Background: an optimization exercise with open tools, aiming at small area, a short achievable clock period and few clock cycles. Do not read the settings as production practice.
Where RTL was checked, it was by simulation tests only, not by an equivalence proof against the original.
Some runs may be left out. An edit can pass the tests and still lose a function that they never use.
Only the layout flow was run in runs 14 to 16; the RTL was not checked for function there.
Power is estimated from default activity; no workload was simulated.

--- flow/design.v: outline only ---
// module CNN: 2769 lines
// module xnr: 3 lines
// module orr: 3 lines
// module fa: 4 lines
module CNN(
    input                       clk,
    input                       rst_n,
    input                       in_valid,
    input      signed [15:0]    in_data,
    input                       opt,
    output reg                  out_valid,
    output reg signed [15:0]    out_data
);
  // ...
==> flow/flow/run.sh <==
#!/bin/bash
# Standard ORFS layout, with faster port buffers and timing repair aimed
# below the clock period.
set -euo pipefail
bash standard.sh SETUP_SLACK_MARGIN=10 "BUFFER_PORTS_ARGS=-buffer_cell sky130_fd_sc_hd__buf_2" finish > make.log 2>&1
==> flow/standard.sh <==
#!/bin/bash
# synth_recipe.tcl (not shown) runs the flow's synth.tcl, then flattens the netlist and writes it again
# the make line also repeats each setting of config.mk as NAME=value (left out here)
make -C /OpenROAD-flow-scripts/flow DESIGN_CONFIG=/design/flow/config.mk WORK_HOME=/design/flow/orfs CLKGATE_MAP_FILE= SYNTH_SCRIPT=/design/flow/synth_recipe.tcl "${@:-finish}"
==> flow/config.mk <==
export PLATFORM = sky130hd
export DESIGN_NAME = CNN
export DESIGN_NICKNAME = CNN
export VERILOG_FILES = /design/flow/design.v
export SDC_FILE = /design/flow/constraint.sdc
export NUM_CORES = 4
export LEC_CHECK = 0
export CAP_MARGIN = 20
export CORE_MARGIN = 2
export CORE_UTILIZATION = 40
export PLACE_DENSITY = 0.6
export SLEW_MARGIN = 20
export SYNTH_HIERARCHICAL = 1
export SYNTH_MINIMUM_KEEP_SIZE = 0
==> flow/constraint.sdc <==
create_clock -name core_clock -period 14.0 [get_ports {clk}]
set_input_delay 2.8000 -clock core_clock [delete_from_list [all_inputs] [get_ports {clk}]]
set_output_delay 2.8000 -clock core_clock [all_outputs]
set_load 0.01 [all_outputs]
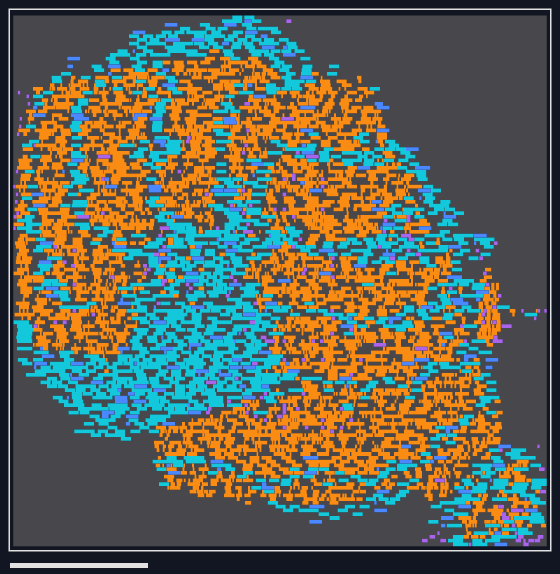
run_1/cell_classes.png
Bar = 100 um. Fill, decap, tap and diode cells in gray.
Key: clock drivers and dummy loads = blue [cells 212, share of their area 6.1%]; other buffers and delay cells = purple [cells 180, share of their area 2.5%]; flip-flops = cyan [cells 1113, share of their area 38%]; all other logic = orange [cells 3464, share of their area 54%]

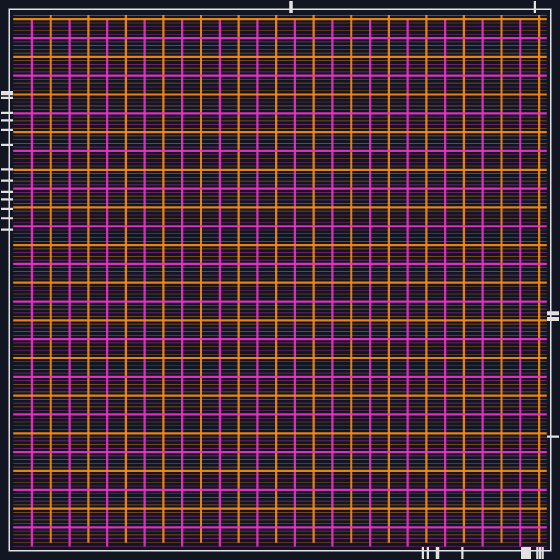
run_1/pdn.png
Pins as bars on the die edge.
Key: VDD = orange; VSS = magenta
The core has 141 rows. 37 signal pins sit on the boundary.

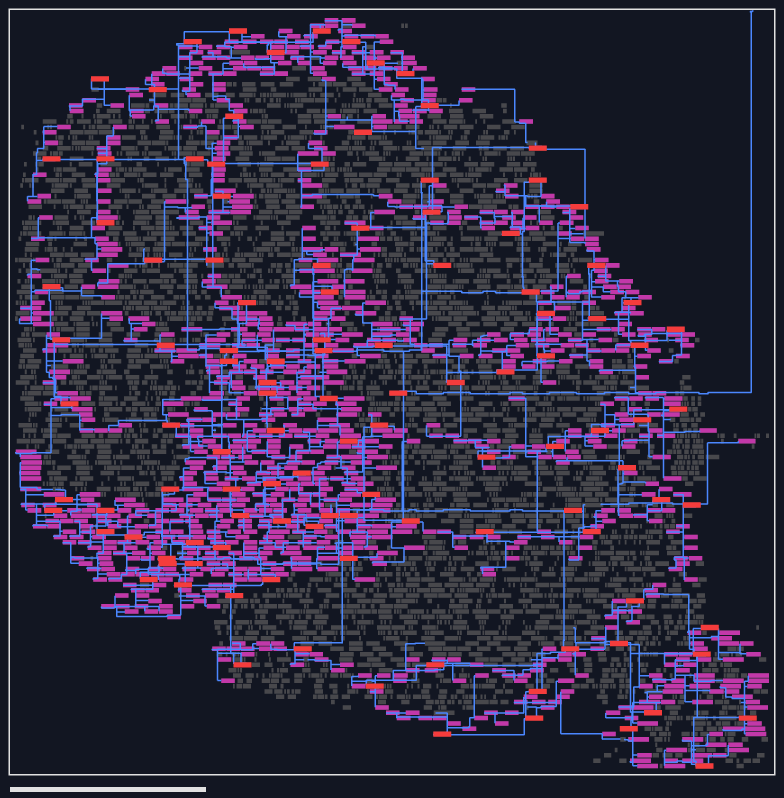
run_1/clock_map.png
Bar = 100 um.
Key: cells driving clock nets = red [count 114]; clock wires = blue [length 13100 um]; flip-flops = magenta [count 1113]
There are 115 routed clock nets. Position of the flops: spread over the die.

==> impl_metrics.tcl, run 1 <==
set metrics [dict create \
    cts.sink_count 1113 \
    cell_variety_after_synth 71 \
    grt_pass1_wl_um 215000 \
    fraction_of_standard_cell_area_in_multi_input_logic 0.512 \
    n_all_inverters 122 \
    gr-usage-met1 0.242 \
    number_of_nets_in_the_layout 6085 \
    numCtsBuffers 114 \
    category_of_the_critical_setup_timing_path "reg2out" \
    die_x_um 390 \
    cp_data_arrival_time_ps 1200 \
    post-route-cell-area_mm2 0.0667 \
    cts_root_buffer "clkbuf_16" \
    yosys-mux-area-fraction 0.00866 \
    r2r_cells 7 \
    power_clock_w 0.00311 \
    drc 0 \
    timing.slew.headroom 0.322 \
    cts_buffer_depth 3 \
    dominant_combinational_cell_family_by_area_after_synthesis "adder cells" \
    instances_no_fill 6899 \
    grt_use_met3 0.0408 \
    cellInternalPower_w 0.00877 \
    power.combinational.fraction 0.458 \
    area.share.sequential 0.362 \
    clock-skew-final_ps 61.2 \
    worstMarginPinSlew_ps 1020 \
    fp.coreArea_mm2 0.148 \
    crit_path_cell_trace "buf_6" \
    fill_cell_count 13373 \
    clock_cell_area_share 0.0591 \
    outcome "no timing/DRC/antenna violations" \
    timing.max_cap.violations 0 \
    mostFrequentLayoutCell "nand2_1" \
    layout.nonclk_buf_frac 0.0240 \
    grt_max_degree 50 \
    placement_rows 141 \
    dr_total_vias 34296 \
    post-place-cells 6589 \
    ff2ff_setup_slack_ps 10080 \
    netlist_area_mm2 0.0597 \
    synth_top_area_cell "fa_1" \
    power_leader "combinational logic" \
    largest_register_ffs 576 \
    clockPowerShare 0.229 \
    fin_worst_hold_slack_ps 287 \
    largestClassByArea "multi-input gates" \
    irDropWorstVdd_uv 142 \
    cts-resized-gates 35 \
    utilization 0.451 \
    post_synth_top_area_share 0.349 \
    port_buffers 36 \
    final.period_utilization 0.285 \
    globalRoute.busiestLayer "met2" \
    routed-wl-met2_um 65900 \
    floorplan.die.height_um 390 \
    hold_depth 0 \
    drt-vias-per-instance 4.97 \
    slowest_delay_ps 350 \
    worst-path-max-fanout 1 \
]
Testbench counts for the RTL of run 1, summed over its fixed seeds: cycles 13,248.
==> inputs of run 2 (changes only) <==
--- a/flow/config.mk
+++ b/flow/config.mk
@@ -9,4 +9,4 @@
 export CORE_MARGIN = 2
-export CORE_UTILIZATION = 40
-export PLACE_DENSITY = 0.6
+export CORE_UTILIZATION = 65
+export PLACE_DENSITY = 0.8
 export SLEW_MARGIN = 20
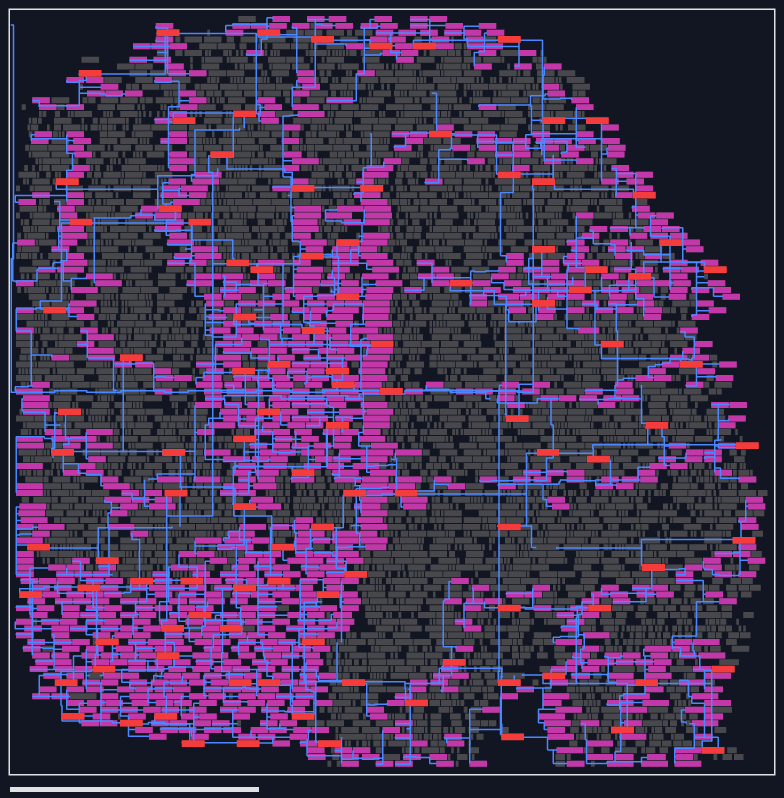
run_2/clock_map.png
Bar = 100 um.
Key: clock wires = blue [length 12000 um]; flip-flops = magenta [count 1113]; cells driving clock nets = red [count 107]
There are 108 routed clock nets.

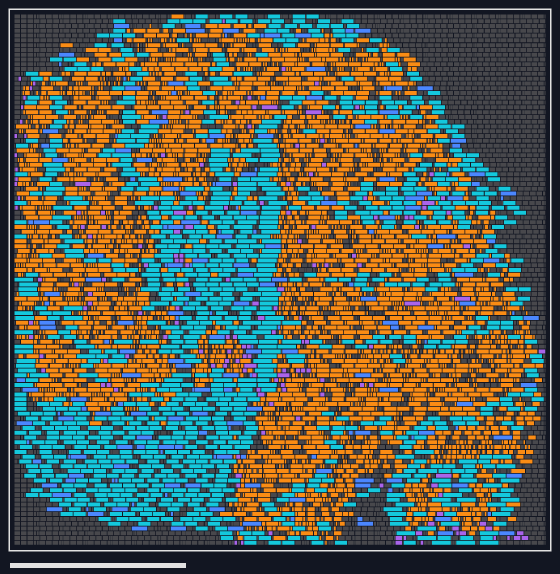
run_2/cell_classes.png
Bar = 100 um. Fill, decap, tap and diode cells in gray.
Key: other buffers and delay cells = purple [cells 164, share of their area 2.2%]; all other logic = orange [cells 3464, share of their area 54%]; flip-flops = cyan [cells 1113, share of their area 38%]; clock drivers and dummy loads = blue [cells 201, share of their area 5.9%]

==> run 2 against run 1 <==
  * Global-route usage up 11 points
  * Sequential share of layout area up 0.66 points
  * Count of clock-buffer cells in the layout down 12
  * Critical endpoint is now out_valid
  * Flip-flop and latch count unchanged
  * Synthesized cell count unchanged
==> impl_metrics.tcl, run 2 <==
set metrics [dict create \
    slowest_delay_ps 470 \
    irDropWorstVdd_uv 152 \
    synthTopCellsByArea "fa_1 (35%), dfxtp_1 (31%), edfxtp_1 (8.9%), nand2_1 (8.4%), xnor2_1 (5.3%)" \
    n_antenna_cell 3 \
    utilization 0.718 \
    routed-wl-met2_um 66700 \
    grt_use_met3 0.0779 \
    post_synth_and_or_nand_nor_area_fraction 0.112 \
    dominant_register_cell_in_the_synthesized_netlist "dfxtp_1" \
    post_synth_top_area_share 0.349 \
    cts_buffer_depth 3 \
    yosysWarningCount 8 \
    num-multi-input-gates 3342 \
    yosys-mux-area-fraction 0.00866 \
    clock_buffer_count 147 \
    synth_compound_gate_area_share 0.00917 \
    die_x_um 307 \
    num-nonclk-buffers 164 \
    cp.required_ps 11200 \
    gr-usage-met1 0.366 \
    dr_total_vias 35906 \
    power.switching_fraction 0.359 \
    cell_variety_after_synth 71 \
    cellInternalPower_w 0.00868 \
    netlist_instances 4823 \
    finalMaxSlewViolations 0 \
    post_dp_hpwl_um 88000 \
    cpLargestDelayFamily "flip-flops" \
    synthTopCellsByCount "nand2_1 (1334), fa_1 (1041), dfxtp_1 (928)" \
    cp_data_arrival_time_ps 1320 \
    wl_met1_um 48900 \
    final.min_clock_period_ps 4120 \
    port_buffers 36 \
    p_comb_w 0.00629 \
    tapcell.inserted 1186 \
    drc 0 \
    ff2ff_setup_slack_ps 10080 \
    yosys.area_share.adder 0.381 \
    worst-path-max-fanout 1 \
    dominant_combinational_cell_family_by_area_after_synthesis "adder cells" \
    power_leader "combinational logic" \
    area_of_combinational_cells_with_multiple_inputs_mm2 0.0342 \
    clk_latency_ps 740 \
    globalRoute.busiestLayer "met2" \
    power.combinational.fraction 0.465 \
    seq_cells 1113 \
    clock_cell_area_share 0.0579 \
    routed.top_layer "met5" \
    cts.sink_count 1113 \
    gp_congestion 0.912 \
    power_leakage_nw 24.7 \
    worstMarginPinSlew_ps 1000 \
    synth.avg_cell_area_um2 12.4 \
    mostFrequentLayoutCell "nand2_1" \
    synthToLayoutAreaGrowth_pct 9.86 \
    cts-resized-gates 37 \
    post-route-cell-area_mm2 0.0655 \
    clockPowerShare 0.222 \
    fp.coreArea_mm2 0.0912 \
    clock-skew-final_ps 96.7 \
    largestClassByArea "multi-input gates" \
    power_clock_w 0.00300 \
    grt_max_degree 50 \
    category_of_the_critical_setup_timing_path "reg2out" \
    post_route_cells_drive_above_1_share 0.0858 \
    path_clk_slew_ps 60 \
    layout.nonclk_buf_frac 0.0215 \
    cts_root_buffer "clkbuf_16" \
    tot_gr_track_use 0.294 \
    placement_rows 111 \
    timing.slew.headroom 0.332 \
    synth_top_area_cell "fa_1" \
    detail_route.first_pass.iterations 8 \
    drt-vias-per-instance 5.86 \
    post-place-cells 5836 \
    synth_xor_area_frac 0.0605 \
    area.share.sequential 0.368 \
    report.power.total_w 0.0135 \
    final.period_utilization 0.295 \
    netlist_area_mm2 0.0597 \
    largest_register_ffs 576 \
    n_all_inverters 122 \
    grt_pass1_wl_um 211000 \
    grt_setup_unrepaired "yes" \
    fraction_of_standard_cell_area_in_multi_input_logic 0.522 \
    num_io_pins 37 \
    number_of_nets_in_the_layout 6062 \
    numCtsBuffers 107 \
    hold_depth 0 \
    r2r_cells 7 \
    cts-htree-levels 3 \
    fill_cell_count 5582 \
    critical_path.n_buffers_inverters 1 \
    slowest_stage "dfrtp_2" \
    floorplan.die.height_um 307 \
    crit_path_cell_trace "buf_6" \
    timing.max_cap.violations 0 \
    instances_no_fill 6131 \
    synth_most_common_cell "nand2_1" \
    fin_worst_hold_slack_ps 275 \
    outcome "no timing/DRC/antenna violations" \
    synth_seq_area_share 0.404 \
]
run_2/drive_strength.png
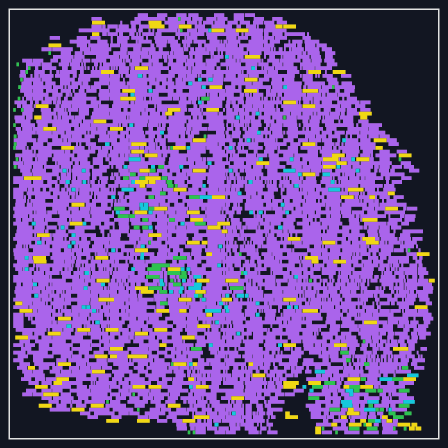

==> inputs of run 3 (changes only) <==
--- a/flow/config.mk
+++ b/flow/config.mk
@@ -10,2 +10,4 @@
 export CORE_UTILIZATION = 65
+export CTS_BUF_LIST = sky130_fd_sc_hd__clkbuf_8
+export CTS_CLUSTER_SIZE = 20
 export PLACE_DENSITY = 0.8
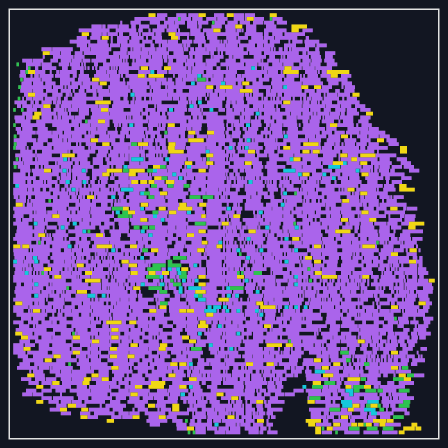
run_3/drive_strength.png
Key: drive 3 to 4 = cyan [cells 135, share 2.7%, most used buf_4]; drive 6 and up = yellow [cells 268, share 5.3%, most used clkbuf_8]; drive 1 or less = purple [cells 4555, share 90%, most used nand2_1]; drive 2 = green [cells 108, share 2.1%, most used buf_2]

==> run 3 against run 2 <==
  * Hold slack lost 14 ps
  * Non-clock buffer count grew 12
  * Fmax shrank 4.1%
  * Synthesized area is the same
  * Largest cell class unchanged
  * Largest power group unchanged
  * Critical path depth is the same
==> impl_metrics.tcl, run 3 <==
set metrics [dict create \
    grt_setup_unrepaired "yes" \
    slowest_stage "dfrtp_2" \
    yosys.area_share.adder 0.381 \
    outcome "no timing/DRC/antenna violations" \
    utilization 0.720 \
    floorplan.die.height_um 307 \
    timing.slew.headroom 0.300 \
    grt_pass1_wl_um 210000 \
    slowest_delay_ps 470 \
    cp.required_ps 11200 \
    grt_use_met3 0.0823 \
    hold_depth 0 \
    seq_cells 1113 \
    detail_route.first_pass.iterations 9 \
    n_antenna_cell 5 \
    num-multi-input-gates 3342 \
    yosysWarningCount 8 \
    area.share.sequential 0.367 \
    synth_most_common_cell "nand2_1" \
    synth_top_area_cell "fa_1" \
    area_of_combinational_cells_with_multiple_inputs_mm2 0.0342 \
    grt_max_degree 50 \
    die_x_um 307 \
    clockPowerShare 0.217 \
    drc 0 \
    cts_root_buffer "clkbuf_8" \
    placement_rows 111 \
    drt-vias-per-instance 5.77 \
    power.switching_fraction 0.364 \
    clk_latency_ps 880 \
    postSynthRegisterBits 1113 \
    synth.avg_cell_area_um2 12.4 \
    tapcell.inserted 1186 \
    report.power.total_w 0.0135 \
    cellInternalPower_w 0.00856 \
    clock_buffer_count 203 \
    path_clk_slew_ps 60 \
    cpLargestDelayFamily "flip-flops" \
    number_of_nets_in_the_layout 6137 \
    globalRoute.busiestLayer "met2" \
    dominant_combinational_cell_family_by_area_after_synthesis "adder cells" \
    cts-resized-gates 37 \
    dominant_register_cell_in_the_synthesized_netlist "dfxtp_1" \
    layout.nonclk_buf_frac 0.0234 \
    cts.sink_count 1113 \
    post-place-cells 5836 \
    r2r_cells 8 \
    largestClassByArea "multi-input gates" \
    synthToLayoutAreaGrowth_pct 10.2 \
    synth_seq_area_share 0.404 \
    routed.top_layer "met5" \
    n_all_inverters 122 \
    p_comb_w 0.00630 \
    netlist_instances 4823 \
    post_synth_top_area_share 0.349 \
    critical_path.n_buffers_inverters 1 \
    cp_data_arrival_time_ps 1500 \
    clock-skew-final_ps 80.0 \
    instances_no_fill 6257 \
    cts-htree-levels 4 \
    irDropWorstVdd_uv 151 \
    category_of_the_critical_setup_timing_path "reg2out" \
    fp.coreArea_mm2 0.0912 \
    wl_met1_um 48900 \
    synth_xor_area_frac 0.0605 \
    post_synth_and_or_nand_nor_area_fraction 0.112 \
    largest_register_ffs 576 \
    worst-path-max-fanout 1 \
    final.min_clock_period_ps 4300 \
    mostFrequentLayoutCell "nand2_1" \
    power_clock_w 0.00292 \
    synthTopCellsByArea "fa_1 (35%), dfxtp_1 (31%), edfxtp_1 (8.9%), nand2_1 (8.4%), xnor2_1 (5.3%)" \
    cell_variety_after_synth 71 \
    routed-wl-met2_um 65400 \
    num_io_pins 37 \
    crit_path_cell_trace "buf_6" \
    netlist_area_mm2 0.0597 \
    post_dp_hpwl_um 88000 \
    ff2ff_setup_slack_ps 10020 \
    worstMarginPinSlew_ps 1050 \
    tot_gr_track_use 0.293 \
    synth_compound_gate_area_share 0.00917 \
    yosys-mux-area-fraction 0.00866 \
    switchingPower_w 0.00491 \
    final.period_utilization 0.307 \
]
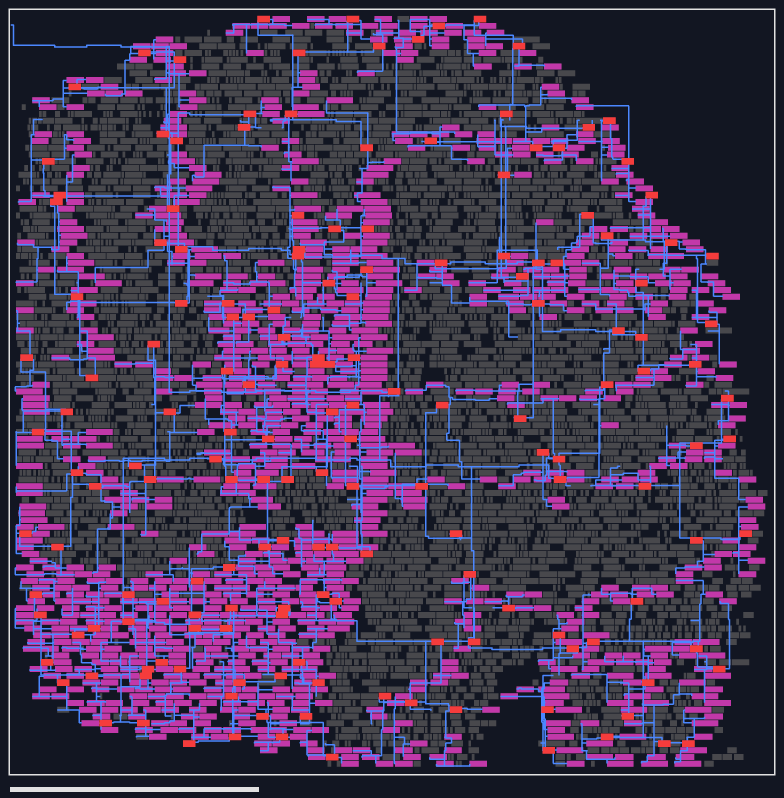
run_3/clock_map.png
Bar = 100 um.
Key: cells driving clock nets = red [count 170]; clock wires = blue [length 12800 um]; flip-flops = magenta [count 1113]
There are 171 routed clock nets. Position of the flops: spread over the die.

run_3/cell_classes.png
Bar = 100 um. Fill, decap, tap and diode cells in gray.
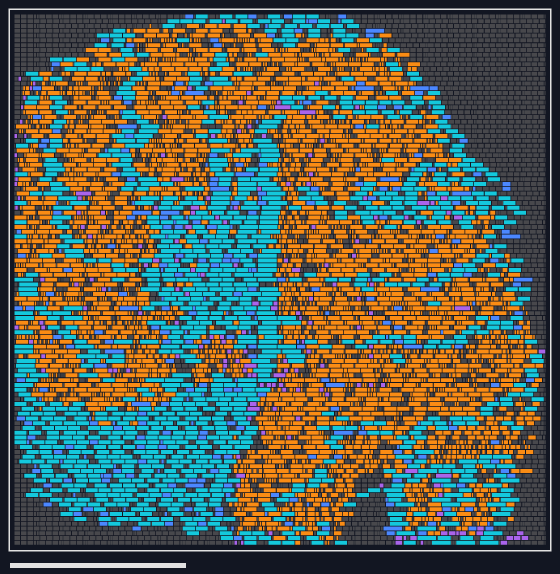

==> inputs of run 4 (changes only) <==
==> flow/run.sh (new file) <==
#!/bin/bash
# synth_recipe.tcl (not shown) runs the flow's synth.tcl, then flattens the netlist and writes it again
# the make line also repeats each setting of config.mk as NAME=value (left out here)
make -C /OpenROAD-flow-scripts/flow DESIGN_CONFIG=/design/flow/config.mk WORK_HOME=/design/flow/orfs CLKGATE_MAP_FILE= SYNTH_SCRIPT=/design/flow/synth_recipe.tcl finish
--- a/flow/config.mk
+++ b/flow/config.mk
@@ -9,6 +9,4 @@
 export CORE_MARGIN = 2
-export CORE_UTILIZATION = 65
-export CTS_BUF_LIST = sky130_fd_sc_hd__clkbuf_8
-export CTS_CLUSTER_SIZE = 20
-export PLACE_DENSITY = 0.8
+export CORE_UTILIZATION = 40
+export PLACE_DENSITY = 0.6
 export SLEW_MARGIN = 20
removed: flow/flow/run.sh
removed: flow/standard.sh
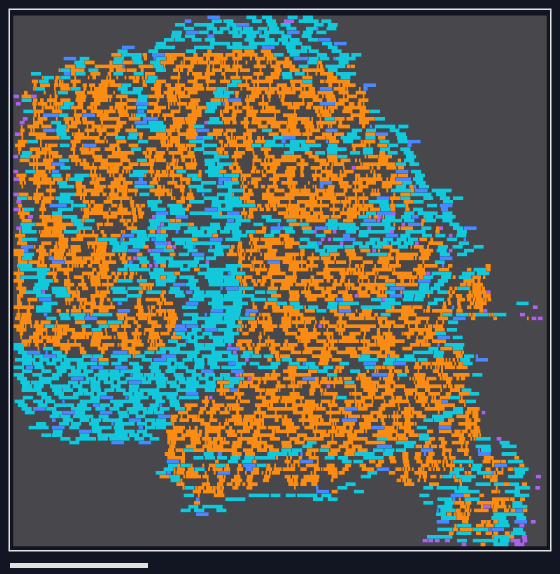
run_4/cell_classes.png
Bar = 100 um. Fill, decap, tap and diode cells in gray.
Key: clock drivers and dummy loads = blue [cells 210, share of their area 6.0%]; other buffers and delay cells = purple [cells 80, share of their area 1.1%]; flip-flops = cyan [cells 1113, share of their area 38%]; all other logic = orange [cells 3464, share of their area 55%]

==> run 4 against run 3 <==
  * Largest power group unchanged
  * Cell count increased by 8.7%
  * Total power decreased by 0.53%
  * Non-clock buffer count decreased by 96
  * Fmax decreased by 3.5%
  * Routed wire length increased by 0.66%
  * Sequential share of layout area about the same
  * Die area increased by 62%
  * Count of clock-buffer cells in the layout decreased by 46
  * Synthesized cell count unchanged
  * Critical path depth unchanged
==> impl_metrics.tcl, run 4 <==
set metrics [dict create \
    outcome "no timing/DRC/antenna violations" \
    tot_gr_track_use 0.184 \
    path_clk_slew_ps 60 \
    p_comb_w 0.00616 \
    cp_data_arrival_time_ps 1660 \
    cts.sink_count 1113 \
    report.power.total_w 0.0134 \
    drc 0 \
    utilization 0.444 \
    instances_no_fill 6801 \
    power_clock_w 0.00299 \
    power_leader "combinational logic" \
    grt_pass1_wl_um 214000 \
    clock_buffer_count 157 \
    routed.top_layer "met5" \
    worst-path-max-fanout 1 \
    fin_worst_hold_slack_ps 289 \
    category_of_the_critical_setup_timing_path "reg2out" \
    yosysWarningCount 8 \
    post_synth_top_area_share 0.349 \
    yosys.area_share.adder 0.381 \
    numCtsBuffers 112 \
    drt-vias-per-instance 5.01 \
    routed-wl-met2_um 66200 \
    postSynthRegisterBits 1113 \
    cts-htree-levels 3 \
    switchingPower_w 0.00476 \
    worstSetupStartpointType "flop" \
    number_of_nets_in_the_layout 5983 \
    post_route_cells_drive_above_1_share 0.0571 \
    synth_most_common_cell "nand2_1" \
    cts_root_buffer "clkbuf_16" \
    critical_path.n_buffers_inverters 1 \
    post-place-cells 6586 \
    floorplan.die.height_um 390 \
    port_buffers 36 \
    netlist_instances 4823 \
    wl_met1_um 56600 \
    synth.avg_cell_area_um2 12.4 \
    synth_xor_area_frac 0.0605 \
    power.combinational.fraction 0.460 \
    die_x_um 390 \
    clk_latency_ps 760 \
    num-nonclk-buffers 80 \
    cp.required_ps 11200 \
    n_antenna_cell 4 \
    r2r_cells 14 \
    crit_path_cell_trace "clkdlybuf4s50_1" \
    synthTopCellsByArea "fa_1 (35%), dfxtp_1 (31%), edfxtp_1 (8.9%), nand2_1 (8.4%), xnor2_1 (5.3%)" \
    area_of_combinational_cells_with_multiple_inputs_mm2 0.0341 \
    gr-usage-met1 0.246 \
    dr_total_vias 34065 \
    hold_violations 0 \
    fraction_of_standard_cell_area_in_multi_input_logic 0.520 \
    timing.slew.headroom 0.303 \
    synth_compound_gate_area_share 0.00917 \
    async_reset_ff_frac 0.00809 \
    power_leakage_nw 24.2 \
    globalRoute.busiestLayer "met2" \
    n_all_inverters 122 \
    cell_variety_after_synth 71 \
    clock-skew-final_ps 71.4 \
    cellInternalPower_w 0.00864 \
    clock_cell_area_share 0.0579 \
    fill_cell_count 13349 \
    power.switching_fraction 0.355 \
    synth_seq_area_share 0.404 \
    clockPowerShare 0.224 \
    placement_rows 141 \
    finalMaxSlewViolations 0 \
    yosys-mux-area-fraction 0.00866 \
    final.min_clock_period_ps 4460 \
    irDropWorstVdd_uv 118 \
    worstMarginPinSlew_ps 1050 \
    mostFrequentLayoutCell "nand2_1" \
    cts-resized-gates 0 \
    synthTopCellsByCount "nand2_1 (1334), fa_1 (1041), dfxtp_1 (928)" \
    area.share.sequential 0.367 \
    timing.max_cap.violations 0 \
    num_io_pins 37 \
    hold_depth 0 \
    layout.nonclk_buf_frac 0.0106 \
    largest_register_ffs 576 \
    grt_use_met3 0.0317 \
    gp_congestion 0.855 \
    cts_buffer_depth 3 \
    min-delay-path-class "reg2reg" \
    fp.coreArea_mm2 0.148 \
    largestClassByArea "multi-input gates" \
    post-route-cell-area_mm2 0.0656 \
    count_of_hold_buffers_inserted_by_post_cts_repair 0 \
    detail_route.first_pass.iterations 5 \
    num-multi-input-gates 3342 \
    grt_max_degree 50 \
    netlist_area_mm2 0.0597 \
]
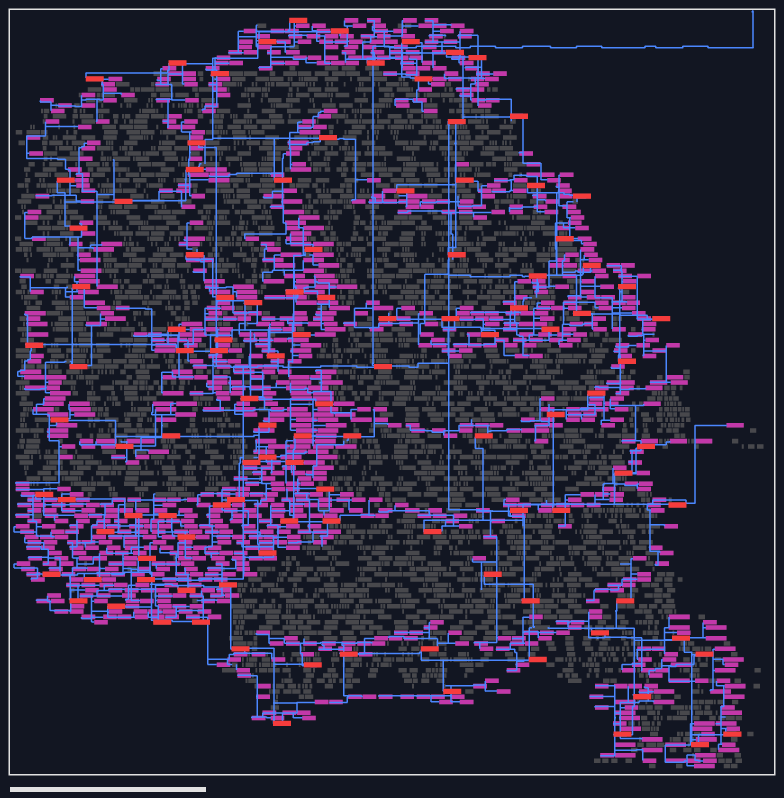
run_4/clock_map.png
Bar = 100 um.
Key: flip-flops = magenta [count 1113]; clock wires = blue [length 13000 um]; cells driving clock nets = red [count 112]
There are 113 routed clock nets.

==> inputs of run 5 (changes only) <==
--- a/flow/design.v
+++ b/flow/design.v
@@ -2737,18 +2737,18 @@
     case (cnt)
-        7'd47: begin fv = 1'b1; g = 1'b0; first = 1'b1; last = 1'b0; end
-        7'd48: begin fv = 1'b1; g = 1'b0; first = 1'b0; last = 1'b0; end
-        7'd49: begin fv = 1'b1; g = 1'b1; first = 1'b1; last = 1'b0; end
-        7'd50: begin fv = 1'b1; g = 1'b1; first = 1'b0; last = 1'b0; end
-        7'd53: begin fv = 1'b1; g = 1'b0; first = 1'b0; last = 1'b0; end
-        7'd54: begin fv = 1'b1; g = 1'b0; first = 1'b0; last = 1'b1; end
-        7'd55: begin fv = 1'b1; g = 1'b1; first = 1'b0; last = 1'b0; end
-        7'd56: begin fv = 1'b1; g = 1'b1; first = 1'b0; last = 1'b1; end
-        7'd59: begin fv = 1'b1; g = 1'b0; first = 1'b1; last = 1'b0; end
-        7'd60: begin fv = 1'b1; g = 1'b0; first = 1'b0; last = 1'b0; end
-        7'd61: begin fv = 1'b1; g = 1'b1; first = 1'b1; last = 1'b0; end
-        7'd62: begin fv = 1'b1; g = 1'b1; first = 1'b0; last = 1'b0; end
-        7'd65: begin fv = 1'b1; g = 1'b0; first = 1'b0; last = 1'b0; end
-        7'd66: begin fv = 1'b1; g = 1'b0; first = 1'b0; last = 1'b1; end
-        7'd67: begin fv = 1'b1; g = 1'b1; first = 1'b0; last = 1'b0; end
-        7'd68: begin fv = 1'b1; g = 1'b1; first = 1'b0; last = 1'b1; end
+        7'd46: begin fv = 1'b1; g = 1'b0; first = 1'b1; last = 1'b0; end
+        7'd47: begin fv = 1'b1; g = 1'b0; first = 1'b0; last = 1'b0; end
+        7'd48: begin fv = 1'b1; g = 1'b1; first = 1'b1; last = 1'b0; end
+        7'd49: begin fv = 1'b1; g = 1'b1; first = 1'b0; last = 1'b0; end
+        7'd52: begin fv = 1'b1; g = 1'b0; first = 1'b0; last = 1'b0; end
+        7'd53: begin fv = 1'b1; g = 1'b0; first = 1'b0; last = 1'b1; end
+        7'd54: begin fv = 1'b1; g = 1'b1; first = 1'b0; last = 1'b0; end
+        7'd55: begin fv = 1'b1; g = 1'b1; first = 1'b0; last = 1'b1; end
+        7'd58: begin fv = 1'b1; g = 1'b0; first = 1'b1; last = 1'b0; end
+        7'd59: begin fv = 1'b1; g = 1'b0; first = 1'b0; last = 1'b0; end
+        7'd60: begin fv = 1'b1; g = 1'b1; first = 1'b1; last = 1'b0; end
+        7'd61: begin fv = 1'b1; g = 1'b1; first = 1'b0; last = 1'b0; end
+        7'd64: begin fv = 1'b1; g = 1'b0; first = 1'b0; last = 1'b0; end
+        7'd65: begin fv = 1'b1; g = 1'b0; first = 1'b0; last = 1'b1; end
+        7'd66: begin fv = 1'b1; g = 1'b1; first = 1'b0; last = 1'b0; end
+        7'd67: begin fv = 1'b1; g = 1'b1; first = 1'b0; last = 1'b1; end
         default: ;
@@ -2756,9 +2756,17 @@
 end
+reg pv0, pv1, pfirst, plast, pg;
+always @(posedge clk or negedge rst_n) begin
+    if (!rst_n) begin
+        pv0 <= 1'b0; pv1 <= 1'b0; pfirst <= 1'b0; plast <= 1'b0; pg <= 1'b0;
+    end else begin
+        pv0 <= fv && !g; pv1 <= fv && g; pfirst <= first; plast <= fv && last; pg <= g;
+    end
+end
 reg signed [15:0] mx0, mx1;
-wire signed [15:0] mx = g ? mx1 : mx0;
-wire signed [15:0] mxn = (first || f > mx) ? f : mx;
+wire signed [15:0] n0 = (pfirst || f > mx0) ? f : mx0;
+wire signed [15:0] n1 = (pfirst || f > mx1) ? f : mx1;
 always @(posedge clk) begin
-    if (fv && !g) mx0 <= mxn;
-    if (fv &&  g) mx1 <= mxn;
-    out_data <= mxn;
+    if (pv0) mx0 <= n0;
+    if (pv1) mx1 <= n1;
+    out_data <= pg ? n1 : n0;
 end
@@ -2766,3 +2774,3 @@
     if (!rst_n) out_valid <= 1'b0;
-    else out_valid <= fv && last;
+    else out_valid <= plast;
 end
==> flow/flow/run.sh (new file) <==
#!/bin/bash
# Standard ORFS layout, with faster port buffers and timing repair aimed
# below the clock period.
set -euo pipefail
bash standard.sh SETUP_SLACK_MARGIN=10 "BUFFER_PORTS_ARGS=-buffer_cell sky130_fd_sc_hd__buf_2" finish > make.log 2>&1
==> flow/standard.sh (new file) <==
#!/bin/bash
# synth_recipe.tcl (not shown) runs the flow's synth.tcl, then flattens the netlist and writes it again
# the make line also repeats each setting of config.mk as NAME=value (left out here)
make -C /OpenROAD-flow-scripts/flow DESIGN_CONFIG=/design/flow/config.mk WORK_HOME=/design/flow/orfs CLKGATE_MAP_FILE= SYNTH_SCRIPT=/design/flow/synth_recipe.tcl "${@:-finish}"
--- a/flow/config.mk
+++ b/flow/config.mk
@@ -10,2 +10,4 @@
 export CORE_UTILIZATION = 40
+export CTS_CLUSTER_DIAMETER = 60
+export CTS_CLUSTER_SIZE = 30
 export PLACE_DENSITY = 0.6
removed: flow/run.sh
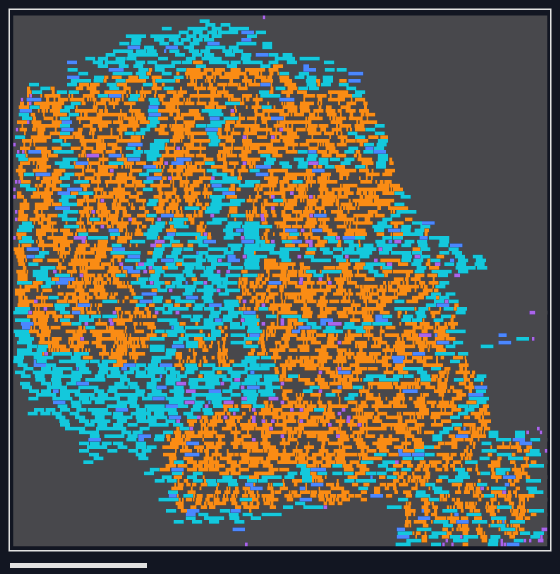
run_5/cell_classes.png
Bar = 100 um. Fill, decap, tap and diode cells in gray.
Key: other buffers and delay cells = purple [cells 163, share of their area 2.1%]; flip-flops = cyan [cells 1118, share of their area 38%]; all other logic = orange [cells 3599, share of their area 55%]; clock drivers and dummy loads = blue [cells 165, share of their area 5.5%]

==> run 5 against run 4 <==
  * Still clean on timing, DRC and antenna
  * Hold slack better by 4.4 ps
  * Core utilization up 0.24 points
  * Worst setup slack better by 480 ps
  * Die area up 1.5%
  * Critical path depth unchanged
  * Non-clock buffer count up 83
  * Critical endpoint is now out_valid
==> impl_metrics.tcl, run 5 <==
set metrics [dict create \
    power_leakage_nw 25.0 \
    initial_utilization 0.403 \
    yosysWarningCount 8 \
    critical_path.endpoint_type "output port" \
    switchingPower_w 0.00500 \
    synthTopCellsByCount "nand2_1 (1350), fa_1 (1041), dfxtp_1 (928)" \
    irDropWorstVdd_uv 143 \
    grt-ovfl-total 0 \
    floorplan.die.height_um 393 \
    async_reset_ff_frac 0.0125 \
    fp.coreArea_mm2 0.150 \
    wirelength_um 141000 \
    path_clk_slew_ps 100 \
    wl_met1_um 58500 \
    placement_rows 142 \
    yosys-mux-area-fraction 0.00843 \
    routed.top_layer "met5" \
    grt_max_degree 50 \
    synth_most_common_cell "nand2_1" \
    commonest_non_fill_non_tap_cells_in_the_layout "nand2_1 (1349), fa_1 (1041), dfxtp_1 (910)" \
    mostFrequentLayoutCell "nand2_1" \
    dominant_combinational_cell_family_by_area_after_synthesis "adder cells" \
    powerSeq_w 0.00427 \
    numCtsBuffers 88 \
    p_comb_w 0.00624 \
    netlist_instances 4973 \
    clock-skew-final_ps 47.1 \
    gr-usage-met1 0.246 \
    dr_total_vias 35022 \
    min-delay-path-class "reg2reg" \
    final.period_utilization 0.285 \
    utilization 0.446 \
    largest_register_ffs 576 \
    globalRoute.busiestLayer "met2" \
    r2r_cells 11 \
    fill_cell_count 13632 \
    slowest_delay_ps 380 \
    largestClassByArea "multi-input gates" \
    hold_depth 0 \
    clk_latency_ps 730 \
    detail_route.first_pass.iterations 6 \
    cell_variety_after_synth 60 \
    instances_no_fill 7062 \
    synth_enable_flop_cells 176 \
    grt_pass1_wl_um 219000 \
    dr.first_iter.drc_count 2527 \
    synth_top_area_cell "fa_1" \
    area_of_combinational_cells_with_multiple_inputs_mm2 0.0348 \
    final.min_clock_period_ps 3980 \
    grt_setup_unrepaired "yes" \
    worstSetupStartpointType "flop" \
    cellInternalPower_w 0.00838 \
    power_per_cell_area_mw_per_mm2 200 \
    route.antenna.remaining_nets 0 \
    n_all_inverters 138 \
    drt-vias-per-instance 4.96 \
    fraction_of_standard_cell_area_in_multi_input_logic 0.520 \
    post-place-cells 6807 \
    layout.nonclk_buf_frac 0.0200 \
    synth_compound_gate_area_share 0.0139 \
    clockPowerShare 0.214 \
    port_buffers 36 \
    n_antenna_cell 1 \
    cts-htree-levels 3 \
    max_clock_freq_ghz 0.251 \
    post_dp_hpwl_um 95200 \
    cts-resized-gates 17 \
    num-nonclk-buffers 163 \
    clock_cell_area_share 0.0526 \
    synthToLayoutAreaGrowth_pct 10.7 \
    setup-tns-final_ps 0 \
    fin_worst_hold_slack_ps 293 \
    die_x_um 393 \
    synth_xor_area_frac 0.0595 \
    count_of_hold_buffers_inserted_by_post_cts_repair 0 \
    tritoncts "built" \
    netlist_area_mm2 0.0605 \
    post_route_cells_drive_above_1_share 0.0753 \
    power_clock_w 0.00287 \
    synthTopCellsByArea "fa_1 (34%), dfxtp_1 (31%), edfxtp_1 (8.7%), nand2_1 (8.4%), xnor2_1 (5.2%)" \
    power_leader "combinational logic" \
    hold_violations 0 \
    dominant_register_cell_in_the_synthesized_netlist "dfxtp_1" \
    finalSetupViolations 0 \
    cts_post_setup_buffers_inserted 14 \
    yosys.area_share.adder 0.379 \
    power_frac_seq 0.319 \
    cp_data_arrival_time_ps 1180 \
    post_synth_top_area_share 0.344 \
    grtUsageMet2 0.307 \
    timing.max_cap.violations 0 \
    critical_path_cell_count 1 \
    place_worst_setup_slack_ps 9640 \
    num-multi-input-gates 3461 \
    tot_gr_track_use 0.186 \
    finalWorstSetupSlack_ps 10020 \
    postSynthRegisterBits 1118 \
    die-area_mm2 0.154 \
    final-seq-area_mm2 0.0242 \
    report.power.total_w 0.0134 \
    synth.avg_cell_area_um2 12.2 \
    cpLargestDelayFamily "flip-flops" \
    finalMaxSlewViolations 0 \
    worstMarginPinSlew_ps 1060 \
    area.share.sequential 0.362 \
    route.detailed.wl_per_inst_um 19.9 \
    crit_path_cell_trace "buf_6" \
    synth_seq_area_share 0.400 \
    category_of_the_critical_setup_timing_path "reg2out" \
    number_of_nets_in_the_layout 6198 \
    gp_congestion 0.878 \
    power.combinational.fraction 0.467 \
    vias_in_the_first_global_route 38036 \
    cts.sink_count 1118 \
    placed_instance_area_mm2 0.0626 \
    grt_use_met3 0.0368 \
    post_synth_and_or_nand_nor_area_fraction 0.115 \
    dr_wl_met3_um 10200 \
    drc 0 \
    tapcell.inserted 2016 \
    cts_root_buffer "clkbuf_16" \
    timing.slew.headroom 0.295 \
    worst-path-max-fanout 1 \
    seq_cells 1118 \
    routed-wl-met2_um 67700 \
    outcome "no timing/DRC/antenna violations" \
    antenna_found_initial 10 \
    cp.required_ps 11200 \
    critical_path.n_buffers_inverters 1 \
    ff2ff_setup_slack_ps 10090 \
    slowest_stage "dfrtp_1" \
    post-route-cell-area_mm2 0.0670 \
    power.switching_fraction 0.373 \
    cts_buffer_depth 3 \
    num_io_pins 37 \
    clock_buffer_count 99 \
]
Testbench counts for the RTL of run 5, summed over its fixed seeds: cycles 13,248.
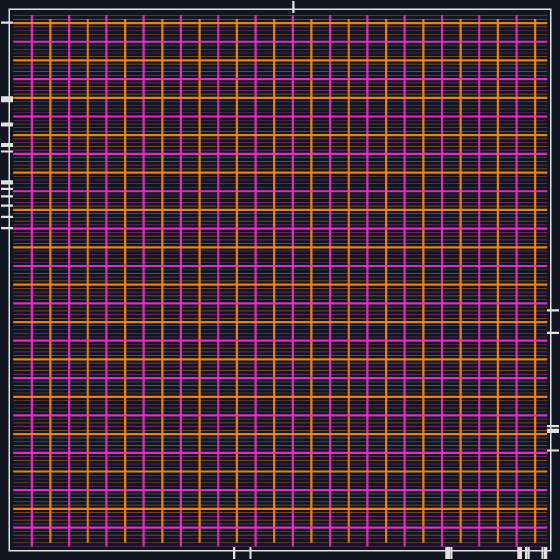
run_5/pdn.png
Pins as bars on the die edge.
Key: VDD = orange; VSS = magenta
143 met1 rails follow the rows. The core has 142 rows. 37 signal pins sit on the boundary. 28 straps on met4.

run_5/clock_map.png
Bar = 100 um.
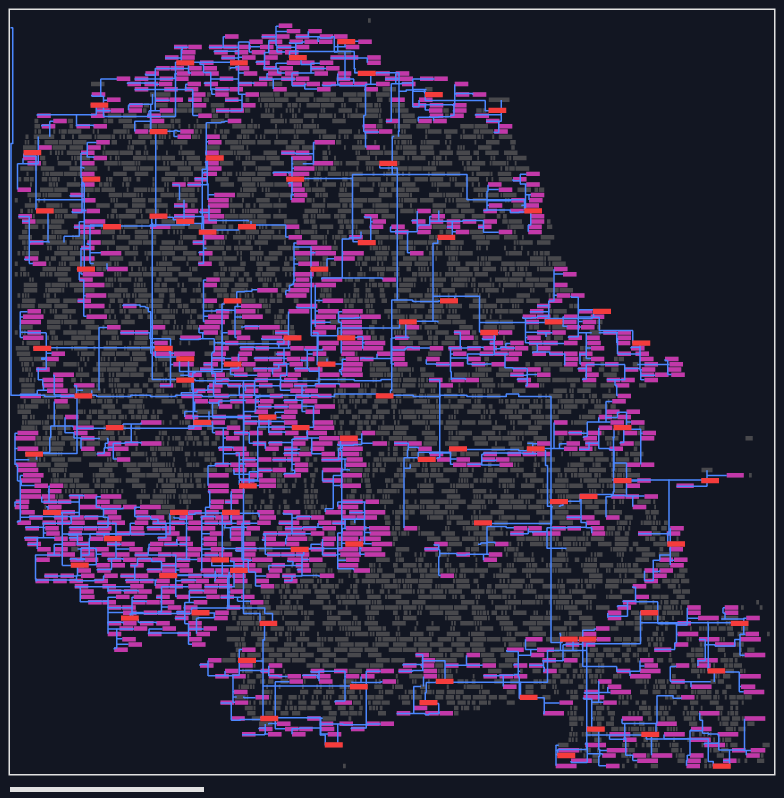

==> inputs of run 6 (changes only) <==
--- a/flow/config.mk
+++ b/flow/config.mk
@@ -10,4 +10,2 @@
 export CORE_UTILIZATION = 40
-export CTS_CLUSTER_DIAMETER = 60
-export CTS_CLUSTER_SIZE = 30
 export PLACE_DENSITY = 0.6
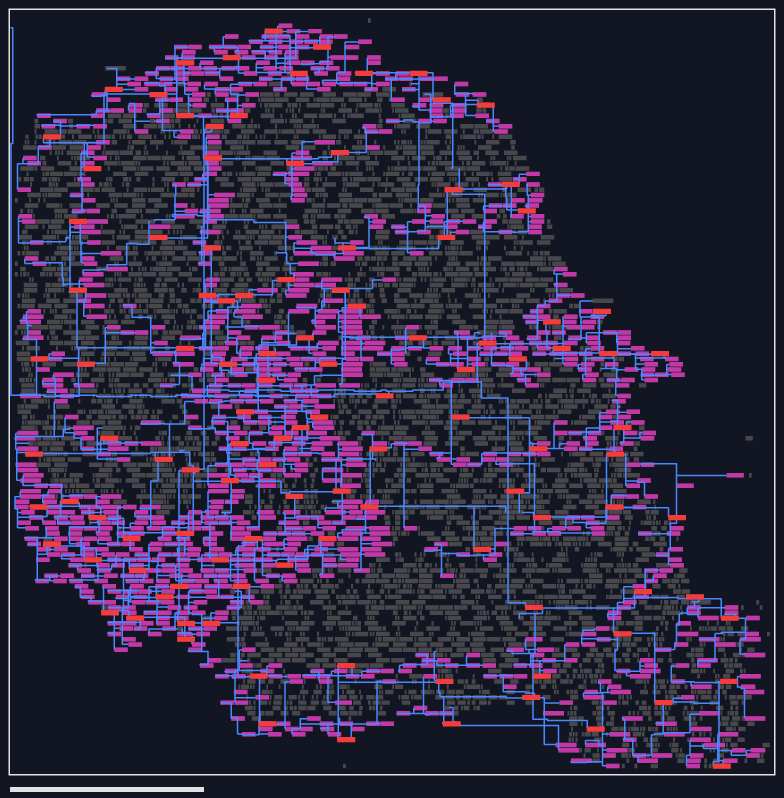
run_6/clock_map.png
Bar = 100 um.
Key: flip-flops = magenta [count 1118]; cells driving clock nets = red [count 113]; clock wires = blue [length 13200 um]
There are 114 routed clock nets. Position of the flops: spread over the die.

==> run 6 against run 5 <==
  * Non-clock buffer count fell by 13
  * Sequential share of layout area fell by 0.13 points
  * Total power rose by 1.5%
  * Core utilization rose by 0.16 points
  * First-iteration DRC count fell by 2.2%
  * Critical endpoint unchanged
  * Largest cell class unchanged
  * Highest routed layer is now met4
==> impl_metrics.tcl, run 6 <==
set metrics [dict create \
    outcome "no timing/DRC/antenna violations" \
    layout.nonclk_buf_frac 0.0183 \
    clockPowerShare 0.225 \
    worst-path-max-fanout 1 \
    synth_compound_gate_area_share 0.0139 \
    async_reset_ff_frac 0.0125 \
    grt_pass1_wl_um 221000 \
    netlist_area_mm2 0.0605 \
    final-seq-area_mm2 0.0242 \
    switchingPower_w 0.00483 \
    power.combinational.fraction 0.461 \
    commonest_non_fill_non_tap_cells_in_the_layout "nand2_1 (1349), fa_1 (1041), dfxtp_1 (910)" \
    wl_met1_um 58400 \
    wirelength_um 142000 \
    synth_xor_area_frac 0.0595 \
    cell_variety_after_synth 60 \
    synth_most_common_cell "nand2_1" \
    category_of_the_critical_setup_timing_path "reg2out" \
    post_dp_hpwl_um 95200 \
    post_synth_top_area_share 0.344 \
    grt_max_degree 50 \
    routed.top_layer "met4" \
    number_of_nets_in_the_layout 6210 \
    fin_worst_hold_slack_ps 303 \
    dr.first_iter.drc_count 2471 \
    port_buffers 36 \
    p_comb_w 0.00625 \
    fraction_of_standard_cell_area_in_multi_input_logic 0.518 \
    cellInternalPower_w 0.00875 \
    cts-resized-gates 18 \
    crit_path_cell_trace "buf_6" \
    placement_rows 142 \
    num-multi-input-gates 3461 \
    hold_depth 0 \
    yosys-mux-area-fraction 0.00843 \
    vias_in_the_first_global_route 38424 \
    dominant_register_cell_in_the_synthesized_netlist "dfxtp_1" \
    ff2ff_setup_slack_ps 10060 \
    synth_enable_flop_cells 176 \
    seq_cells 1118 \
    largestClassByArea "multi-input gates" \
    yosys.area_share.adder 0.379 \
    detail_route.first_pass.iterations 7 \
    globalRoute.busiestLayer "met2" \
    power_leakage_nw 25.1 \
    power_clock_w 0.00305 \
    dr_wl_met3_um 10600 \
    synthTopCellsByCount "nand2_1 (1350), fa_1 (1041), dfxtp_1 (928)" \
    gr-usage-met1 0.246 \
    critical_path.endpoint_type "output port" \
    power_leader "combinational logic" \
    clock-skew-final_ps 59.9 \
    r2r_cells 7 \
    count_of_hold_buffers_inserted_by_post_cts_repair 0 \
    timing.slew.headroom 0.301 \
    report.power.total_w 0.0136 \
    utilization 0.448 \
    area.share.sequential 0.361 \
    slowest_delay_ps 380 \
    setup-tns-final_ps 0 \
    tapcell.inserted 2016 \
    synth.avg_cell_area_um2 12.2 \
    cpLargestDelayFamily "flip-flops" \
    cts.sink_count 1118 \
    final.period_utilization 0.287 \
    critical_path.n_buffers_inverters 1 \
    fp.coreArea_mm2 0.150 \
    route.antenna.remaining_nets 0 \
    timing.max_cap.violations 0 \
    grt_use_met3 0.0361 \
    synthTopCellsByArea "fa_1 (34%), dfxtp_1 (31%), edfxtp_1 (8.7%), nand2_1 (8.4%), xnor2_1 (5.2%)" \
    clock_cell_area_share 0.0575 \
    floorplan.die.height_um 393 \
    dominant_combinational_cell_family_by_area_after_synthesis "adder cells" \
    yosysWarningCount 8 \
    worstSetupStartpointType "flop" \
    place_worst_setup_slack_ps 9640 \
    numCtsBuffers 113 \
    tot_gr_track_use 0.187 \
    n_all_inverters 138 \
    power_per_cell_area_mw_per_mm2 202 \
    drt-vias-per-instance 4.96 \
    mostFrequentLayoutCell "nand2_1" \
    grt-ovfl-total 0 \
    max_clock_freq_ghz 0.249 \
    antenna_found_initial 14 \
    n_antenna_cell 4 \
    power.switching_fraction 0.356 \
    post-route-cell-area_mm2 0.0672 \
    gp_congestion 0.878 \
    die-area_mm2 0.154 \
    irDropWorstVdd_uv 150 \
    finalWorstSetupSlack_ps 9990 \
    dr_total_vias 35235 \
    postSynthRegisterBits 1118 \
    path_clk_slew_ps 60 \
]
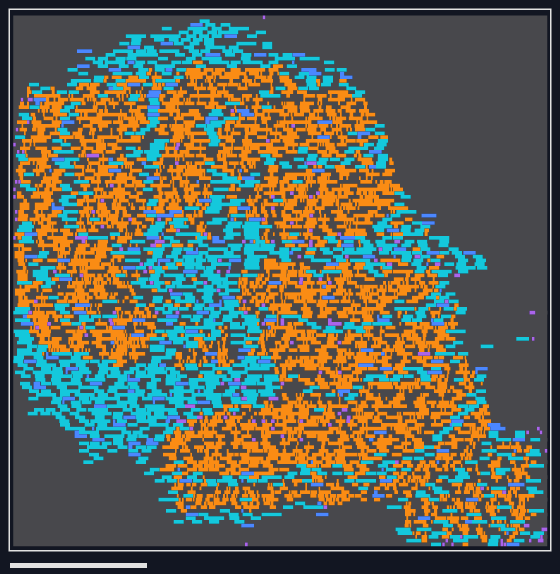
run_6/cell_classes.png
Bar = 100 um. Fill, decap, tap and diode cells in gray.
Key: all other logic = orange [cells 3599, share of their area 55%]; clock drivers and dummy loads = blue [cells 211, share of their area 6.0%]; flip-flops = cyan [cells 1118, share of their area 37%]; other buffers and delay cells = purple [cells 150, share of their area 1.9%]

==> inputs of run 7 (changes only) <==
--- a/flow/config.mk
+++ b/flow/config.mk
@@ -7,2 +7,3 @@
 export LEC_CHECK = 0
+export ABC_AREA = 1
 export CAP_MARGIN = 20
@@ -10,2 +11,4 @@
 export CORE_UTILIZATION = 40
+export CTS_CLUSTER_DIAMETER = 100
+export CTS_CLUSTER_SIZE = 25
 export PLACE_DENSITY = 0.6
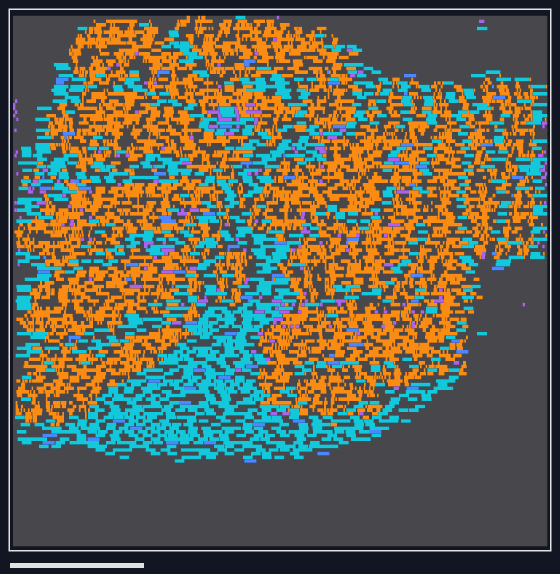
run_7/cell_classes.png
Bar = 100 um. Fill, decap, tap and diode cells in gray.
Key: flip-flops = cyan [cells 1118, share of their area 36%]; all other logic = orange [cells 4938, share of their area 58%]; other buffers and delay cells = purple [cells 190, share of their area 2.8%]; clock drivers and dummy loads = blue [cells 86, share of their area 2.5%]

==> run 7 against run 6 <==
  * Still clean
  * First-iteration DRC count down 1.0%
  * Sequential share of layout area down 1.0 points
  * Clock skew up 4.5 ps
  * Synthesized cell count up 27%
  * Via count up 14%
==> impl_metrics.tcl, run 7 <==
set metrics [dict create \
    worstMarginPinSlew_ps 1130 \
    slowest_delay_ps 370 \
    synth_most_common_cell "nand2_1" \
    post_dp_hpwl_um 103000 \
    number_of_nets_in_the_layout 7530 \
    num_io_pins 37 \
    synth_xor_area_frac 0.0283 \
    netlist_instances 6319 \
    grt-ovfl-total 0 \
    routed.top_layer "met5" \
    ff2ff_setup_slack_ps 10080 \
    finalSetupViolations 0 \
    final.period_utilization 0.288 \
    commonest_non_fill_non_tap_cells_in_the_layout "nand2_1 (2251), fa_1 (1039), inv_1 (907)" \
    dr_wl_met3_um 10200 \
    tritoncts "built" \
    cts_post_setup_buffers_inserted 10 \
    power.switching_fraction 0.391 \
    cellInternalPower_w 0.00759 \
    post_synth_and_or_nand_nor_area_fraction 0.156 \
    placed_instance_area_mm2 0.0661 \
    setup-tns-final_ps 0 \
    route.antenna.remaining_nets 0 \
    cts_buffer_depth 3 \
    timing.max_cap.violations 0 \
    vias_in_the_first_global_route 42914 \
    path_clk_slew_ps 90 \
    worstSetupStartpointType "flop" \
    numCtsBuffers 54 \
    timing.slew.headroom 0.241 \
    clockPowerShare 0.146 \
    yosys-mux-area-fraction 0.00281 \
    critical_path.endpoint_type "output port" \
    netlist_area_mm2 0.0640 \
    dr.first_iter.drc_count 2446 \
    synth_seq_area_share 0.378 \
    critical_path.n_buffers_inverters 1 \
    die-area_mm2 0.163 \
    fp.coreArea_mm2 0.159 \
    power.combinational.fraction 0.513 \
    report.power.total_w 0.0125 \
    n_antenna_cell 2 \
    count_of_hold_buffers_inserted_by_post_cts_repair 0 \
    num-nonclk-buffers 190 \
    clock-skew-final_ps 64.5 \
    cp_data_arrival_time_ps 1230 \
    cpLargestDelayFamily "flip-flops" \
    n_all_inverters 910 \
    detail_route.first_pass.iterations 7 \
    dr_total_vias 40339 \
    power_clock_w 0.00182 \
    postSynthRegisterBits 1118 \
    grtUsageMet2 0.316 \
    layout.nonclk_buf_frac 0.0267 \
    max_clock_freq_ghz 0.248 \
    grt_pass1_wl_um 235000 \
    utilization 0.436 \
    synth_enable_flop_cells 176 \
    synthTopCellsByArea "fa_1 (33%), dfxtp_1 (29%), nand2_1 (13%), edfxtp_1 (8.3%), inv_1 (5.3%)" \
    drt-vias-per-instance 4.80 \
    antenna_found_initial 5 \
    yosysWarningCount 8 \
    mostFrequentLayoutCell "nand2_1" \
    min-delay-path-class "reg2reg" \
    worst-path-max-fanout 1 \
    globalRoute.busiestLayer "met2" \
    finalWorstSetupSlack_ps 9970 \
    cts-resized-gates 24 \
    route.detailed.wl_per_inst_um 17.6 \
    grt_max_degree 51 \
    synthToLayoutAreaGrowth_pct 7.99 \
    slowest_stage "dfrtp_1" \
    dominant_combinational_cell_family_by_area_after_synthesis "adder cells" \
    seq_cells 1118 \
    hold_violations 0 \
    hold_depth 0 \
    p_comb_w 0.00639 \
    fill_cell_count 14689 \
    routed-wl-met2_um 72500 \
    synth.avg_cell_area_um2 10.1 \
    post-route-cell-area_mm2 0.0692 \
    final-seq-area_mm2 0.0243 \
    gp_congestion 0.855 \
    num-multi-input-gates 4028 \
    category_of_the_critical_setup_timing_path "reg2out" \
    wl_met1_um 60700 \
    cts-htree-levels 2 \
    die_x_um 404 \
    placement_rows 146 \
    cp.required_ps 11200 \
    instances_no_fill 8406 \
    critical_path_cell_count 1 \
    tot_gr_track_use 0.185 \
    gr-usage-met1 0.235 \
    clk_latency_ps 740 \
    yosys.area_share.adder 0.358 \
    clock_cell_area_share 0.0241 \
    grt_setup_unrepaired "yes" \
    synth_compound_gate_area_share 0.00621 \
    floorplan.die.height_um 404 \
    powerSeq_w 0.00425 \
    power_per_cell_area_mw_per_mm2 180 \
    synthTopCellsByCount "nand2_1 (2251), fa_1 (1041), dfxtp_1 (928)" \
    area_of_combinational_cells_with_multiple_inputs_mm2 0.0354 \
    port_buffers 36 \
    cts.sink_count 1118 \
    outcome "no timing/DRC/antenna violations" \
    largest_register_ffs 576 \
    post_route_cells_drive_above_1_share 0.0575 \
    async_reset_ff_frac 0.0125 \
    crit_path_cell_trace "buf_2" \
    area.share.sequential 0.351 \
]
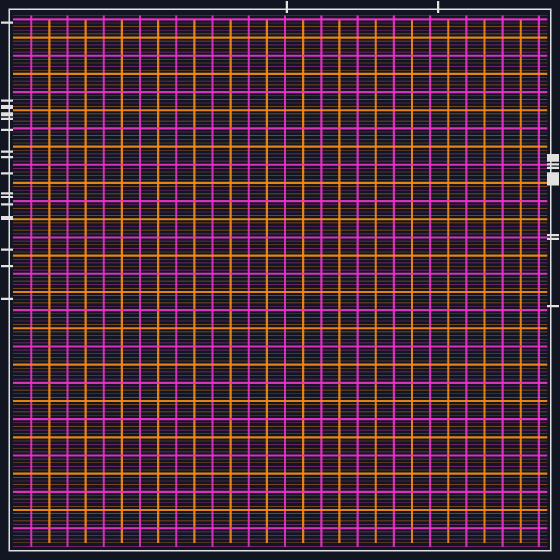
run_7/pdn.png
Pins as bars on the die edge.
Key: VDD = orange; VSS = magenta
147 met1 rails follow the rows. 37 signal pins sit on the boundary. The core has 146 rows. 29 straps on met5.

run_7/clock_map.png
Bar = 100 um.
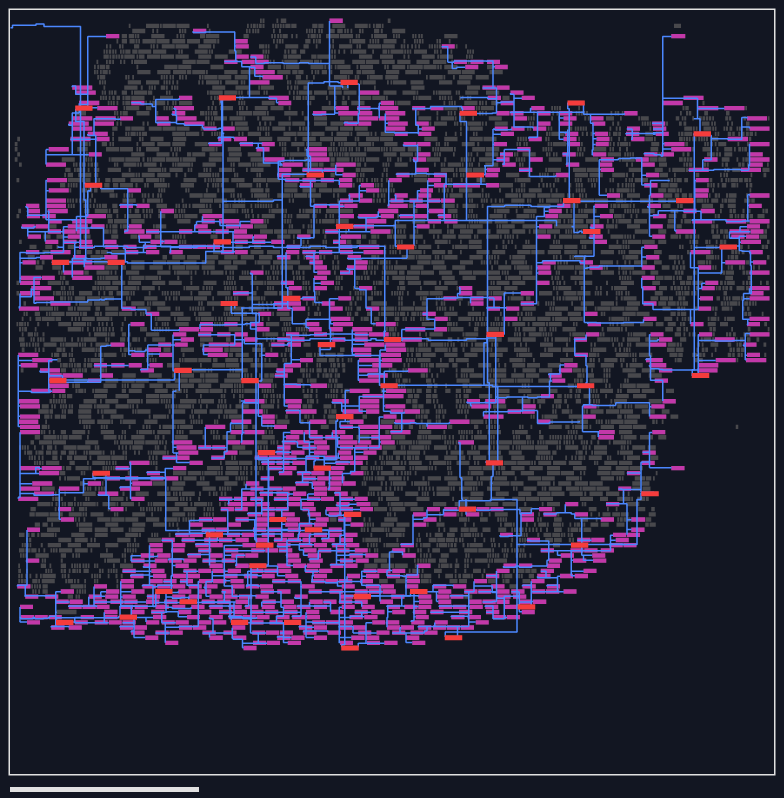

==> inputs of run 8 (changes only) <==
--- a/flow/config.mk
+++ b/flow/config.mk
@@ -7,3 +7,2 @@
 export LEC_CHECK = 0
-export ABC_AREA = 1
 export CAP_MARGIN = 20
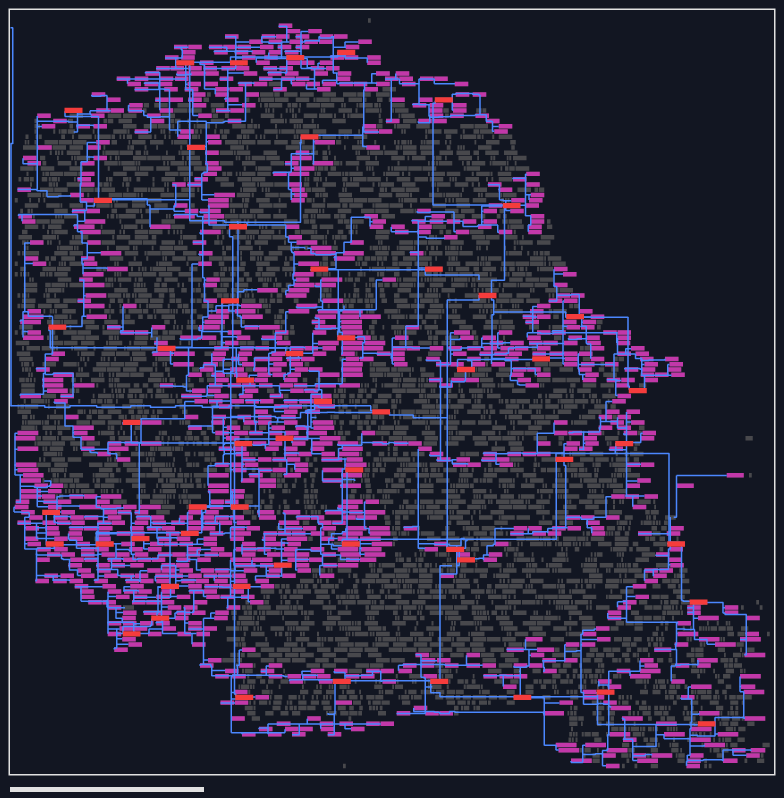
run_8/clock_map.png
Bar = 100 um.
Key: cells driving clock nets = red [count 55]; clock wires = blue [length 11900 um]; flip-flops = magenta [count 1118]
There are 56 routed clock nets.

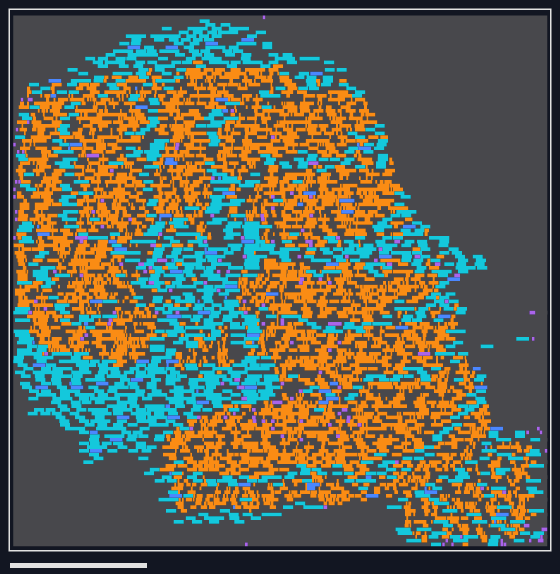
run_8/cell_classes.png
Bar = 100 um. Fill, decap, tap and diode cells in gray.
Key: clock drivers and dummy loads = blue [cells 92, share of their area 2.7%]; flip-flops = cyan [cells 1118, share of their area 39%]; other buffers and delay cells = purple [cells 153, share of their area 2.0%]; all other logic = orange [cells 3599, share of their area 57%]

==> run 8 against run 7 <==
  * Clock power about the same
  * Total power decreased by 1.1%
  * Global-route usage decreased by 0.063 points
  * Count of clock-buffer cells in the layout increased by 2
==> impl_metrics.tcl, run 8 <==
set metrics [dict create \
    outcome "no timing/DRC/antenna violations" \
    largestClassByArea "multi-input gates" \
    gp_congestion 0.878 \
    drt-vias-per-instance 4.97 \
    synth.avg_cell_area_um2 12.2 \
    layout.nonclk_buf_frac 0.0189 \
    min-delay-path-class "reg2reg" \
    largest_register_ffs 576 \
    routed.top_layer "met5" \
    category_of_the_critical_setup_timing_path "reg2out" \
    routed-wl-met2_um 67000 \
    detail_route.first_pass.iterations 6 \
    synth_xor_area_frac 0.0595 \
    fp.coreArea_mm2 0.150 \
    synthTopCellsByArea "fa_1 (34%), dfxtp_1 (31%), edfxtp_1 (8.7%), nand2_1 (8.4%), xnor2_1 (5.2%)" \
    yosysWarningCount 8 \
    die_x_um 393 \
    power_per_cell_area_mw_per_mm2 189 \
    num_io_pins 37 \
    cp_data_arrival_time_ps 1210 \
    instances_no_fill 6979 \
    placed_instance_area_mm2 0.0626 \
    tot_gr_track_use 0.184 \
    post_route_cells_drive_above_1_share 0.0576 \
    grt_use_met3 0.0390 \
    numCtsBuffers 55 \
    post_dp_hpwl_um 95200 \
    dr_wl_met3_um 11000 \
    number_of_nets_in_the_layout 6155 \
    max_clock_freq_ghz 0.249 \
    cts_post_setup_buffers_inserted 12 \
    postSynthRegisterBits 1118 \
    tritoncts "built" \
    finalWorstSetupSlack_ps 9990 \
    hold_depth 0 \
    num-nonclk-buffers 153 \
    cts-resized-gates 17 \
    yosys.area_share.adder 0.379 \
    worst-path-max-fanout 1 \
    place_worst_setup_slack_ps 9640 \
    final-seq-area_mm2 0.0242 \
    r2r_cells 7 \
    tapcell.inserted 2016 \
    synth_enable_flop_cells 176 \
    power_leakage_nw 24.1 \
    n_antenna_cell 1 \
    power.switching_fraction 0.372 \
    power_clock_w 0.00181 \
    critical_path.endpoint_type "output port" \
    dr.first_iter.drc_count 2443 \
    synthToLayoutAreaGrowth_pct 7.43 \
    wirelength_um 140000 \
    critical_path_cell_count 1 \
    ff2ff_setup_slack_ps 10060 \
    post-route-cell-area_mm2 0.0650 \
    grt_pass1_wl_um 217000 \
    post_synth_top_area_share 0.344 \
    grtUsageMet2 0.304 \
    die-area_mm2 0.154 \
    wl_met1_um 57100 \
    post_synth_and_or_nand_nor_area_fraction 0.115 \
    grt-ovfl-total 0 \
    synth_compound_gate_area_share 0.0139 \
    irDropWorstVdd_uv 123 \
    clk_latency_ps 720 \
    power_frac_seq 0.346 \
    cpLargestDelayFamily "flip-flops" \
    slowest_stage "dfrtp_1" \
    grt_setup_unrepaired "yes" \
    finalSetupViolations 0 \
    antenna_found_initial 12 \
]
==> inputs of run 9 (changes only) <==
--- a/flow/config.mk
+++ b/flow/config.mk
@@ -12,2 +12,3 @@
 export CTS_CLUSTER_SIZE = 25
+export GPL_TIMING_DRIVEN = 1
 export PLACE_DENSITY = 0.6
==> run 9 against run 8 <==
  * Clock skew is the same
  * Cell area is the same
  * Via count is the same
  * Cell count is the same
  * Die area is the same
  * First-iteration DRC count is the same
  * Register-to-register slack is essentially flat
  * Total power is the same
  * Fmax is the same
  * Combinational power is essentially flat
==> impl_metrics.tcl, run 9 <==
set metrics [dict create \
    synth_compound_gate_area_share 0.0139 \
    clock_cell_area_share 0.0258 \
    netlist_area_mm2 0.0605 \
    power_leakage_nw 24.1 \
    gp_congestion 0.878 \
    die-area_mm2 0.154 \
    largest_register_ffs 576 \
    grtUsageMet2 0.304 \
    synth_seq_area_share 0.400 \
    num_io_pins 37 \
    n_antenna_cell 1 \
    dominant_register_cell_in_the_synthesized_netlist "dfxtp_1" \
    fin_worst_hold_slack_ps 296 \
    critical_path.n_buffers_inverters 1 \
    max_clock_freq_ghz 0.249 \
    area.share.sequential 0.373 \
    routed-wl-met2_um 67000 \
    tapcell.inserted 2016 \
    dr_total_vias 34703 \
    cp.required_ps 11200 \
    critical_path_cell_count 1 \
    irDropWorstVdd_uv 123 \
    tot_gr_track_use 0.184 \
    r2r_cells 7 \
    count_of_hold_buffers_inserted_by_post_cts_repair 0 \
    antenna_found_initial 12 \
    tritoncts "built" \
    report.power.total_w 0.0123 \
    async_reset_ff_frac 0.0125 \
    fill_cell_count 13829 \
    dr_wl_met3_um 11000 \
    gr-usage-met1 0.242 \
    synth_most_common_cell "nand2_1" \
    dominant_combinational_cell_family_by_area_after_synthesis "adder cells" \
    post-route-cell-area_mm2 0.0650 \
    route.detailed.wl_per_inst_um 20.0 \
    power_per_cell_area_mw_per_mm2 189 \
    cts_buffer_depth 3 \
    powerSeq_w 0.00427 \
    place_worst_setup_slack_ps 9640 \
    finalWorstSetupSlack_ps 9990 \
    finalMaxSlewViolations 0 \
    cts-resized-gates 17 \
    globalRoute.busiestLayer "met2" \
    fp.coreArea_mm2 0.150 \
    num-multi-input-gates 3461 \
    power_frac_seq 0.346 \
    routed.top_layer "met5" \
    post_route_cells_drive_above_1_share 0.0576 \
    fraction_of_standard_cell_area_in_multi_input_logic 0.536 \
    grt_setup_unrepaired "yes" \
    postSynthRegisterBits 1118 \
    area_of_combinational_cells_with_multiple_inputs_mm2 0.0348 \
    vias_in_the_first_global_route 37607 \
    cts_post_setup_buffers_inserted 12 \
    setup-tns-final_ps 0 \
    post_dp_hpwl_um 95200 \
    post_synth_and_or_nand_nor_area_fraction 0.115 \
    yosys-mux-area-fraction 0.00843 \
    seq_cells 1118 \
    num-nonclk-buffers 153 \
    hold_depth 0 \
    path_clk_slew_ps 90 \
    synthToLayoutAreaGrowth_pct 7.43 \
    p_comb_w 0.00624 \
    final-seq-area_mm2 0.0242 \
    yosys.area_share.adder 0.379 \
    timing.max_cap.violations 0 \
    drt-vias-per-instance 4.97 \
    worstSetupStartpointType "flop" \
    timing.slew.headroom 0.258 \
    synthTopCellsByArea "fa_1 (34%), dfxtp_1 (31%), edfxtp_1 (8.7%), nand2_1 (8.4%), xnor2_1 (5.2%)" \
    die_x_um 393 \
    cell_variety_after_synth 60 \
    synth.avg_cell_area_um2 12.2 \
    cts.sink_count 1118 \
    synth_enable_flop_cells 176 \
    mostFrequentLayoutCell "nand2_1" \
    worst-path-max-fanout 1 \
    clock-skew-final_ps 59.7 \
    clock_buffer_count 74 \
    instances_no_fill 6979 \
    worstMarginPinSlew_ps 1100 \
    dr.first_iter.drc_count 2443 \
    outcome "no timing/DRC/antenna violations" \
    grt_use_met3 0.0390 \
    synth_xor_area_frac 0.0595 \
    min-delay-path-class "reg2reg" \
    grt_max_degree 50 \
    netlist_instances 4973 \
    commonest_non_fill_non_tap_cells_in_the_layout "nand2_1 (1349), fa_1 (1041), dfxtp_1 (909)" \
    cts-htree-levels 2 \
    wirelength_um 140000 \
    cellInternalPower_w 0.00773 \
    drc 0 \
    power.switching_fraction 0.372 \
    power.combinational.fraction 0.507 \
    crit_path_cell_trace "buf_6" \
    power_clock_w 0.00181 \
    initial_utilization 0.403 \
    critical_path.endpoint_type "output port" \
    utilization 0.433 \
    largestClassByArea "multi-input gates" \
    placement_rows 142 \
    finalSetupViolations 0 \
    category_of_the_critical_setup_timing_path "reg2out" \
    final.period_utilization 0.286 \
    synth_top_area_cell "fa_1" \
    slowest_delay_ps 390 \
    slowest_stage "dfrtp_1" \
    cp_data_arrival_time_ps 1210 \
    route.antenna.remaining_nets 0 \
    port_buffers 36 \
    switchingPower_w 0.00459 \
    hold_violations 0 \
    cpLargestDelayFamily "flip-flops" \
    clockPowerShare 0.147 \
    power_leader "combinational logic" \
    clk_latency_ps 720 \
    synthTopCellsByCount "nand2_1 (1350), fa_1 (1041), dfxtp_1 (928)" \
    n_all_inverters 138 \
    number_of_nets_in_the_layout 6155 \
    detail_route.first_pass.iterations 6 \
    post-place-cells 6807 \
    final.min_clock_period_ps 4010 \
    cts_root_buffer "clkbuf_16" \
    floorplan.die.height_um 393 \
    grt-ovfl-total 0 \
    grt_pass1_wl_um 217000 \
    layout.nonclk_buf_frac 0.0189 \
    post_synth_top_area_share 0.344 \
    ff2ff_setup_slack_ps 10060 \
    yosysWarningCount 8 \
    wl_met1_um 57100 \
    placed_instance_area_mm2 0.0626 \
    numCtsBuffers 55 \
]
==> inputs of run 10 (changes only) <==
--- a/flow/config.mk
+++ b/flow/config.mk
@@ -9,7 +9,4 @@
 export CORE_MARGIN = 2
-export CORE_UTILIZATION = 40
-export CTS_CLUSTER_DIAMETER = 100
-export CTS_CLUSTER_SIZE = 25
-export GPL_TIMING_DRIVEN = 1
-export PLACE_DENSITY = 0.6
+export CORE_UTILIZATION = 50
+export PLACE_DENSITY = 0.65
 export SLEW_MARGIN = 20
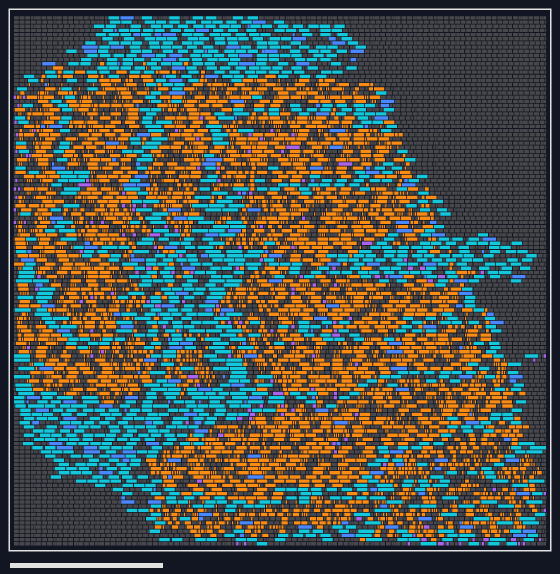
run_10/cell_classes.png
Bar = 100 um. Fill, decap, tap and diode cells in gray.
Key: flip-flops = cyan [cells 1118, share of their area 37%]; all other logic = orange [cells 3599, share of their area 55%]; clock drivers and dummy loads = blue [cells 210, share of their area 6.2%]; other buffers and delay cells = purple [cells 148, share of their area 1.9%]

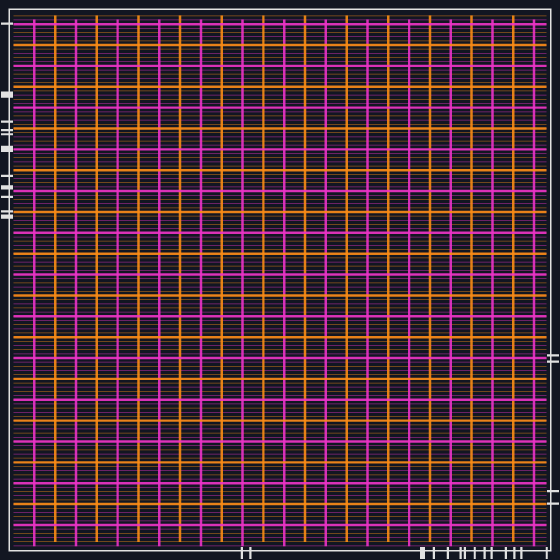
run_10/pdn.png
Pins as bars on the die edge.
Key: VSS = magenta; VDD = orange
The core has 127 rows. 25 straps on met5.

==> run 10 against run 9 <==
  * Cell area rose by 2.8%
  * Synthesized area did not move
  * Die area fell by 20%
  * Clock skew rose by 0.97 ps
  * Total power rose by 10%
  * Flip-flop and latch count did not move
  * Register-to-register slack barely moved
  * Combinational power fell by 0.6%
  * Critical path depth did not move
  * Worst setup slack improved by 37 ps
==> impl_metrics.tcl, run 10 <==
set metrics [dict create \
    die-area_mm2 0.124 \
    port_buffers 36 \
    cts-htree-levels 3 \
    drt-vias-per-instance 5.27 \
    dr_total_vias 35281 \
    num_io_pins 37 \
    grt_pass1_wl_um 218000 \
    clk_latency_ps 750 \
    power_leader "combinational logic" \
    outcome "no timing/DRC/antenna violations" \
    fraction_of_standard_cell_area_in_multi_input_logic 0.521 \
    power_leakage_nw 25.2 \
    critical_path_cell_count 1 \
    power.combinational.fraction 0.455 \
    timing.slew.headroom 0.291 \
    clock_cell_area_share 0.0597 \
    r2r_cells 7 \
    synth.avg_cell_area_um2 12.2 \
    area_of_combinational_cells_with_multiple_inputs_mm2 0.0348 \
    powerSeq_w 0.00428 \
    globalRoute.busiestLayer "met2" \
    tapcell.inserted 1612 \
    post_dp_hpwl_um 94300 \
    synth_xor_area_frac 0.0595 \
    clock_buffer_count 154 \
    grt-ovfl-total 0 \
    routed-wl-met2_um 66900 \
    clockPowerShare 0.230 \
    min-delay-path-class "reg2reg" \
    final.period_utilization 0.284 \
    setup-tns-final_ps 0 \
    hold_violations 0 \
    largestClassByArea "multi-input gates" \
    cpLargestDelayFamily "flip-flops" \
    fill_cell_count 9838 \
    cts_root_buffer "clkbuf_16" \
    largest_register_ffs 576 \
    hold_depth 0 \
    synth_most_common_cell "nand2_1" \
    grt_setup_unrepaired "yes" \
    post-route-cell-area_mm2 0.0668 \
    tot_gr_track_use 0.227 \
    gp_congestion 0.914 \
    switchingPower_w 0.00482 \
    max_clock_freq_ghz 0.252 \
    power.switching_fraction 0.354 \
    synth_enable_flop_cells 176 \
    p_comb_w 0.00620 \
    finalWorstSetupSlack_ps 10030 \
    grt_max_degree 50 \
    report.power.total_w 0.0136 \
    synth_seq_area_share 0.400 \
    power_clock_w 0.00313 \
    dr.first_iter.drc_count 2408 \
    number_of_nets_in_the_layout 6208 \
    route.antenna.remaining_nets 0 \
    async_reset_ff_frac 0.0125 \
    antenna_found_initial 3 \
    worstMarginPinSlew_ps 1060 \
    netlist_area_mm2 0.0605 \
    finalSetupViolations 0 \
    crit_path_cell_trace "buf_2" \
    critical_path.n_buffers_inverters 1 \
    critical_path.endpoint_type "output port" \
    postSynthRegisterBits 1118 \
    yosysWarningCount 8 \
    synthToLayoutAreaGrowth_pct 10.4 \
    wirelength_um 139000 \
    cts-resized-gates 15 \
    netlist_instances 4973 \
    power_per_cell_area_mw_per_mm2 204 \
    n_all_inverters 138 \
    post_route_cells_drive_above_1_share 0.0800 \
    power_frac_seq 0.314 \
    die_x_um 352 \
    dominant_register_cell_in_the_synthesized_netlist "dfxtp_1" \
    cts_buffer_depth 3 \
    commonest_non_fill_non_tap_cells_in_the_layout "nand2_1 (1350), fa_1 (1041), dfxtp_1 (906)" \
    synthTopCellsByCount "nand2_1 (1350), fa_1 (1041), dfxtp_1 (928)" \
    mostFrequentLayoutCell "nand2_1" \
]
run_10/clock_map.png
Bar = 100 um.
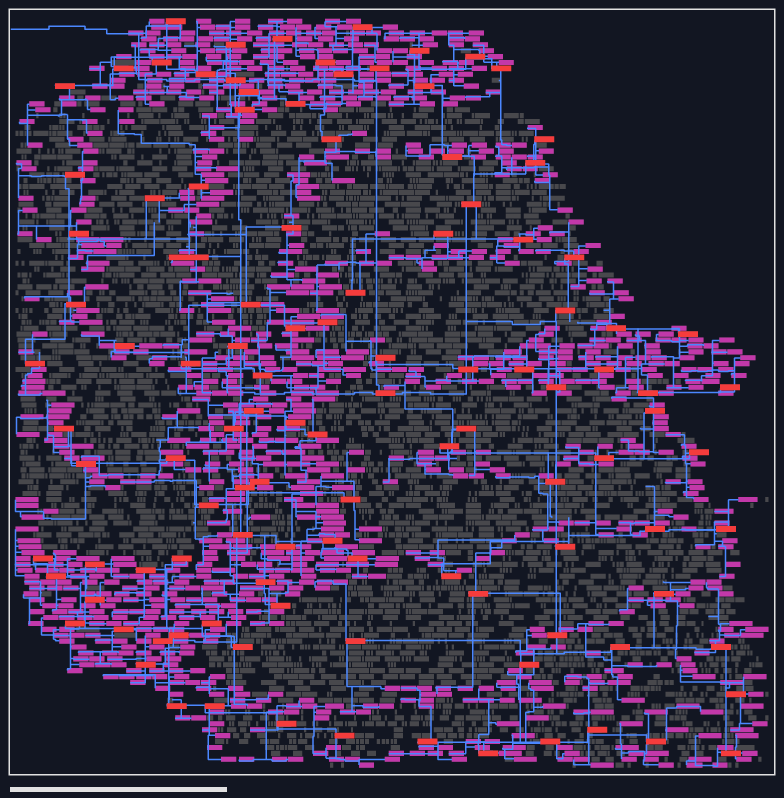

==> inputs of run 11 (changes only) <==
==> flow/flow/run.sh (replaced) <==
#!/bin/bash
# Standard ORFS layout, with faster port buffers and timing repair aimed
# below the clock period.
set -euo pipefail
bash standard.sh SETUP_SLACK_MARGIN=9.85 "BUFFER_PORTS_ARGS=-buffer_cell sky130_fd_sc_hd__buf_2" finish > make.log 2>&1
--- a/flow/config.mk
+++ b/flow/config.mk
@@ -9,4 +9,6 @@
 export CORE_MARGIN = 2
-export CORE_UTILIZATION = 50
-export PLACE_DENSITY = 0.65
+export CORE_UTILIZATION = 40
+export CTS_CLUSTER_DIAMETER = 100
+export CTS_CLUSTER_SIZE = 25
+export PLACE_DENSITY = 0.6
 export SLEW_MARGIN = 20
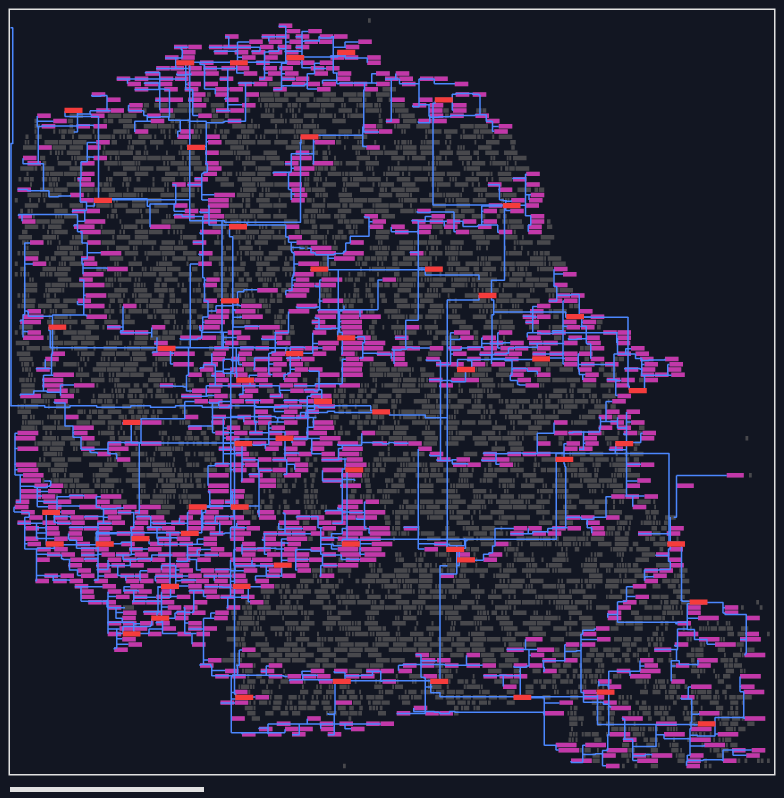
run_11/clock_map.png
Bar = 100 um.
Key: clock wires = blue [length 11900 um]; cells driving clock nets = red [count 55]; flip-flops = magenta [count 1118]
Position of the flops: spread over the die.

==> run 11 against run 10 <==
  * Sequential power barely moved
  * Combinational power hardly changed
  * First-iteration DRC count grew 2.5%
  * Still clean
  * Die area increased by 25%
  * Cell count rose by 3.3%
  * Synthesized cell count is the same
  * Clock power down 42%
  * Non-clock buffer count is 60 lower
  * Critical path type is now reg2reg
==> impl_metrics.tcl, run 11 <==
set metrics [dict create \
    commonest_non_fill_non_tap_cells_in_the_layout "nand2_1 (1349), fa_1 (1041), dfxtp_1 (917)" \
    hold_depth 0 \
    report.power.total_w 0.0123 \
    grt_use_met3 0.0399 \
    synth_compound_gate_area_share 0.0139 \
    routed.top_layer "met5" \
    finalWorstSetupSlack_ps 9970 \
    count_of_hold_buffers_inserted_by_post_cts_repair 0 \
    largest_register_ffs 576 \
    vias_in_the_first_global_route 37567 \
    cts-htree-levels 2 \
    numCtsBuffers 55 \
    cpLargestDelayFamily "adder cells" \
    cts_root_buffer "clkbuf_16" \
    critical_path_cell_count 11 \
    tapcell.inserted 2016 \
    power_frac_seq 0.347 \
    cts-resized-gates 8 \
    grt_max_degree 50 \
    clock_buffer_count 74 \
    yosysWarningCount 8 \
    fraction_of_standard_cell_area_in_multi_input_logic 0.541 \
    crit_path_cell_trace "nand2_1, or2_1, fa_1, fa_1, fa_1, fa_1, xnor2_1, xnor2_1, xnor2_1, xnor2_1, xnor2_1" \
    power.switching_fraction 0.373 \
    n_all_inverters 138 \
    fill_cell_count 13879 \
    cts_post_setup_buffers_inserted 0 \
    clock_cell_area_share 0.0261 \
    finalSetupViolations 0 \
    final.period_utilization 0.288 \
    hold_violations 0 \
    cp_data_arrival_time_ps 4670 \
    worst-path-max-fanout 16 \
    synth_seq_area_share 0.400 \
    dr.first_iter.drc_count 2467 \
    synth_xor_area_frac 0.0595 \
    power.combinational.fraction 0.506 \
    final-seq-area_mm2 0.0242 \
    layout.nonclk_buf_frac 0.00935 \
    post_synth_top_area_share 0.344 \
    mostFrequentLayoutCell "nand2_1" \
    postSynthRegisterBits 1118 \
    n_antenna_cell 1 \
    num_io_pins 37 \
    largestClassByArea "multi-input gates" \
    netlist_instances 4973 \
    timing.max_cap.violations 0 \
    port_buffers 36 \
    post_dp_hpwl_um 95200 \
    cts.sink_count 1118 \
    globalRoute.busiestLayer "met2" \
    tot_gr_track_use 0.184 \
    grt_pass1_wl_um 217000 \
    power_clock_w 0.00181 \
    die-area_mm2 0.154 \
    post-place-cells 6807 \
    cp.required_ps 14650 \
    max_clock_freq_ghz 0.248 \
    clockPowerShare 0.147 \
    cell_variety_after_synth 60 \
    power_leader "combinational logic" \
    dominant_register_cell_in_the_synthesized_netlist "dfxtp_1" \
    initial_utilization 0.403 \
    irDropWorstVdd_uv 123 \
    synth_enable_flop_cells 176 \
    cts_buffer_depth 3 \
    num-nonclk-buffers 88 \
    dominant_combinational_cell_family_by_area_after_synthesis "adder cells" \
    wirelength_um 138000 \
    synth.avg_cell_area_um2 12.2 \
    netlist_area_mm2 0.0605 \
    number_of_nets_in_the_layout 6090 \
    synthTopCellsByArea "fa_1 (34%), dfxtp_1 (31%), edfxtp_1 (8.7%), nand2_1 (8.4%), xnor2_1 (5.2%)" \
    path_clk_slew_ps 100 \
    grt_setup_unrepaired "yes" \
    r2r_cells 11 \
    gp_congestion 0.878 \
    outcome "no timing/DRC/antenna violations" \
    dr_wl_met3_um 10100 \
    routed-wl-met2_um 66700 \
    grtUsageMet2 0.303 \
    critical_path.endpoint_type "flop" \
    yosys.area_share.adder 0.379 \
    fp.coreArea_mm2 0.150 \
    category_of_the_critical_setup_timing_path "reg2reg" \
    clock-skew-final_ps 59.1 \
    area_of_combinational_cells_with_multiple_inputs_mm2 0.0348 \
    placement_rows 142 \
    finalMaxSlewViolations 0 \
    synthToLayoutAreaGrowth_pct 6.37 \
    yosys-mux-area-fraction 0.00843 \
    worstSetupStartpointType "flop" \
    worstMarginPinSlew_ps 1130 \
    async_reset_ff_frac 0.0125 \
]
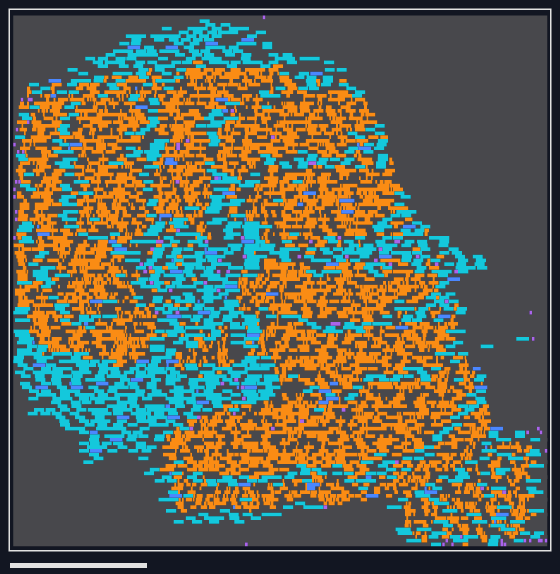
run_11/cell_classes.png
Bar = 100 um. Fill, decap, tap and diode cells in gray.
Key: flip-flops = cyan [cells 1118, share of their area 39%]; other buffers and delay cells = purple [cells 88, share of their area 0.97%]; all other logic = orange [cells 3599, share of their area 57%]; clock drivers and dummy loads = blue [cells 92, share of their area 2.7%]

==> inputs of run 12 (changes only) <==
==> flow/flow/run.sh (replaced) <==
#!/bin/bash
# Standard ORFS layout, with faster port buffers and timing repair aimed
# below the clock period.
set -euo pipefail
bash standard.sh SETUP_SLACK_MARGIN=10 CTS_BUF_DISTANCE=120 "BUFFER_PORTS_ARGS=-buffer_cell sky130_fd_sc_hd__buf_2" finish > make.log 2>&1
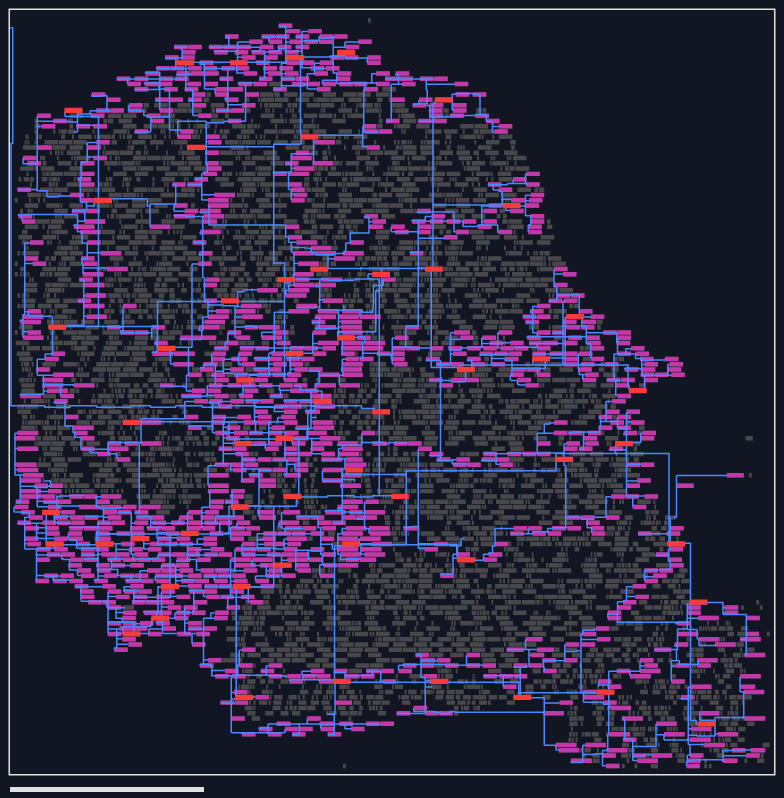
run_12/clock_map.png
Bar = 100 um.
Key: clock wires = blue [length 11700 um]; flip-flops = magenta [count 1118]; cells driving clock nets = red [count 55]
Position of the flops: spread over the die.

==> run 12 against run 11 <==
  * Global-route usage is essentially flat
  * Still clean on timing, DRC and antenna
  * Synthesized area stayed put
  * Cell count increased by 1.0%
  * Worst setup slack better by 43 ps
  * Largest power group unchanged
  * Via count grew 0.70%
  * Synthesized cell count is the same
  * Flip-flop and latch count stayed put
  * Register-to-register slack gained 96 ps
  * Hold slack got worse by 4.8 ps
==> impl_metrics.tcl, run 12 <==
set metrics [dict create \
    outcome "no timing/DRC/antenna violations" \
    cts_post_setup_buffers_inserted 15 \
    netlist_instances 4973 \
    largest_register_ffs 576 \
    timing.slew.headroom 0.252 \
    power_frac_seq 0.346 \
    synth_enable_flop_cells 176 \
    die-area_mm2 0.154 \
    worstSetupStartpointType "flop" \
    power.switching_fraction 0.372 \
    critical_path.endpoint_type "output port" \
    async_reset_ff_frac 0.0125 \
    n_all_inverters 138 \
    synth_seq_area_share 0.400 \
    cpLargestDelayFamily "flip-flops" \
    mostFrequentLayoutCell "nand2_1" \
    synth.avg_cell_area_um2 12.2 \
    post_dp_hpwl_um 95200 \
    dr.first_iter.drc_count 2192 \
    timing.max_cap.violations 0 \
    dr_total_vias 34590 \
    area.share.sequential 0.373 \
    power_leader "combinational logic" \
    initial_utilization 0.403 \
    cp.required_ps 11200 \
    post_synth_top_area_share 0.344 \
    drc 0 \
    number_of_nets_in_the_layout 6160 \
    port_buffers 36 \
    worst-path-max-fanout 1 \
    final.min_clock_period_ps 3980 \
    cts.sink_count 1118 \
    setup-tns-final_ps 0 \
    yosysWarningCount 8 \
    synthTopCellsByCount "nand2_1 (1350), fa_1 (1041), dfxtp_1 (928)" \
    ff2ff_setup_slack_ps 10070 \
    dominant_register_cell_in_the_synthesized_netlist "dfxtp_1" \
    tapcell.inserted 2016 \
    antenna_found_initial 13 \
    synth_compound_gate_area_share 0.0139 \
    cts_root_buffer "clkbuf_16" \
    num_io_pins 37 \
    placement_rows 142 \
    yosys.area_share.adder 0.379 \
    postSynthRegisterBits 1118 \
    route.antenna.remaining_nets 0 \
    hold_violations 0 \
    clk_latency_ps 690 \
    instances_no_fill 6984 \
    clock_buffer_count 74 \
    cts-resized-gates 16 \
    synthToLayoutAreaGrowth_pct 7.52 \
    finalMaxSlewViolations 0 \
    irDropWorstVdd_uv 108 \
    fraction_of_standard_cell_area_in_multi_input_logic 0.535 \
    layout.nonclk_buf_frac 0.0197 \
    cp_data_arrival_time_ps 1180 \
    fin_worst_hold_slack_ps 292 \
    placed_instance_area_mm2 0.0626 \
    tritoncts "built" \
    utilization 0.434 \
    clock-skew-final_ps 59.1 \
    count_of_hold_buffers_inserted_by_post_cts_repair 0 \
    place_worst_setup_slack_ps 9640 \
    post-place-cells 6807 \
    min-delay-path-class "reg2reg" \
    numCtsBuffers 55 \
    power_per_cell_area_mw_per_mm2 189 \
    critical_path_cell_count 1 \
    crit_path_cell_trace "buf_6" \
    switchingPower_w 0.00458 \
    detail_route.first_pass.iterations 6 \
    worstMarginPinSlew_ps 1110 \
    post-route-cell-area_mm2 0.0651 \
    post_synth_and_or_nand_nor_area_fraction 0.115 \
    floorplan.die.height_um 393 \
    power.combinational.fraction 0.507 \
    post_route_cells_drive_above_1_share 0.0586 \
    die_x_um 393 \
    fill_cell_count 13826 \
    path_clk_slew_ps 90 \
    final-seq-area_mm2 0.0242 \
    synth_most_common_cell "nand2_1" \
    seq_cells 1118 \
    slowest_stage "dfrtp_1" \
    yosys-mux-area-fraction 0.00843 \
    cts-htree-levels 2 \
    globalRoute.busiestLayer "met2" \
    num-multi-input-gates 3461 \
    dominant_combinational_cell_family_by_area_after_synthesis "adder cells" \
    routed.top_layer "met5" \
    cts_buffer_depth 3 \
    gp_congestion 0.878 \
    category_of_the_critical_setup_timing_path "reg2out" \
    n_antenna_cell 1 \
    finalSetupViolations 0 \
    clock_cell_area_share 0.0258 \
    grt_setup_unrepaired "yes" \
    r2r_cells 11 \
    report.power.total_w 0.0123 \
    clockPowerShare 0.147 \
    synth_top_area_cell "fa_1" \
    vias_in_the_first_global_route 37626 \
    gr-usage-met1 0.241 \
    powerSeq_w 0.00427 \
    finalWorstSetupSlack_ps 10020 \
    routed-wl-met2_um 67400 \
    power_clock_w 0.00181 \
    grt_use_met3 0.0395 \
    grt_pass1_wl_um 217000 \
    slowest_delay_ps 390 \
    synthTopCellsByArea "fa_1 (34%), dfxtp_1 (31%), edfxtp_1 (8.7%), nand2_1 (8.4%), xnor2_1 (5.2%)" \
    final.period_utilization 0.285 \
    commonest_non_fill_non_tap_cells_in_the_layout "nand2_1 (1349), fa_1 (1041), dfxtp_1 (909)" \
    dr_wl_met3_um 10300 \
    num-nonclk-buffers 158 \
    cellInternalPower_w 0.00773 \
    area_of_combinational_cells_with_multiple_inputs_mm2 0.0348 \
    max_clock_freq_ghz 0.251 \
    netlist_area_mm2 0.0605 \
    critical_path.n_buffers_inverters 1 \
    grtUsageMet2 0.304 \
    largestClassByArea "multi-input gates" \
    grt_max_degree 50 \
    tot_gr_track_use 0.183 \
    cell_variety_after_synth 60 \
    grt-ovfl-total 0 \
    wl_met1_um 57700 \
    fp.coreArea_mm2 0.150 \
    power_leakage_nw 24.1 \
    hold_depth 0 \
    drt-vias-per-instance 4.95 \
    wirelength_um 140000 \
    synth_xor_area_frac 0.0595 \
]
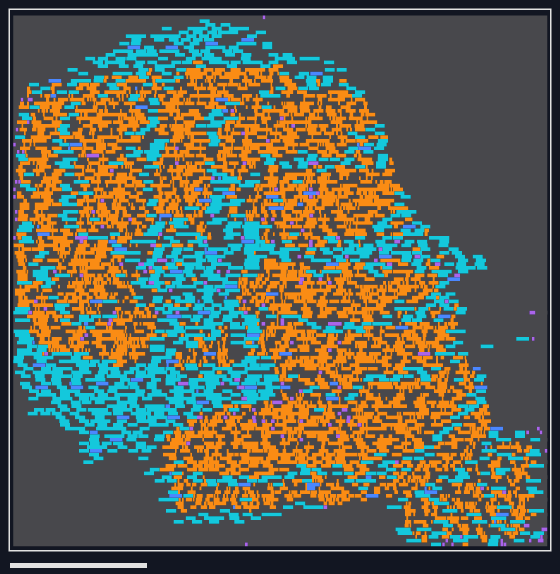
run_12/cell_classes.png
Bar = 100 um. Fill, decap, tap and diode cells in gray.
Key: clock drivers and dummy loads = blue [cells 92, share of their area 2.7%]; flip-flops = cyan [cells 1118, share of their area 39%]; all other logic = orange [cells 3599, share of their area 57%]; other buffers and delay cells = purple [cells 158, share of their area 2.1%]

==> inputs of run 13 (changes only) <==
==> flow/flow/run.sh (replaced) <==
#!/bin/bash
# Standard ORFS layout, with faster port buffers and timing repair aimed
# below the clock period.
set -euo pipefail
bash standard.sh SETUP_SLACK_MARGIN=10.2 CTS_BUF_DISTANCE=120 "BUFFER_PORTS_ARGS=-buffer_cell sky130_fd_sc_hd__buf_2" finish > make.log 2>&1
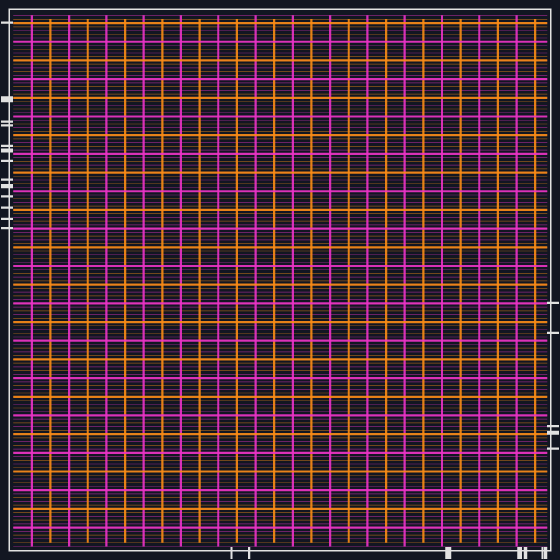
run_13/pdn.png
Pins as bars on the die edge.
Key: VSS = magenta; VDD = orange
37 signal pins sit on the boundary. The core has 142 rows. 28 straps on met5. 28 straps on met4.

==> run 13 against run 12 <==
  * Still clean on timing, DRC and antenna
  * Die area unchanged
  * Flip-flop and latch count unchanged
  * Sequential power about the same
  * Critical path type unchanged
  * Cell area increased by 1.2%
  * Count of clock-buffer cells in the layout increased by 3
==> impl_metrics.tcl, run 13 <==
set metrics [dict create \
    outcome "no timing/DRC/antenna violations" \
    critical_path.endpoint_type "output port" \
    cts-htree-levels 2 \
    synth_seq_area_share 0.400 \
    die-area_mm2 0.154 \
    worstSetupStartpointType "flop" \
    cpLargestDelayFamily "flip-flops" \
    number_of_nets_in_the_layout 6219 \
    detail_route.first_pass.iterations 10 \
    floorplan.die.height_um 393 \
    power_frac_seq 0.343 \
    yosysWarningCount 8 \
    dr.first_iter.drc_count 2457 \
    irDropWorstVdd_uv 148 \
    slowest_stage "dfrtp_1" \
    cellInternalPower_w 0.00779 \
    initial_utilization 0.403 \
    largest_register_ffs 576 \
    min-delay-path-class "reg2reg" \
    synth_compound_gate_area_share 0.0139 \
    tot_gr_track_use 0.186 \
    timing.slew.headroom 0.260 \
    dominant_register_cell_in_the_synthesized_netlist "dfxtp_1" \
    globalRoute.busiestLayer "met2" \
    post_dp_hpwl_um 95900 \
    vias_in_the_first_global_route 37973 \
    fill_cell_count 13799 \
    dr_total_vias 35171 \
    grt_use_met3 0.0341 \
    grt_max_degree 47 \
    fin_worst_hold_slack_ps 276 \
    critical_path_cell_count 1 \
    cts_buffer_depth 3 \
    routed-wl-met2_um 67900 \
    layout.nonclk_buf_frac 0.0292 \
    cts_post_setup_buffers_inserted 85 \
    synth_most_common_cell "nand2_1" \
    tritoncts "built" \
    power_per_cell_area_mw_per_mm2 189 \
    netlist_area_mm2 0.0605 \
    num-nonclk-buffers 216 \
    fraction_of_standard_cell_area_in_multi_input_logic 0.530 \
    synth_top_area_cell "fa_1" \
    clk_latency_ps 710 \
    max_clock_freq_ghz 0.249 \
    place_worst_setup_slack_ps 9640 \
    mostFrequentLayoutCell "nand2_1" \
    die_x_um 393 \
    drc 0 \
    cts-resized-gates 41 \
    clock_buffer_count 77 \
    grtUsageMet2 0.307 \
    yosys-mux-area-fraction 0.00843 \
    route.detailed.wl_per_inst_um 20.1 \
    grt-ovfl-total 0 \
    cp_data_arrival_time_ps 1210 \
    category_of_the_critical_setup_timing_path "reg2out" \
    post_synth_top_area_share 0.344 \
    worst-path-max-fanout 1 \
    switchingPower_w 0.00464 \
    dominant_combinational_cell_family_by_area_after_synthesis "adder cells" \
    synthTopCellsByArea "fa_1 (34%), dfxtp_1 (31%), edfxtp_1 (8.7%), nand2_1 (8.4%), xnor2_1 (5.2%)" \
    final.period_utilization 0.286 \
    instances_no_fill 7044 \
    power_clock_w 0.00185 \
    cts.sink_count 1118 \
    area_of_combinational_cells_with_multiple_inputs_mm2 0.0349 \
    wirelength_um 142000 \
    gp_congestion 0.876 \
]
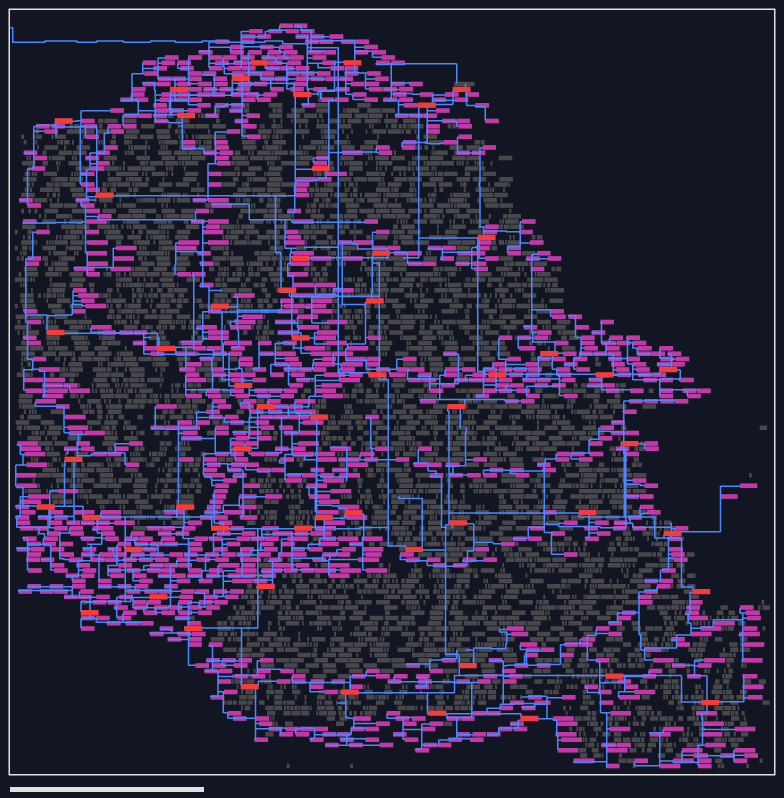
run_13/clock_map.png
Bar = 100 um.
Key: clock wires = blue [length 12200 um]; flip-flops = magenta [count 1118]; cells driving clock nets = red [count 56]
There are 57 routed clock nets.

==> inputs of run 14 (changes only) <==
--- a/flow/design.v
+++ b/flow/design.v
@@ -2181,6 +2181,6 @@
 always @(posedge clk) begin cs7a <= {c1987, c1985, c1983, c1981, c1979, c1977, c1975, c1973, c1971, c1969, c1967, c1965, c1963, c1961, c1959, ~(tp7[0] & kr7[0])}; cs7b <= {s1988, s1986, s1984, s1982, s1980, s1978, s1976, s1974, s1972, s1970, s1968, s1966, s1964, s1962, s1960, s1958}; end
-wire [16:0] xy = {1'b0, ~cs7a} + {1'b0, ~cs7b};
+wire [17:0] xy = {2'b0, ~cs7a} + {2'b0, ~cs7b};
 wire [15:0] tp8 = ring[30];
-reg [1:0] lc;
-always @(posedge clk) lc <= xy[16:15];
+reg [2:0] lc;
+always @(posedge clk) lc <= xy[17:15];
 wire s1989, c1990;
@@ -2730,3 +2730,3 @@
 always @(posedge clk) begin sa <= {c2500, c2498, c2496, c2494, c2492, c2490, c2488, c2486, c2484, c2482, c2480, c2478, c2476, c2474, c2472, c2470, c2468, c2466, c2464, c2462, c2460, c2458, c2456, c2454, c2452, c2450, c2448, c2446, c2444, c2442, c2440, ~(tp8[0] & kr8[0])}; sb <= {1'b1, s2499, s2497, s2495, s2493, s2491, s2489, s2487, s2485, s2483, s2481, s2479, s2477, s2475, s2473, s2471, s2469, s2467, s2465, s2463, s2461, s2459, s2457, s2455, s2453, s2451, s2449, s2447, s2445, s2443, s2441, s2439}; end
-wire [31:0] u = sa + sb + {15'd0, lc[1], 16'd0} + {15'd0, lc[0], 16'd0} + 32'h7fff0001;
+wire [31:0] u = sa + sb + {14'd0, lc[2:1], 16'd0} + {15'd0, lc[0], 16'd0} + 32'h7fff0001;
 reg signed [15:0] f;
==> flow/flow/run.sh (replaced) <==
#!/bin/bash
# Standard ORFS layout, with faster port buffers and timing repair aimed
# below the clock period.
set -euo pipefail
bash standard.sh SETUP_SLACK_MARGIN=10 CTS_BUF_DISTANCE=120 "BUFFER_PORTS_ARGS=-buffer_cell sky130_fd_sc_hd__buf_2" finish > make.log 2>&1
==> run 14 against run 13 <==
  * Critical path type unchanged
  * Critical endpoint unchanged
  * Die area unchanged
  * Still clean on timing, DRC and antenna
  * Clock skew fell by 18 ps
  * Routed wire length fell by 1.7%
  * Highest routed layer is now met5
  * Non-clock buffer count decreased by 58
  * Hold slack better by 16 ps
  * Cell count down 0.85%
==> impl_metrics.tcl, run 14 <==
set metrics [dict create \
    routed.top_layer "met5" \
    final.min_clock_period_ps 3980 \
    synth_enable_flop_cells 176 \
    clk_latency_ps 690 \
    critical_path.n_buffers_inverters 1 \
    max_clock_freq_ghz 0.251 \
    outcome "no timing/DRC/antenna violations" \
    critical_path_cell_count 1 \
    power_leader "combinational logic" \
    drc 0 \
    antenna_found_initial 13 \
    layout.nonclk_buf_frac 0.0197 \
    mostFrequentLayoutCell "nand2_1" \
    yosys-mux-area-fraction 0.00843 \
    power_per_cell_area_mw_per_mm2 189 \
    slowest_delay_ps 390 \
    timing.slew.headroom 0.252 \
    cp_data_arrival_time_ps 1180 \
    netlist_instances 4973 \
    synth.avg_cell_area_um2 12.2 \
    clock_cell_area_share 0.0258 \
    synth_xor_area_frac 0.0595 \
    async_reset_ff_frac 0.0125 \
    cts-htree-levels 2 \
    finalSetupViolations 0 \
    area_of_combinational_cells_with_multiple_inputs_mm2 0.0348 \
    cell_variety_after_synth 60 \
    grt-ovfl-total 0 \
    wirelength_um 140000 \
    dr.first_iter.drc_count 2192 \
    number_of_nets_in_the_layout 6160 \
    placed_instance_area_mm2 0.0626 \
    finalMaxSlewViolations 0 \
    dominant_combinational_cell_family_by_area_after_synthesis "adder cells" \
    post_route_cells_drive_above_1_share 0.0586 \
    gp_congestion 0.878 \
    largestClassByArea "multi-input gates" \
    dominant_register_cell_in_the_synthesized_netlist "dfxtp_1" \
    initial_utilization 0.403 \
    numCtsBuffers 55 \
    seq_cells 1118 \
    ff2ff_setup_slack_ps 10070 \
    post_synth_and_or_nand_nor_area_fraction 0.115 \
    grt_max_degree 50 \
    power.combinational.fraction 0.507 \
    finalWorstSetupSlack_ps 10020 \
    fill_cell_count 13826 \
    r2r_cells 11 \
    n_all_inverters 138 \
    category_of_the_critical_setup_timing_path "reg2out" \
    worstSetupStartpointType "flop" \
    power.switching_fraction 0.372 \
    synth_seq_area_share 0.400 \
    synth_top_area_cell "fa_1" \
    cts_root_buffer "clkbuf_16" \
    place_worst_setup_slack_ps 9640 \
    floorplan.die.height_um 393 \
    num_io_pins 37 \
    fraction_of_standard_cell_area_in_multi_input_logic 0.535 \
    clockPowerShare 0.147 \
    count_of_hold_buffers_inserted_by_post_cts_repair 0 \
    clock-skew-final_ps 59.1 \
    detail_route.first_pass.iterations 6 \
    cellInternalPower_w 0.00773 \
    report.power.total_w 0.0123 \
    vias_in_the_first_global_route 37626 \
    powerSeq_w 0.00427 \
    slowest_stage "dfrtp_1" \
    globalRoute.busiestLayer "met2" \
    route.detailed.wl_per_inst_um 20.0 \
    tritoncts "built" \
    final.period_utilization 0.285 \
    gr-usage-met1 0.241 \
    synth_compound_gate_area_share 0.0139 \
    cpLargestDelayFamily "flip-flops" \
    drt-vias-per-instance 4.95 \
    setup-tns-final_ps 0 \
    power_frac_seq 0.346 \
    largest_register_ffs 576 \
    route.antenna.remaining_nets 0 \
    cts.sink_count 1118 \
    cts_buffer_depth 3 \
    crit_path_cell_trace "buf_6" \
]
==> inputs of run 15 (changes only) <==
--- a/flow/design.v
+++ b/flow/design.v
@@ -2764,9 +2764,8 @@
 end
-reg signed [15:0] mx0, mx1;
-wire signed [15:0] n0 = (pfirst || f > mx0) ? f : mx0;
+reg signed [15:0] mx1;
+wire signed [15:0] n0 = (pfirst || f > out_data) ? f : out_data;
 wire signed [15:0] n1 = (pfirst || f > mx1) ? f : mx1;
 always @(posedge clk) begin
-    if (pv0) mx0 <= n0;
-    if (pv1) mx1 <= n1;
-    out_data <= pg ? n1 : n0;
+    if (pv1 && !plast) mx1 <= n1;
+    if (pv0 || (pv1 && plast)) out_data <= pv1 ? n1 : n0;
 end
==> flow/flow/run.sh (replaced) <==
#!/bin/bash
# Standard ORFS layout, with faster port buffers and timing repair aimed
# below the clock period.
set -euo pipefail
bash standard.sh SETUP_SLACK_MARGIN=10 "BUFFER_PORTS_ARGS=-buffer_cell sky130_fd_sc_hd__buf_2" finish > make.log 2>&1
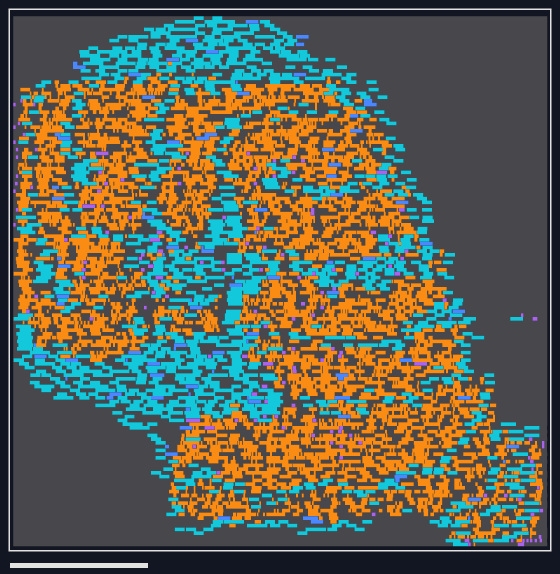
run_15/cell_classes.png
Bar = 100 um. Fill, decap, tap and diode cells in gray.
Key: clock drivers and dummy loads = blue [cells 93, share of their area 2.8%]; flip-flops = cyan [cells 1101, share of their area 39%]; other buffers and delay cells = purple [cells 153, share of their area 2.0%]; all other logic = orange [cells 3549, share of their area 57%]

==> run 15 against run 14 <==
  * Still clean on timing, DRC and antenna
  * Global-route usage up 0.083 points
  * Count of clock-buffer cells in the layout up 4
  * Total power down 1.1%
  * Hold slack better by 27 ps
  * Sequential share of layout area down 0.099 points
  * Routed wire length down 0.97%
  * Die area down 1.1%
  * Clock power up 2%
  * Combinational power down 1%
  * Critical endpoint is now out_data[4]
==> impl_metrics.tcl, run 15 <==
set metrics [dict create \
    p_comb_w 0.00615 \
    placed_instance_area_mm2 0.0618 \
    synthTopCellsByCount "nand2_1 (1355), fa_1 (1041), dfxtp_1 (912)" \
    timing.slew.headroom 0.357 \
    instances_no_fill 6829 \
    synth_compound_gate_area_share 0.0130 \
    tritoncts "built" \
    irDropWorstVdd_uv 110 \
    power_per_cell_area_mw_per_mm2 189 \
    n_all_inverters 136 \
    worstSetupStartpointType "flop" \
    synth_enable_flop_cells 176 \
    fraction_of_standard_cell_area_in_multi_input_logic 0.537 \
    finalWorstSetupSlack_ps 9910 \
    synth_top_area_cell "fa_1" \
    fp.coreArea_mm2 0.148 \
    setup-tns-final_ps 0 \
    floorplan.die.height_um 391 \
    gp_congestion 0.868 \
    cts_root_buffer "clkbuf_16" \
    drt-vias-per-instance 5.04 \
    grt_use_met3 0.0363 \
    cts-htree-levels 2 \
    post_route_cells_drive_above_1_share 0.0576 \
    tot_gr_track_use 0.184 \
    fill_cell_count 13563 \
    powerSeq_w 0.00418 \
    min-delay-path-class "reg2reg" \
    cp.required_ps 11200 \
    ff2ff_setup_slack_ps 10090 \
    n_antenna_cell 3 \
    antenna_found_initial 7 \
    slowest_stage "edfxtp_1" \
    initial_utilization 0.404 \
    vias_in_the_first_global_route 37550 \
    num-multi-input-gates 3413 \
    switchingPower_w 0.00454 \
    wirelength_um 138000 \
    largestClassByArea "multi-input gates" \
    power_leader "combinational logic" \
    yosysWarningCount 8 \
    number_of_nets_in_the_layout 6087 \
    dr.first_iter.drc_count 2381 \
    yosys.area_share.adder 0.383 \
    post-place-cells 6656 \
    outcome "no timing/DRC/antenna violations" \
    timing.max_cap.violations 0 \
    fin_worst_hold_slack_ps 319 \
    grt_setup_unrepaired "yes" \
    numCtsBuffers 54 \
    synth_seq_area_share 0.399 \
    post-route-cell-area_mm2 0.0643 \
    commonest_non_fill_non_tap_cells_in_the_layout "nand2_1 (1355), fa_1 (1041), dfxtp_1 (900)" \
    critical_path_cell_count 1 \
    power_leakage_nw 23.9 \
    clk_latency_ps 720 \
    dr_wl_met3_um 10100 \
    worst-path-max-fanout 2 \
    dr_total_vias 34438 \
    detail_route.first_pass.iterations 6 \
    hold_violations 0 \
    max_clock_freq_ghz 0.244 \
    utilization 0.434 \
    area_of_combinational_cells_with_multiple_inputs_mm2 0.0345 \
    globalRoute.busiestLayer "met2" \
    place_worst_setup_slack_ps 9650 \
    post_dp_hpwl_um 94900 \
    synthToLayoutAreaGrowth_pct 7.48 \
    drc 0 \
    report.power.total_w 0.0122 \
    finalMaxSlewViolations 0 \
    worstMarginPinSlew_ps 960 \
    netlist_area_mm2 0.0598 \
    power.combinational.fraction 0.505 \
    gr-usage-met1 0.242 \
    tapcell.inserted 1930 \
    dominant_combinational_cell_family_by_area_after_synthesis "adder cells" \
    postSynthRegisterBits 1101 \
    synth.avg_cell_area_um2 12.2 \
    layout.nonclk_buf_frac 0.0189 \
    async_reset_ff_frac 0.0118 \
    grtUsageMet2 0.304 \
    mostFrequentLayoutCell "nand2_1" \
    synth_xor_area_frac 0.0599 \
    cellInternalPower_w 0.00764 \
    cp_data_arrival_time_ps 1290 \
    wl_met1_um 56700 \
    grt_pass1_wl_um 216000 \
    category_of_the_critical_setup_timing_path "reg2out" \
    synthTopCellsByArea "fa_1 (35%), dfxtp_1 (31%), edfxtp_1 (8.8%), nand2_1 (8.5%), xnor2_1 (5.2%)" \
    clock_buffer_count 78 \
    port_buffers 36 \
    netlist_instances 4899 \
    grt-ovfl-total 0 \
    crit_path_cell_trace "buf_2" \
    dominant_register_cell_in_the_synthesized_netlist "dfxtp_1" \
    slowest_delay_ps 440 \
    clock_cell_area_share 0.0272 \
    critical_path.endpoint_type "output port" \
    final.min_clock_period_ps 4090 \
    count_of_hold_buffers_inserted_by_post_cts_repair 0 \
    clockPowerShare 0.152 \
    cpLargestDelayFamily "flip-flops" \
    final.period_utilization 0.292 \
    placement_rows 141 \
    power_frac_seq 0.343 \
    routed-wl-met2_um 66300 \
    r2r_cells 11 \
    num_io_pins 37 \
    synth_most_common_cell "nand2_1" \
    seq_cells 1101 \
    routed.top_layer "met5" \
    clock-skew-final_ps 36.9 \
    cts_buffer_depth 3 \
    critical_path.n_buffers_inverters 1 \
    final-seq-area_mm2 0.0239 \
    post_synth_top_area_share 0.348 \
    cts_post_setup_buffers_inserted 9 \
    route.antenna.remaining_nets 0 \
    power_clock_w 0.00185 \
    path_clk_slew_ps 100 \
    die_x_um 391 \
    grt_max_degree 50 \
    finalSetupViolations 0 \
    cts-resized-gates 12 \
    yosys-mux-area-fraction 0.00694 \
    post_synth_and_or_nand_nor_area_fraction 0.114 \
    cell_variety_after_synth 60 \
    route.detailed.wl_per_inst_um 20.2 \
    power.switching_fraction 0.373 \
    num-nonclk-buffers 153 \
    die-area_mm2 0.153 \
    largest_register_ffs 576 \
    cts.sink_count 1101 \
]
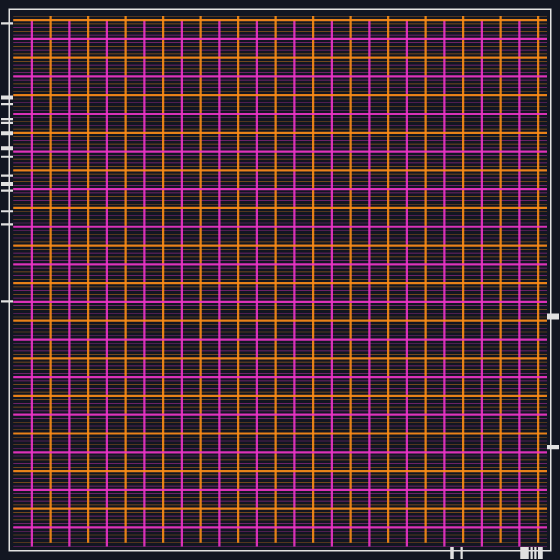
run_15/pdn.png
Pins as bars on the die edge.
Key: VDD = orange; VSS = magenta
37 signal pins sit on the boundary. 28 straps on met5. 28 straps on met4. 142 met1 rails follow the rows.

run_15/clock_map.png
Bar = 100 um.
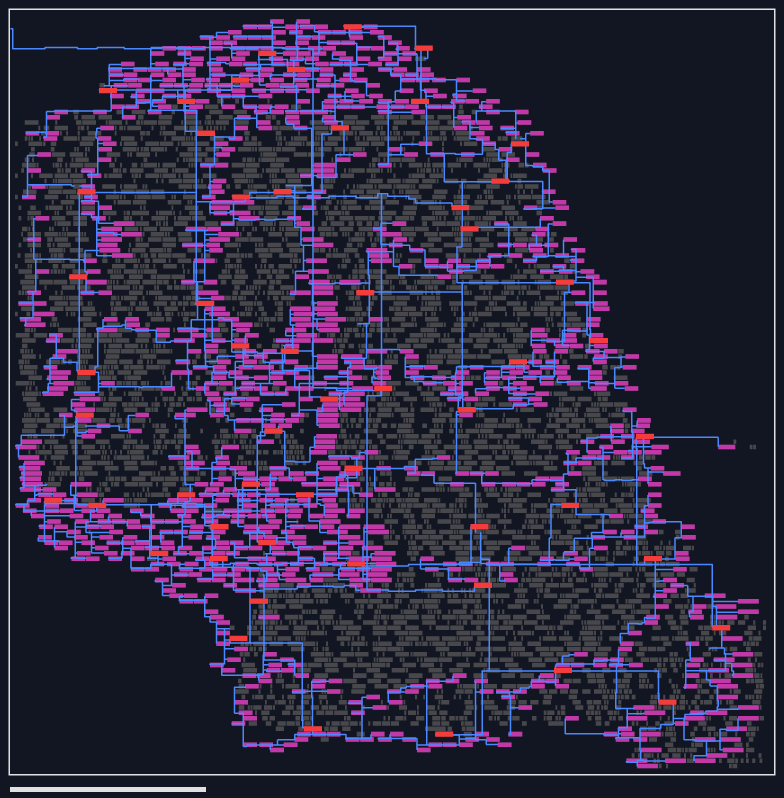

==> inputs of run 16 (changes only) <==
--- a/flow/design.v
+++ b/flow/design.v
@@ -37,3 +37,3 @@
             end
-        end else if (cnt == 7'd68)
+        end else if (cnt == 7'd67)
             cnt <= 7'd0;
@@ -2731,4 +2731,3 @@
 wire [31:0] u = sa + sb + {14'd0, lc[2:1], 16'd0} + {15'd0, lc[0], 16'd0} + 32'h7fff0001;
-reg signed [15:0] f;
-always @(posedge clk) f <= (!u[31] && !opt_r) ? 16'sd0 : ~u[15:0];
+wire signed [15:0] f = (!u[31] && !opt_r) ? 16'sd0 : ~u[15:0];
 reg fv, g, first, last;
@@ -2737,18 +2736,18 @@
     case (cnt)
-        7'd46: begin fv = 1'b1; g = 1'b0; first = 1'b1; last = 1'b0; end
-        7'd47: begin fv = 1'b1; g = 1'b0; first = 1'b0; last = 1'b0; end
-        7'd48: begin fv = 1'b1; g = 1'b1; first = 1'b1; last = 1'b0; end
-        7'd49: begin fv = 1'b1; g = 1'b1; first = 1'b0; last = 1'b0; end
-        7'd52: begin fv = 1'b1; g = 1'b0; first = 1'b0; last = 1'b0; end
-        7'd53: begin fv = 1'b1; g = 1'b0; first = 1'b0; last = 1'b1; end
-        7'd54: begin fv = 1'b1; g = 1'b1; first = 1'b0; last = 1'b0; end
-        7'd55: begin fv = 1'b1; g = 1'b1; first = 1'b0; last = 1'b1; end
-        7'd58: begin fv = 1'b1; g = 1'b0; first = 1'b1; last = 1'b0; end
-        7'd59: begin fv = 1'b1; g = 1'b0; first = 1'b0; last = 1'b0; end
-        7'd60: begin fv = 1'b1; g = 1'b1; first = 1'b1; last = 1'b0; end
-        7'd61: begin fv = 1'b1; g = 1'b1; first = 1'b0; last = 1'b0; end
-        7'd64: begin fv = 1'b1; g = 1'b0; first = 1'b0; last = 1'b0; end
-        7'd65: begin fv = 1'b1; g = 1'b0; first = 1'b0; last = 1'b1; end
-        7'd66: begin fv = 1'b1; g = 1'b1; first = 1'b0; last = 1'b0; end
-        7'd67: begin fv = 1'b1; g = 1'b1; first = 1'b0; last = 1'b1; end
+        7'd45: begin fv = 1'b1; g = 1'b0; first = 1'b1; last = 1'b0; end
+        7'd46: begin fv = 1'b1; g = 1'b0; first = 1'b0; last = 1'b0; end
+        7'd47: begin fv = 1'b1; g = 1'b1; first = 1'b1; last = 1'b0; end
+        7'd48: begin fv = 1'b1; g = 1'b1; first = 1'b0; last = 1'b0; end
+        7'd51: begin fv = 1'b1; g = 1'b0; first = 1'b0; last = 1'b0; end
+        7'd52: begin fv = 1'b1; g = 1'b0; first = 1'b0; last = 1'b1; end
+        7'd53: begin fv = 1'b1; g = 1'b1; first = 1'b0; last = 1'b0; end
+        7'd54: begin fv = 1'b1; g = 1'b1; first = 1'b0; last = 1'b1; end
+        7'd57: begin fv = 1'b1; g = 1'b0; first = 1'b1; last = 1'b0; end
+        7'd58: begin fv = 1'b1; g = 1'b0; first = 1'b0; last = 1'b0; end
+        7'd59: begin fv = 1'b1; g = 1'b1; first = 1'b1; last = 1'b0; end
+        7'd60: begin fv = 1'b1; g = 1'b1; first = 1'b0; last = 1'b0; end
+        7'd63: begin fv = 1'b1; g = 1'b0; first = 1'b0; last = 1'b0; end
+        7'd64: begin fv = 1'b1; g = 1'b0; first = 1'b0; last = 1'b1; end
+        7'd65: begin fv = 1'b1; g = 1'b1; first = 1'b0; last = 1'b0; end
+        7'd66: begin fv = 1'b1; g = 1'b1; first = 1'b0; last = 1'b1; end
         default: ;
@@ -2764,8 +2763,9 @@
 end
-reg signed [15:0] mx1;
-wire signed [15:0] n0 = (pfirst || f > out_data) ? f : out_data;
+reg signed [15:0] mx0, mx1;
+wire signed [15:0] n0 = (pfirst || f > mx0) ? f : mx0;
 wire signed [15:0] n1 = (pfirst || f > mx1) ? f : mx1;
 always @(posedge clk) begin
-    if (pv1 && !plast) mx1 <= n1;
-    if (pv0 || (pv1 && plast)) out_data <= pv1 ? n1 : n0;
+    if (pv0) mx0 <= n0;
+    if (pv1) mx1 <= n1;
+    out_data <= pg ? n1 : n0;
 end
--- a/flow/config.mk
+++ b/flow/config.mk
@@ -10,4 +10,2 @@
 export CORE_UTILIZATION = 40
-export CTS_CLUSTER_DIAMETER = 100
-export CTS_CLUSTER_SIZE = 25
 export PLACE_DENSITY = 0.6
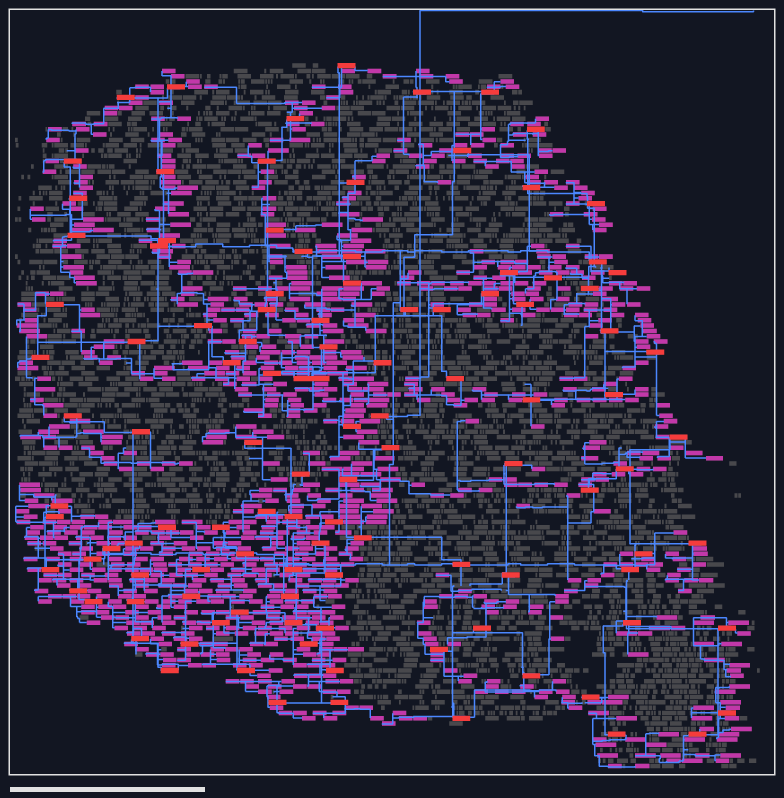
run_16/clock_map.png
Bar = 100 um.
Key: clock wires = blue [length 13000 um]; cells driving clock nets = red [count 112]; flip-flops = magenta [count 1102]
There are 113 routed clock nets.

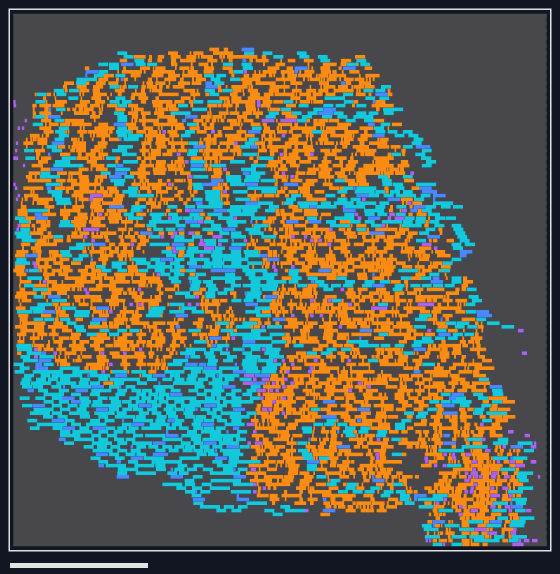
run_16/cell_classes.png
Bar = 100 um. Fill, decap, tap and diode cells in gray.
Key: all other logic = orange [cells 3611, share of their area 55%]; clock drivers and dummy loads = blue [cells 210, share of their area 5.9%]; flip-flops = cyan [cells 1102, share of their area 36%]; other buffers and delay cells = purple [cells 223, share of their area 3.1%]

==> run 16 against run 15 <==
  * Global-route usage rose by 0.59 points
  * Register-to-register slack got worse by 1600 ps
  * Highest routed layer unchanged
  * Combinational power grew 37%
  * Sequential power fell by 2%
  * Still clean
  * Total power is 28% higher
  * Synthesized area increased by 0.43%
  * Sequential share of layout area down 2.2 points
  * Clock skew rose by 20 ps
==> impl_metrics.tcl, run 16 <==
set metrics [dict create \
    post_synth_top_area_share 0.347 \
    finalWorstSetupSlack_ps 8540 \
    dr_total_vias 35737 \
    cts_root_buffer "clkbuf_16" \
    commonest_non_fill_non_tap_cells_in_the_layout "nand2_1 (1356), fa_1 (1040), dfxtp_1 (885)" \
    fp.coreArea_mm2 0.149 \
    n_all_inverters 136 \
    route.antenna.remaining_nets 0 \
    detail_route.first_pass.iterations 6 \
    wirelength_um 144000 \
    cp_data_arrival_time_ps 6100 \
    cpLargestDelayFamily "adder cells" \
    timing.max_cap.violations 0 \
    largest_register_ffs 576 \
    synth_seq_area_share 0.398 \
    count_of_hold_buffers_inserted_by_post_cts_repair 0 \
    grt_use_met3 0.0396 \
    initial_utilization 0.402 \
    floorplan.die.height_um 392 \
    cts_buffer_depth 3 \
    synth_enable_flop_cells 176 \
    placement_rows 142 \
    mostFrequentLayoutCell "nand2_1" \
    slowest_delay_ps 500 \
    num-multi-input-gates 3475 \
    grt_max_degree 50 \
    grtUsageMet2 0.316 \
    die_x_um 392 \
    clock_buffer_count 158 \
    p_comb_w 0.00843 \
    async_reset_ff_frac 0.0127 \
    dr.first_iter.drc_count 2550 \
    drc 0 \
    r2r_cells 24 \
    power_leader "combinational logic" \
    worstMarginPinSlew_ps 1020 \
    post-route-cell-area_mm2 0.0685 \
    final.min_clock_period_ps 5460 \
    path_clk_slew_ps 60 \
    hold_depth 0 \
    numCtsBuffers 112 \
    globalRoute.busiestLayer "met2" \
    synthToLayoutAreaGrowth_pct 14.0 \
    cts-resized-gates 88 \
    postSynthRegisterBits 1102 \
    synth_top_area_cell "fa_1" \
    fill_cell_count 13374 \
    number_of_nets_in_the_layout 6278 \
    utilization 0.459 \
    ff2ff_setup_slack_ps 8540 \
    cp.required_ps 14640 \
    yosys-mux-area-fraction 0.00393 \
    synth_most_common_cell "nand2_1" \
    instances_no_fill 7163 \
    post_synth_and_or_nand_nor_area_fraction 0.116 \
    crit_path_cell_trace "inv_2, ha_4, fa_1, inv_1, fa_1, ha_4, nand4_1, nor4_4, and3_4, nor4_4, buf_4, or2_4, buf_6, nor2_4, buf_4, ha_1, a21oi_2, o21ai_1, a211oi_2, xor2_2, a21oi_4, buf_6, or3_4, a32oi_1" \
    category_of_the_critical_setup_timing_path "reg2reg" \
    power.switching_fraction 0.376 \
    min-delay-path-class "reg2reg" \
    cell_variety_after_synth 56 \
    critical_path.n_buffers_inverters 6 \
    port_buffers 36 \
    yosys.area_share.adder 0.382 \
    routed.top_layer "met5" \
    final-seq-area_mm2 0.0239 \
    finalSetupViolations 0 \
    drt-vias-per-instance 4.99 \
    synth.avg_cell_area_um2 12.1 \
    clk_latency_ps 750 \
    synth_xor_area_frac 0.0602 \
    clockPowerShare 0.196 \
    grt_pass1_wl_um 223000 \
    dominant_combinational_cell_family_by_area_after_synthesis "adder cells" \
    die-area_mm2 0.153 \
    power.combinational.fraction 0.542 \
    yosysWarningCount 8 \
    final.period_utilization 0.390 \
    num_io_pins 37 \
    antenna_found_initial 10 \
    critical_path.endpoint_type "flop" \
    routed-wl-met2_um 69200 \
    report.power.total_w 0.0156 \
    switchingPower_w 0.00585 \
    area.share.sequential 0.349 \
    synth_compound_gate_area_share 0.0153 \
    powerSeq_w 0.00408 \
    tritoncts "built" \
    outcome "no timing/DRC/antenna violations" \
    irDropWorstVdd_uv 434 \
    dr_wl_met3_um 10800 \
    layout.nonclk_buf_frac 0.0294 \
    hold_violations 0 \
    vias_in_the_first_global_route 38880 \
    grt_setup_unrepaired "yes" \
    setup-tns-final_ps 0 \
    finalMaxSlewViolations 0 \
    n_antenna_cell 1 \
    worst-path-max-fanout 6 \
    cts_post_setup_buffers_inserted 70 \
    netlist_area_mm2 0.0601 \
    cellInternalPower_w 0.00970 \
    slowest_stage "fa_1" \
    power_leakage_nw 23.5 \
    max_clock_freq_ghz 0.183 \
    gp_congestion 0.864 \
    grt-ovfl-total 0 \
    power_per_cell_area_mw_per_mm2 227 \
    synthTopCellsByArea "fa_1 (35%), dfxtp_1 (30%), edfxtp_1 (8.8%), nand2_1 (8.5%), xnor2_1 (5.2%)" \
    area_of_combinational_cells_with_multiple_inputs_mm2 0.0357 \
    netlist_instances 4965 \
    post-place-cells 6803 \
    route.detailed.wl_per_inst_um 20.1 \
    fin_worst_hold_slack_ps 280 \
    placed_instance_area_mm2 0.0623 \
    fraction_of_standard_cell_area_in_multi_input_logic 0.520 \
    cts-htree-levels 3 \
]

Re-timed with assumed drivers on the ports (clkbuf_16 on the clock, buf_2 on other inputs), run 16 has 8.537 ns of setup slack against 8.537 ns with ideal ports, and 8.537 ns once port delays also move by the mid clock arrival of 0.807 ns.
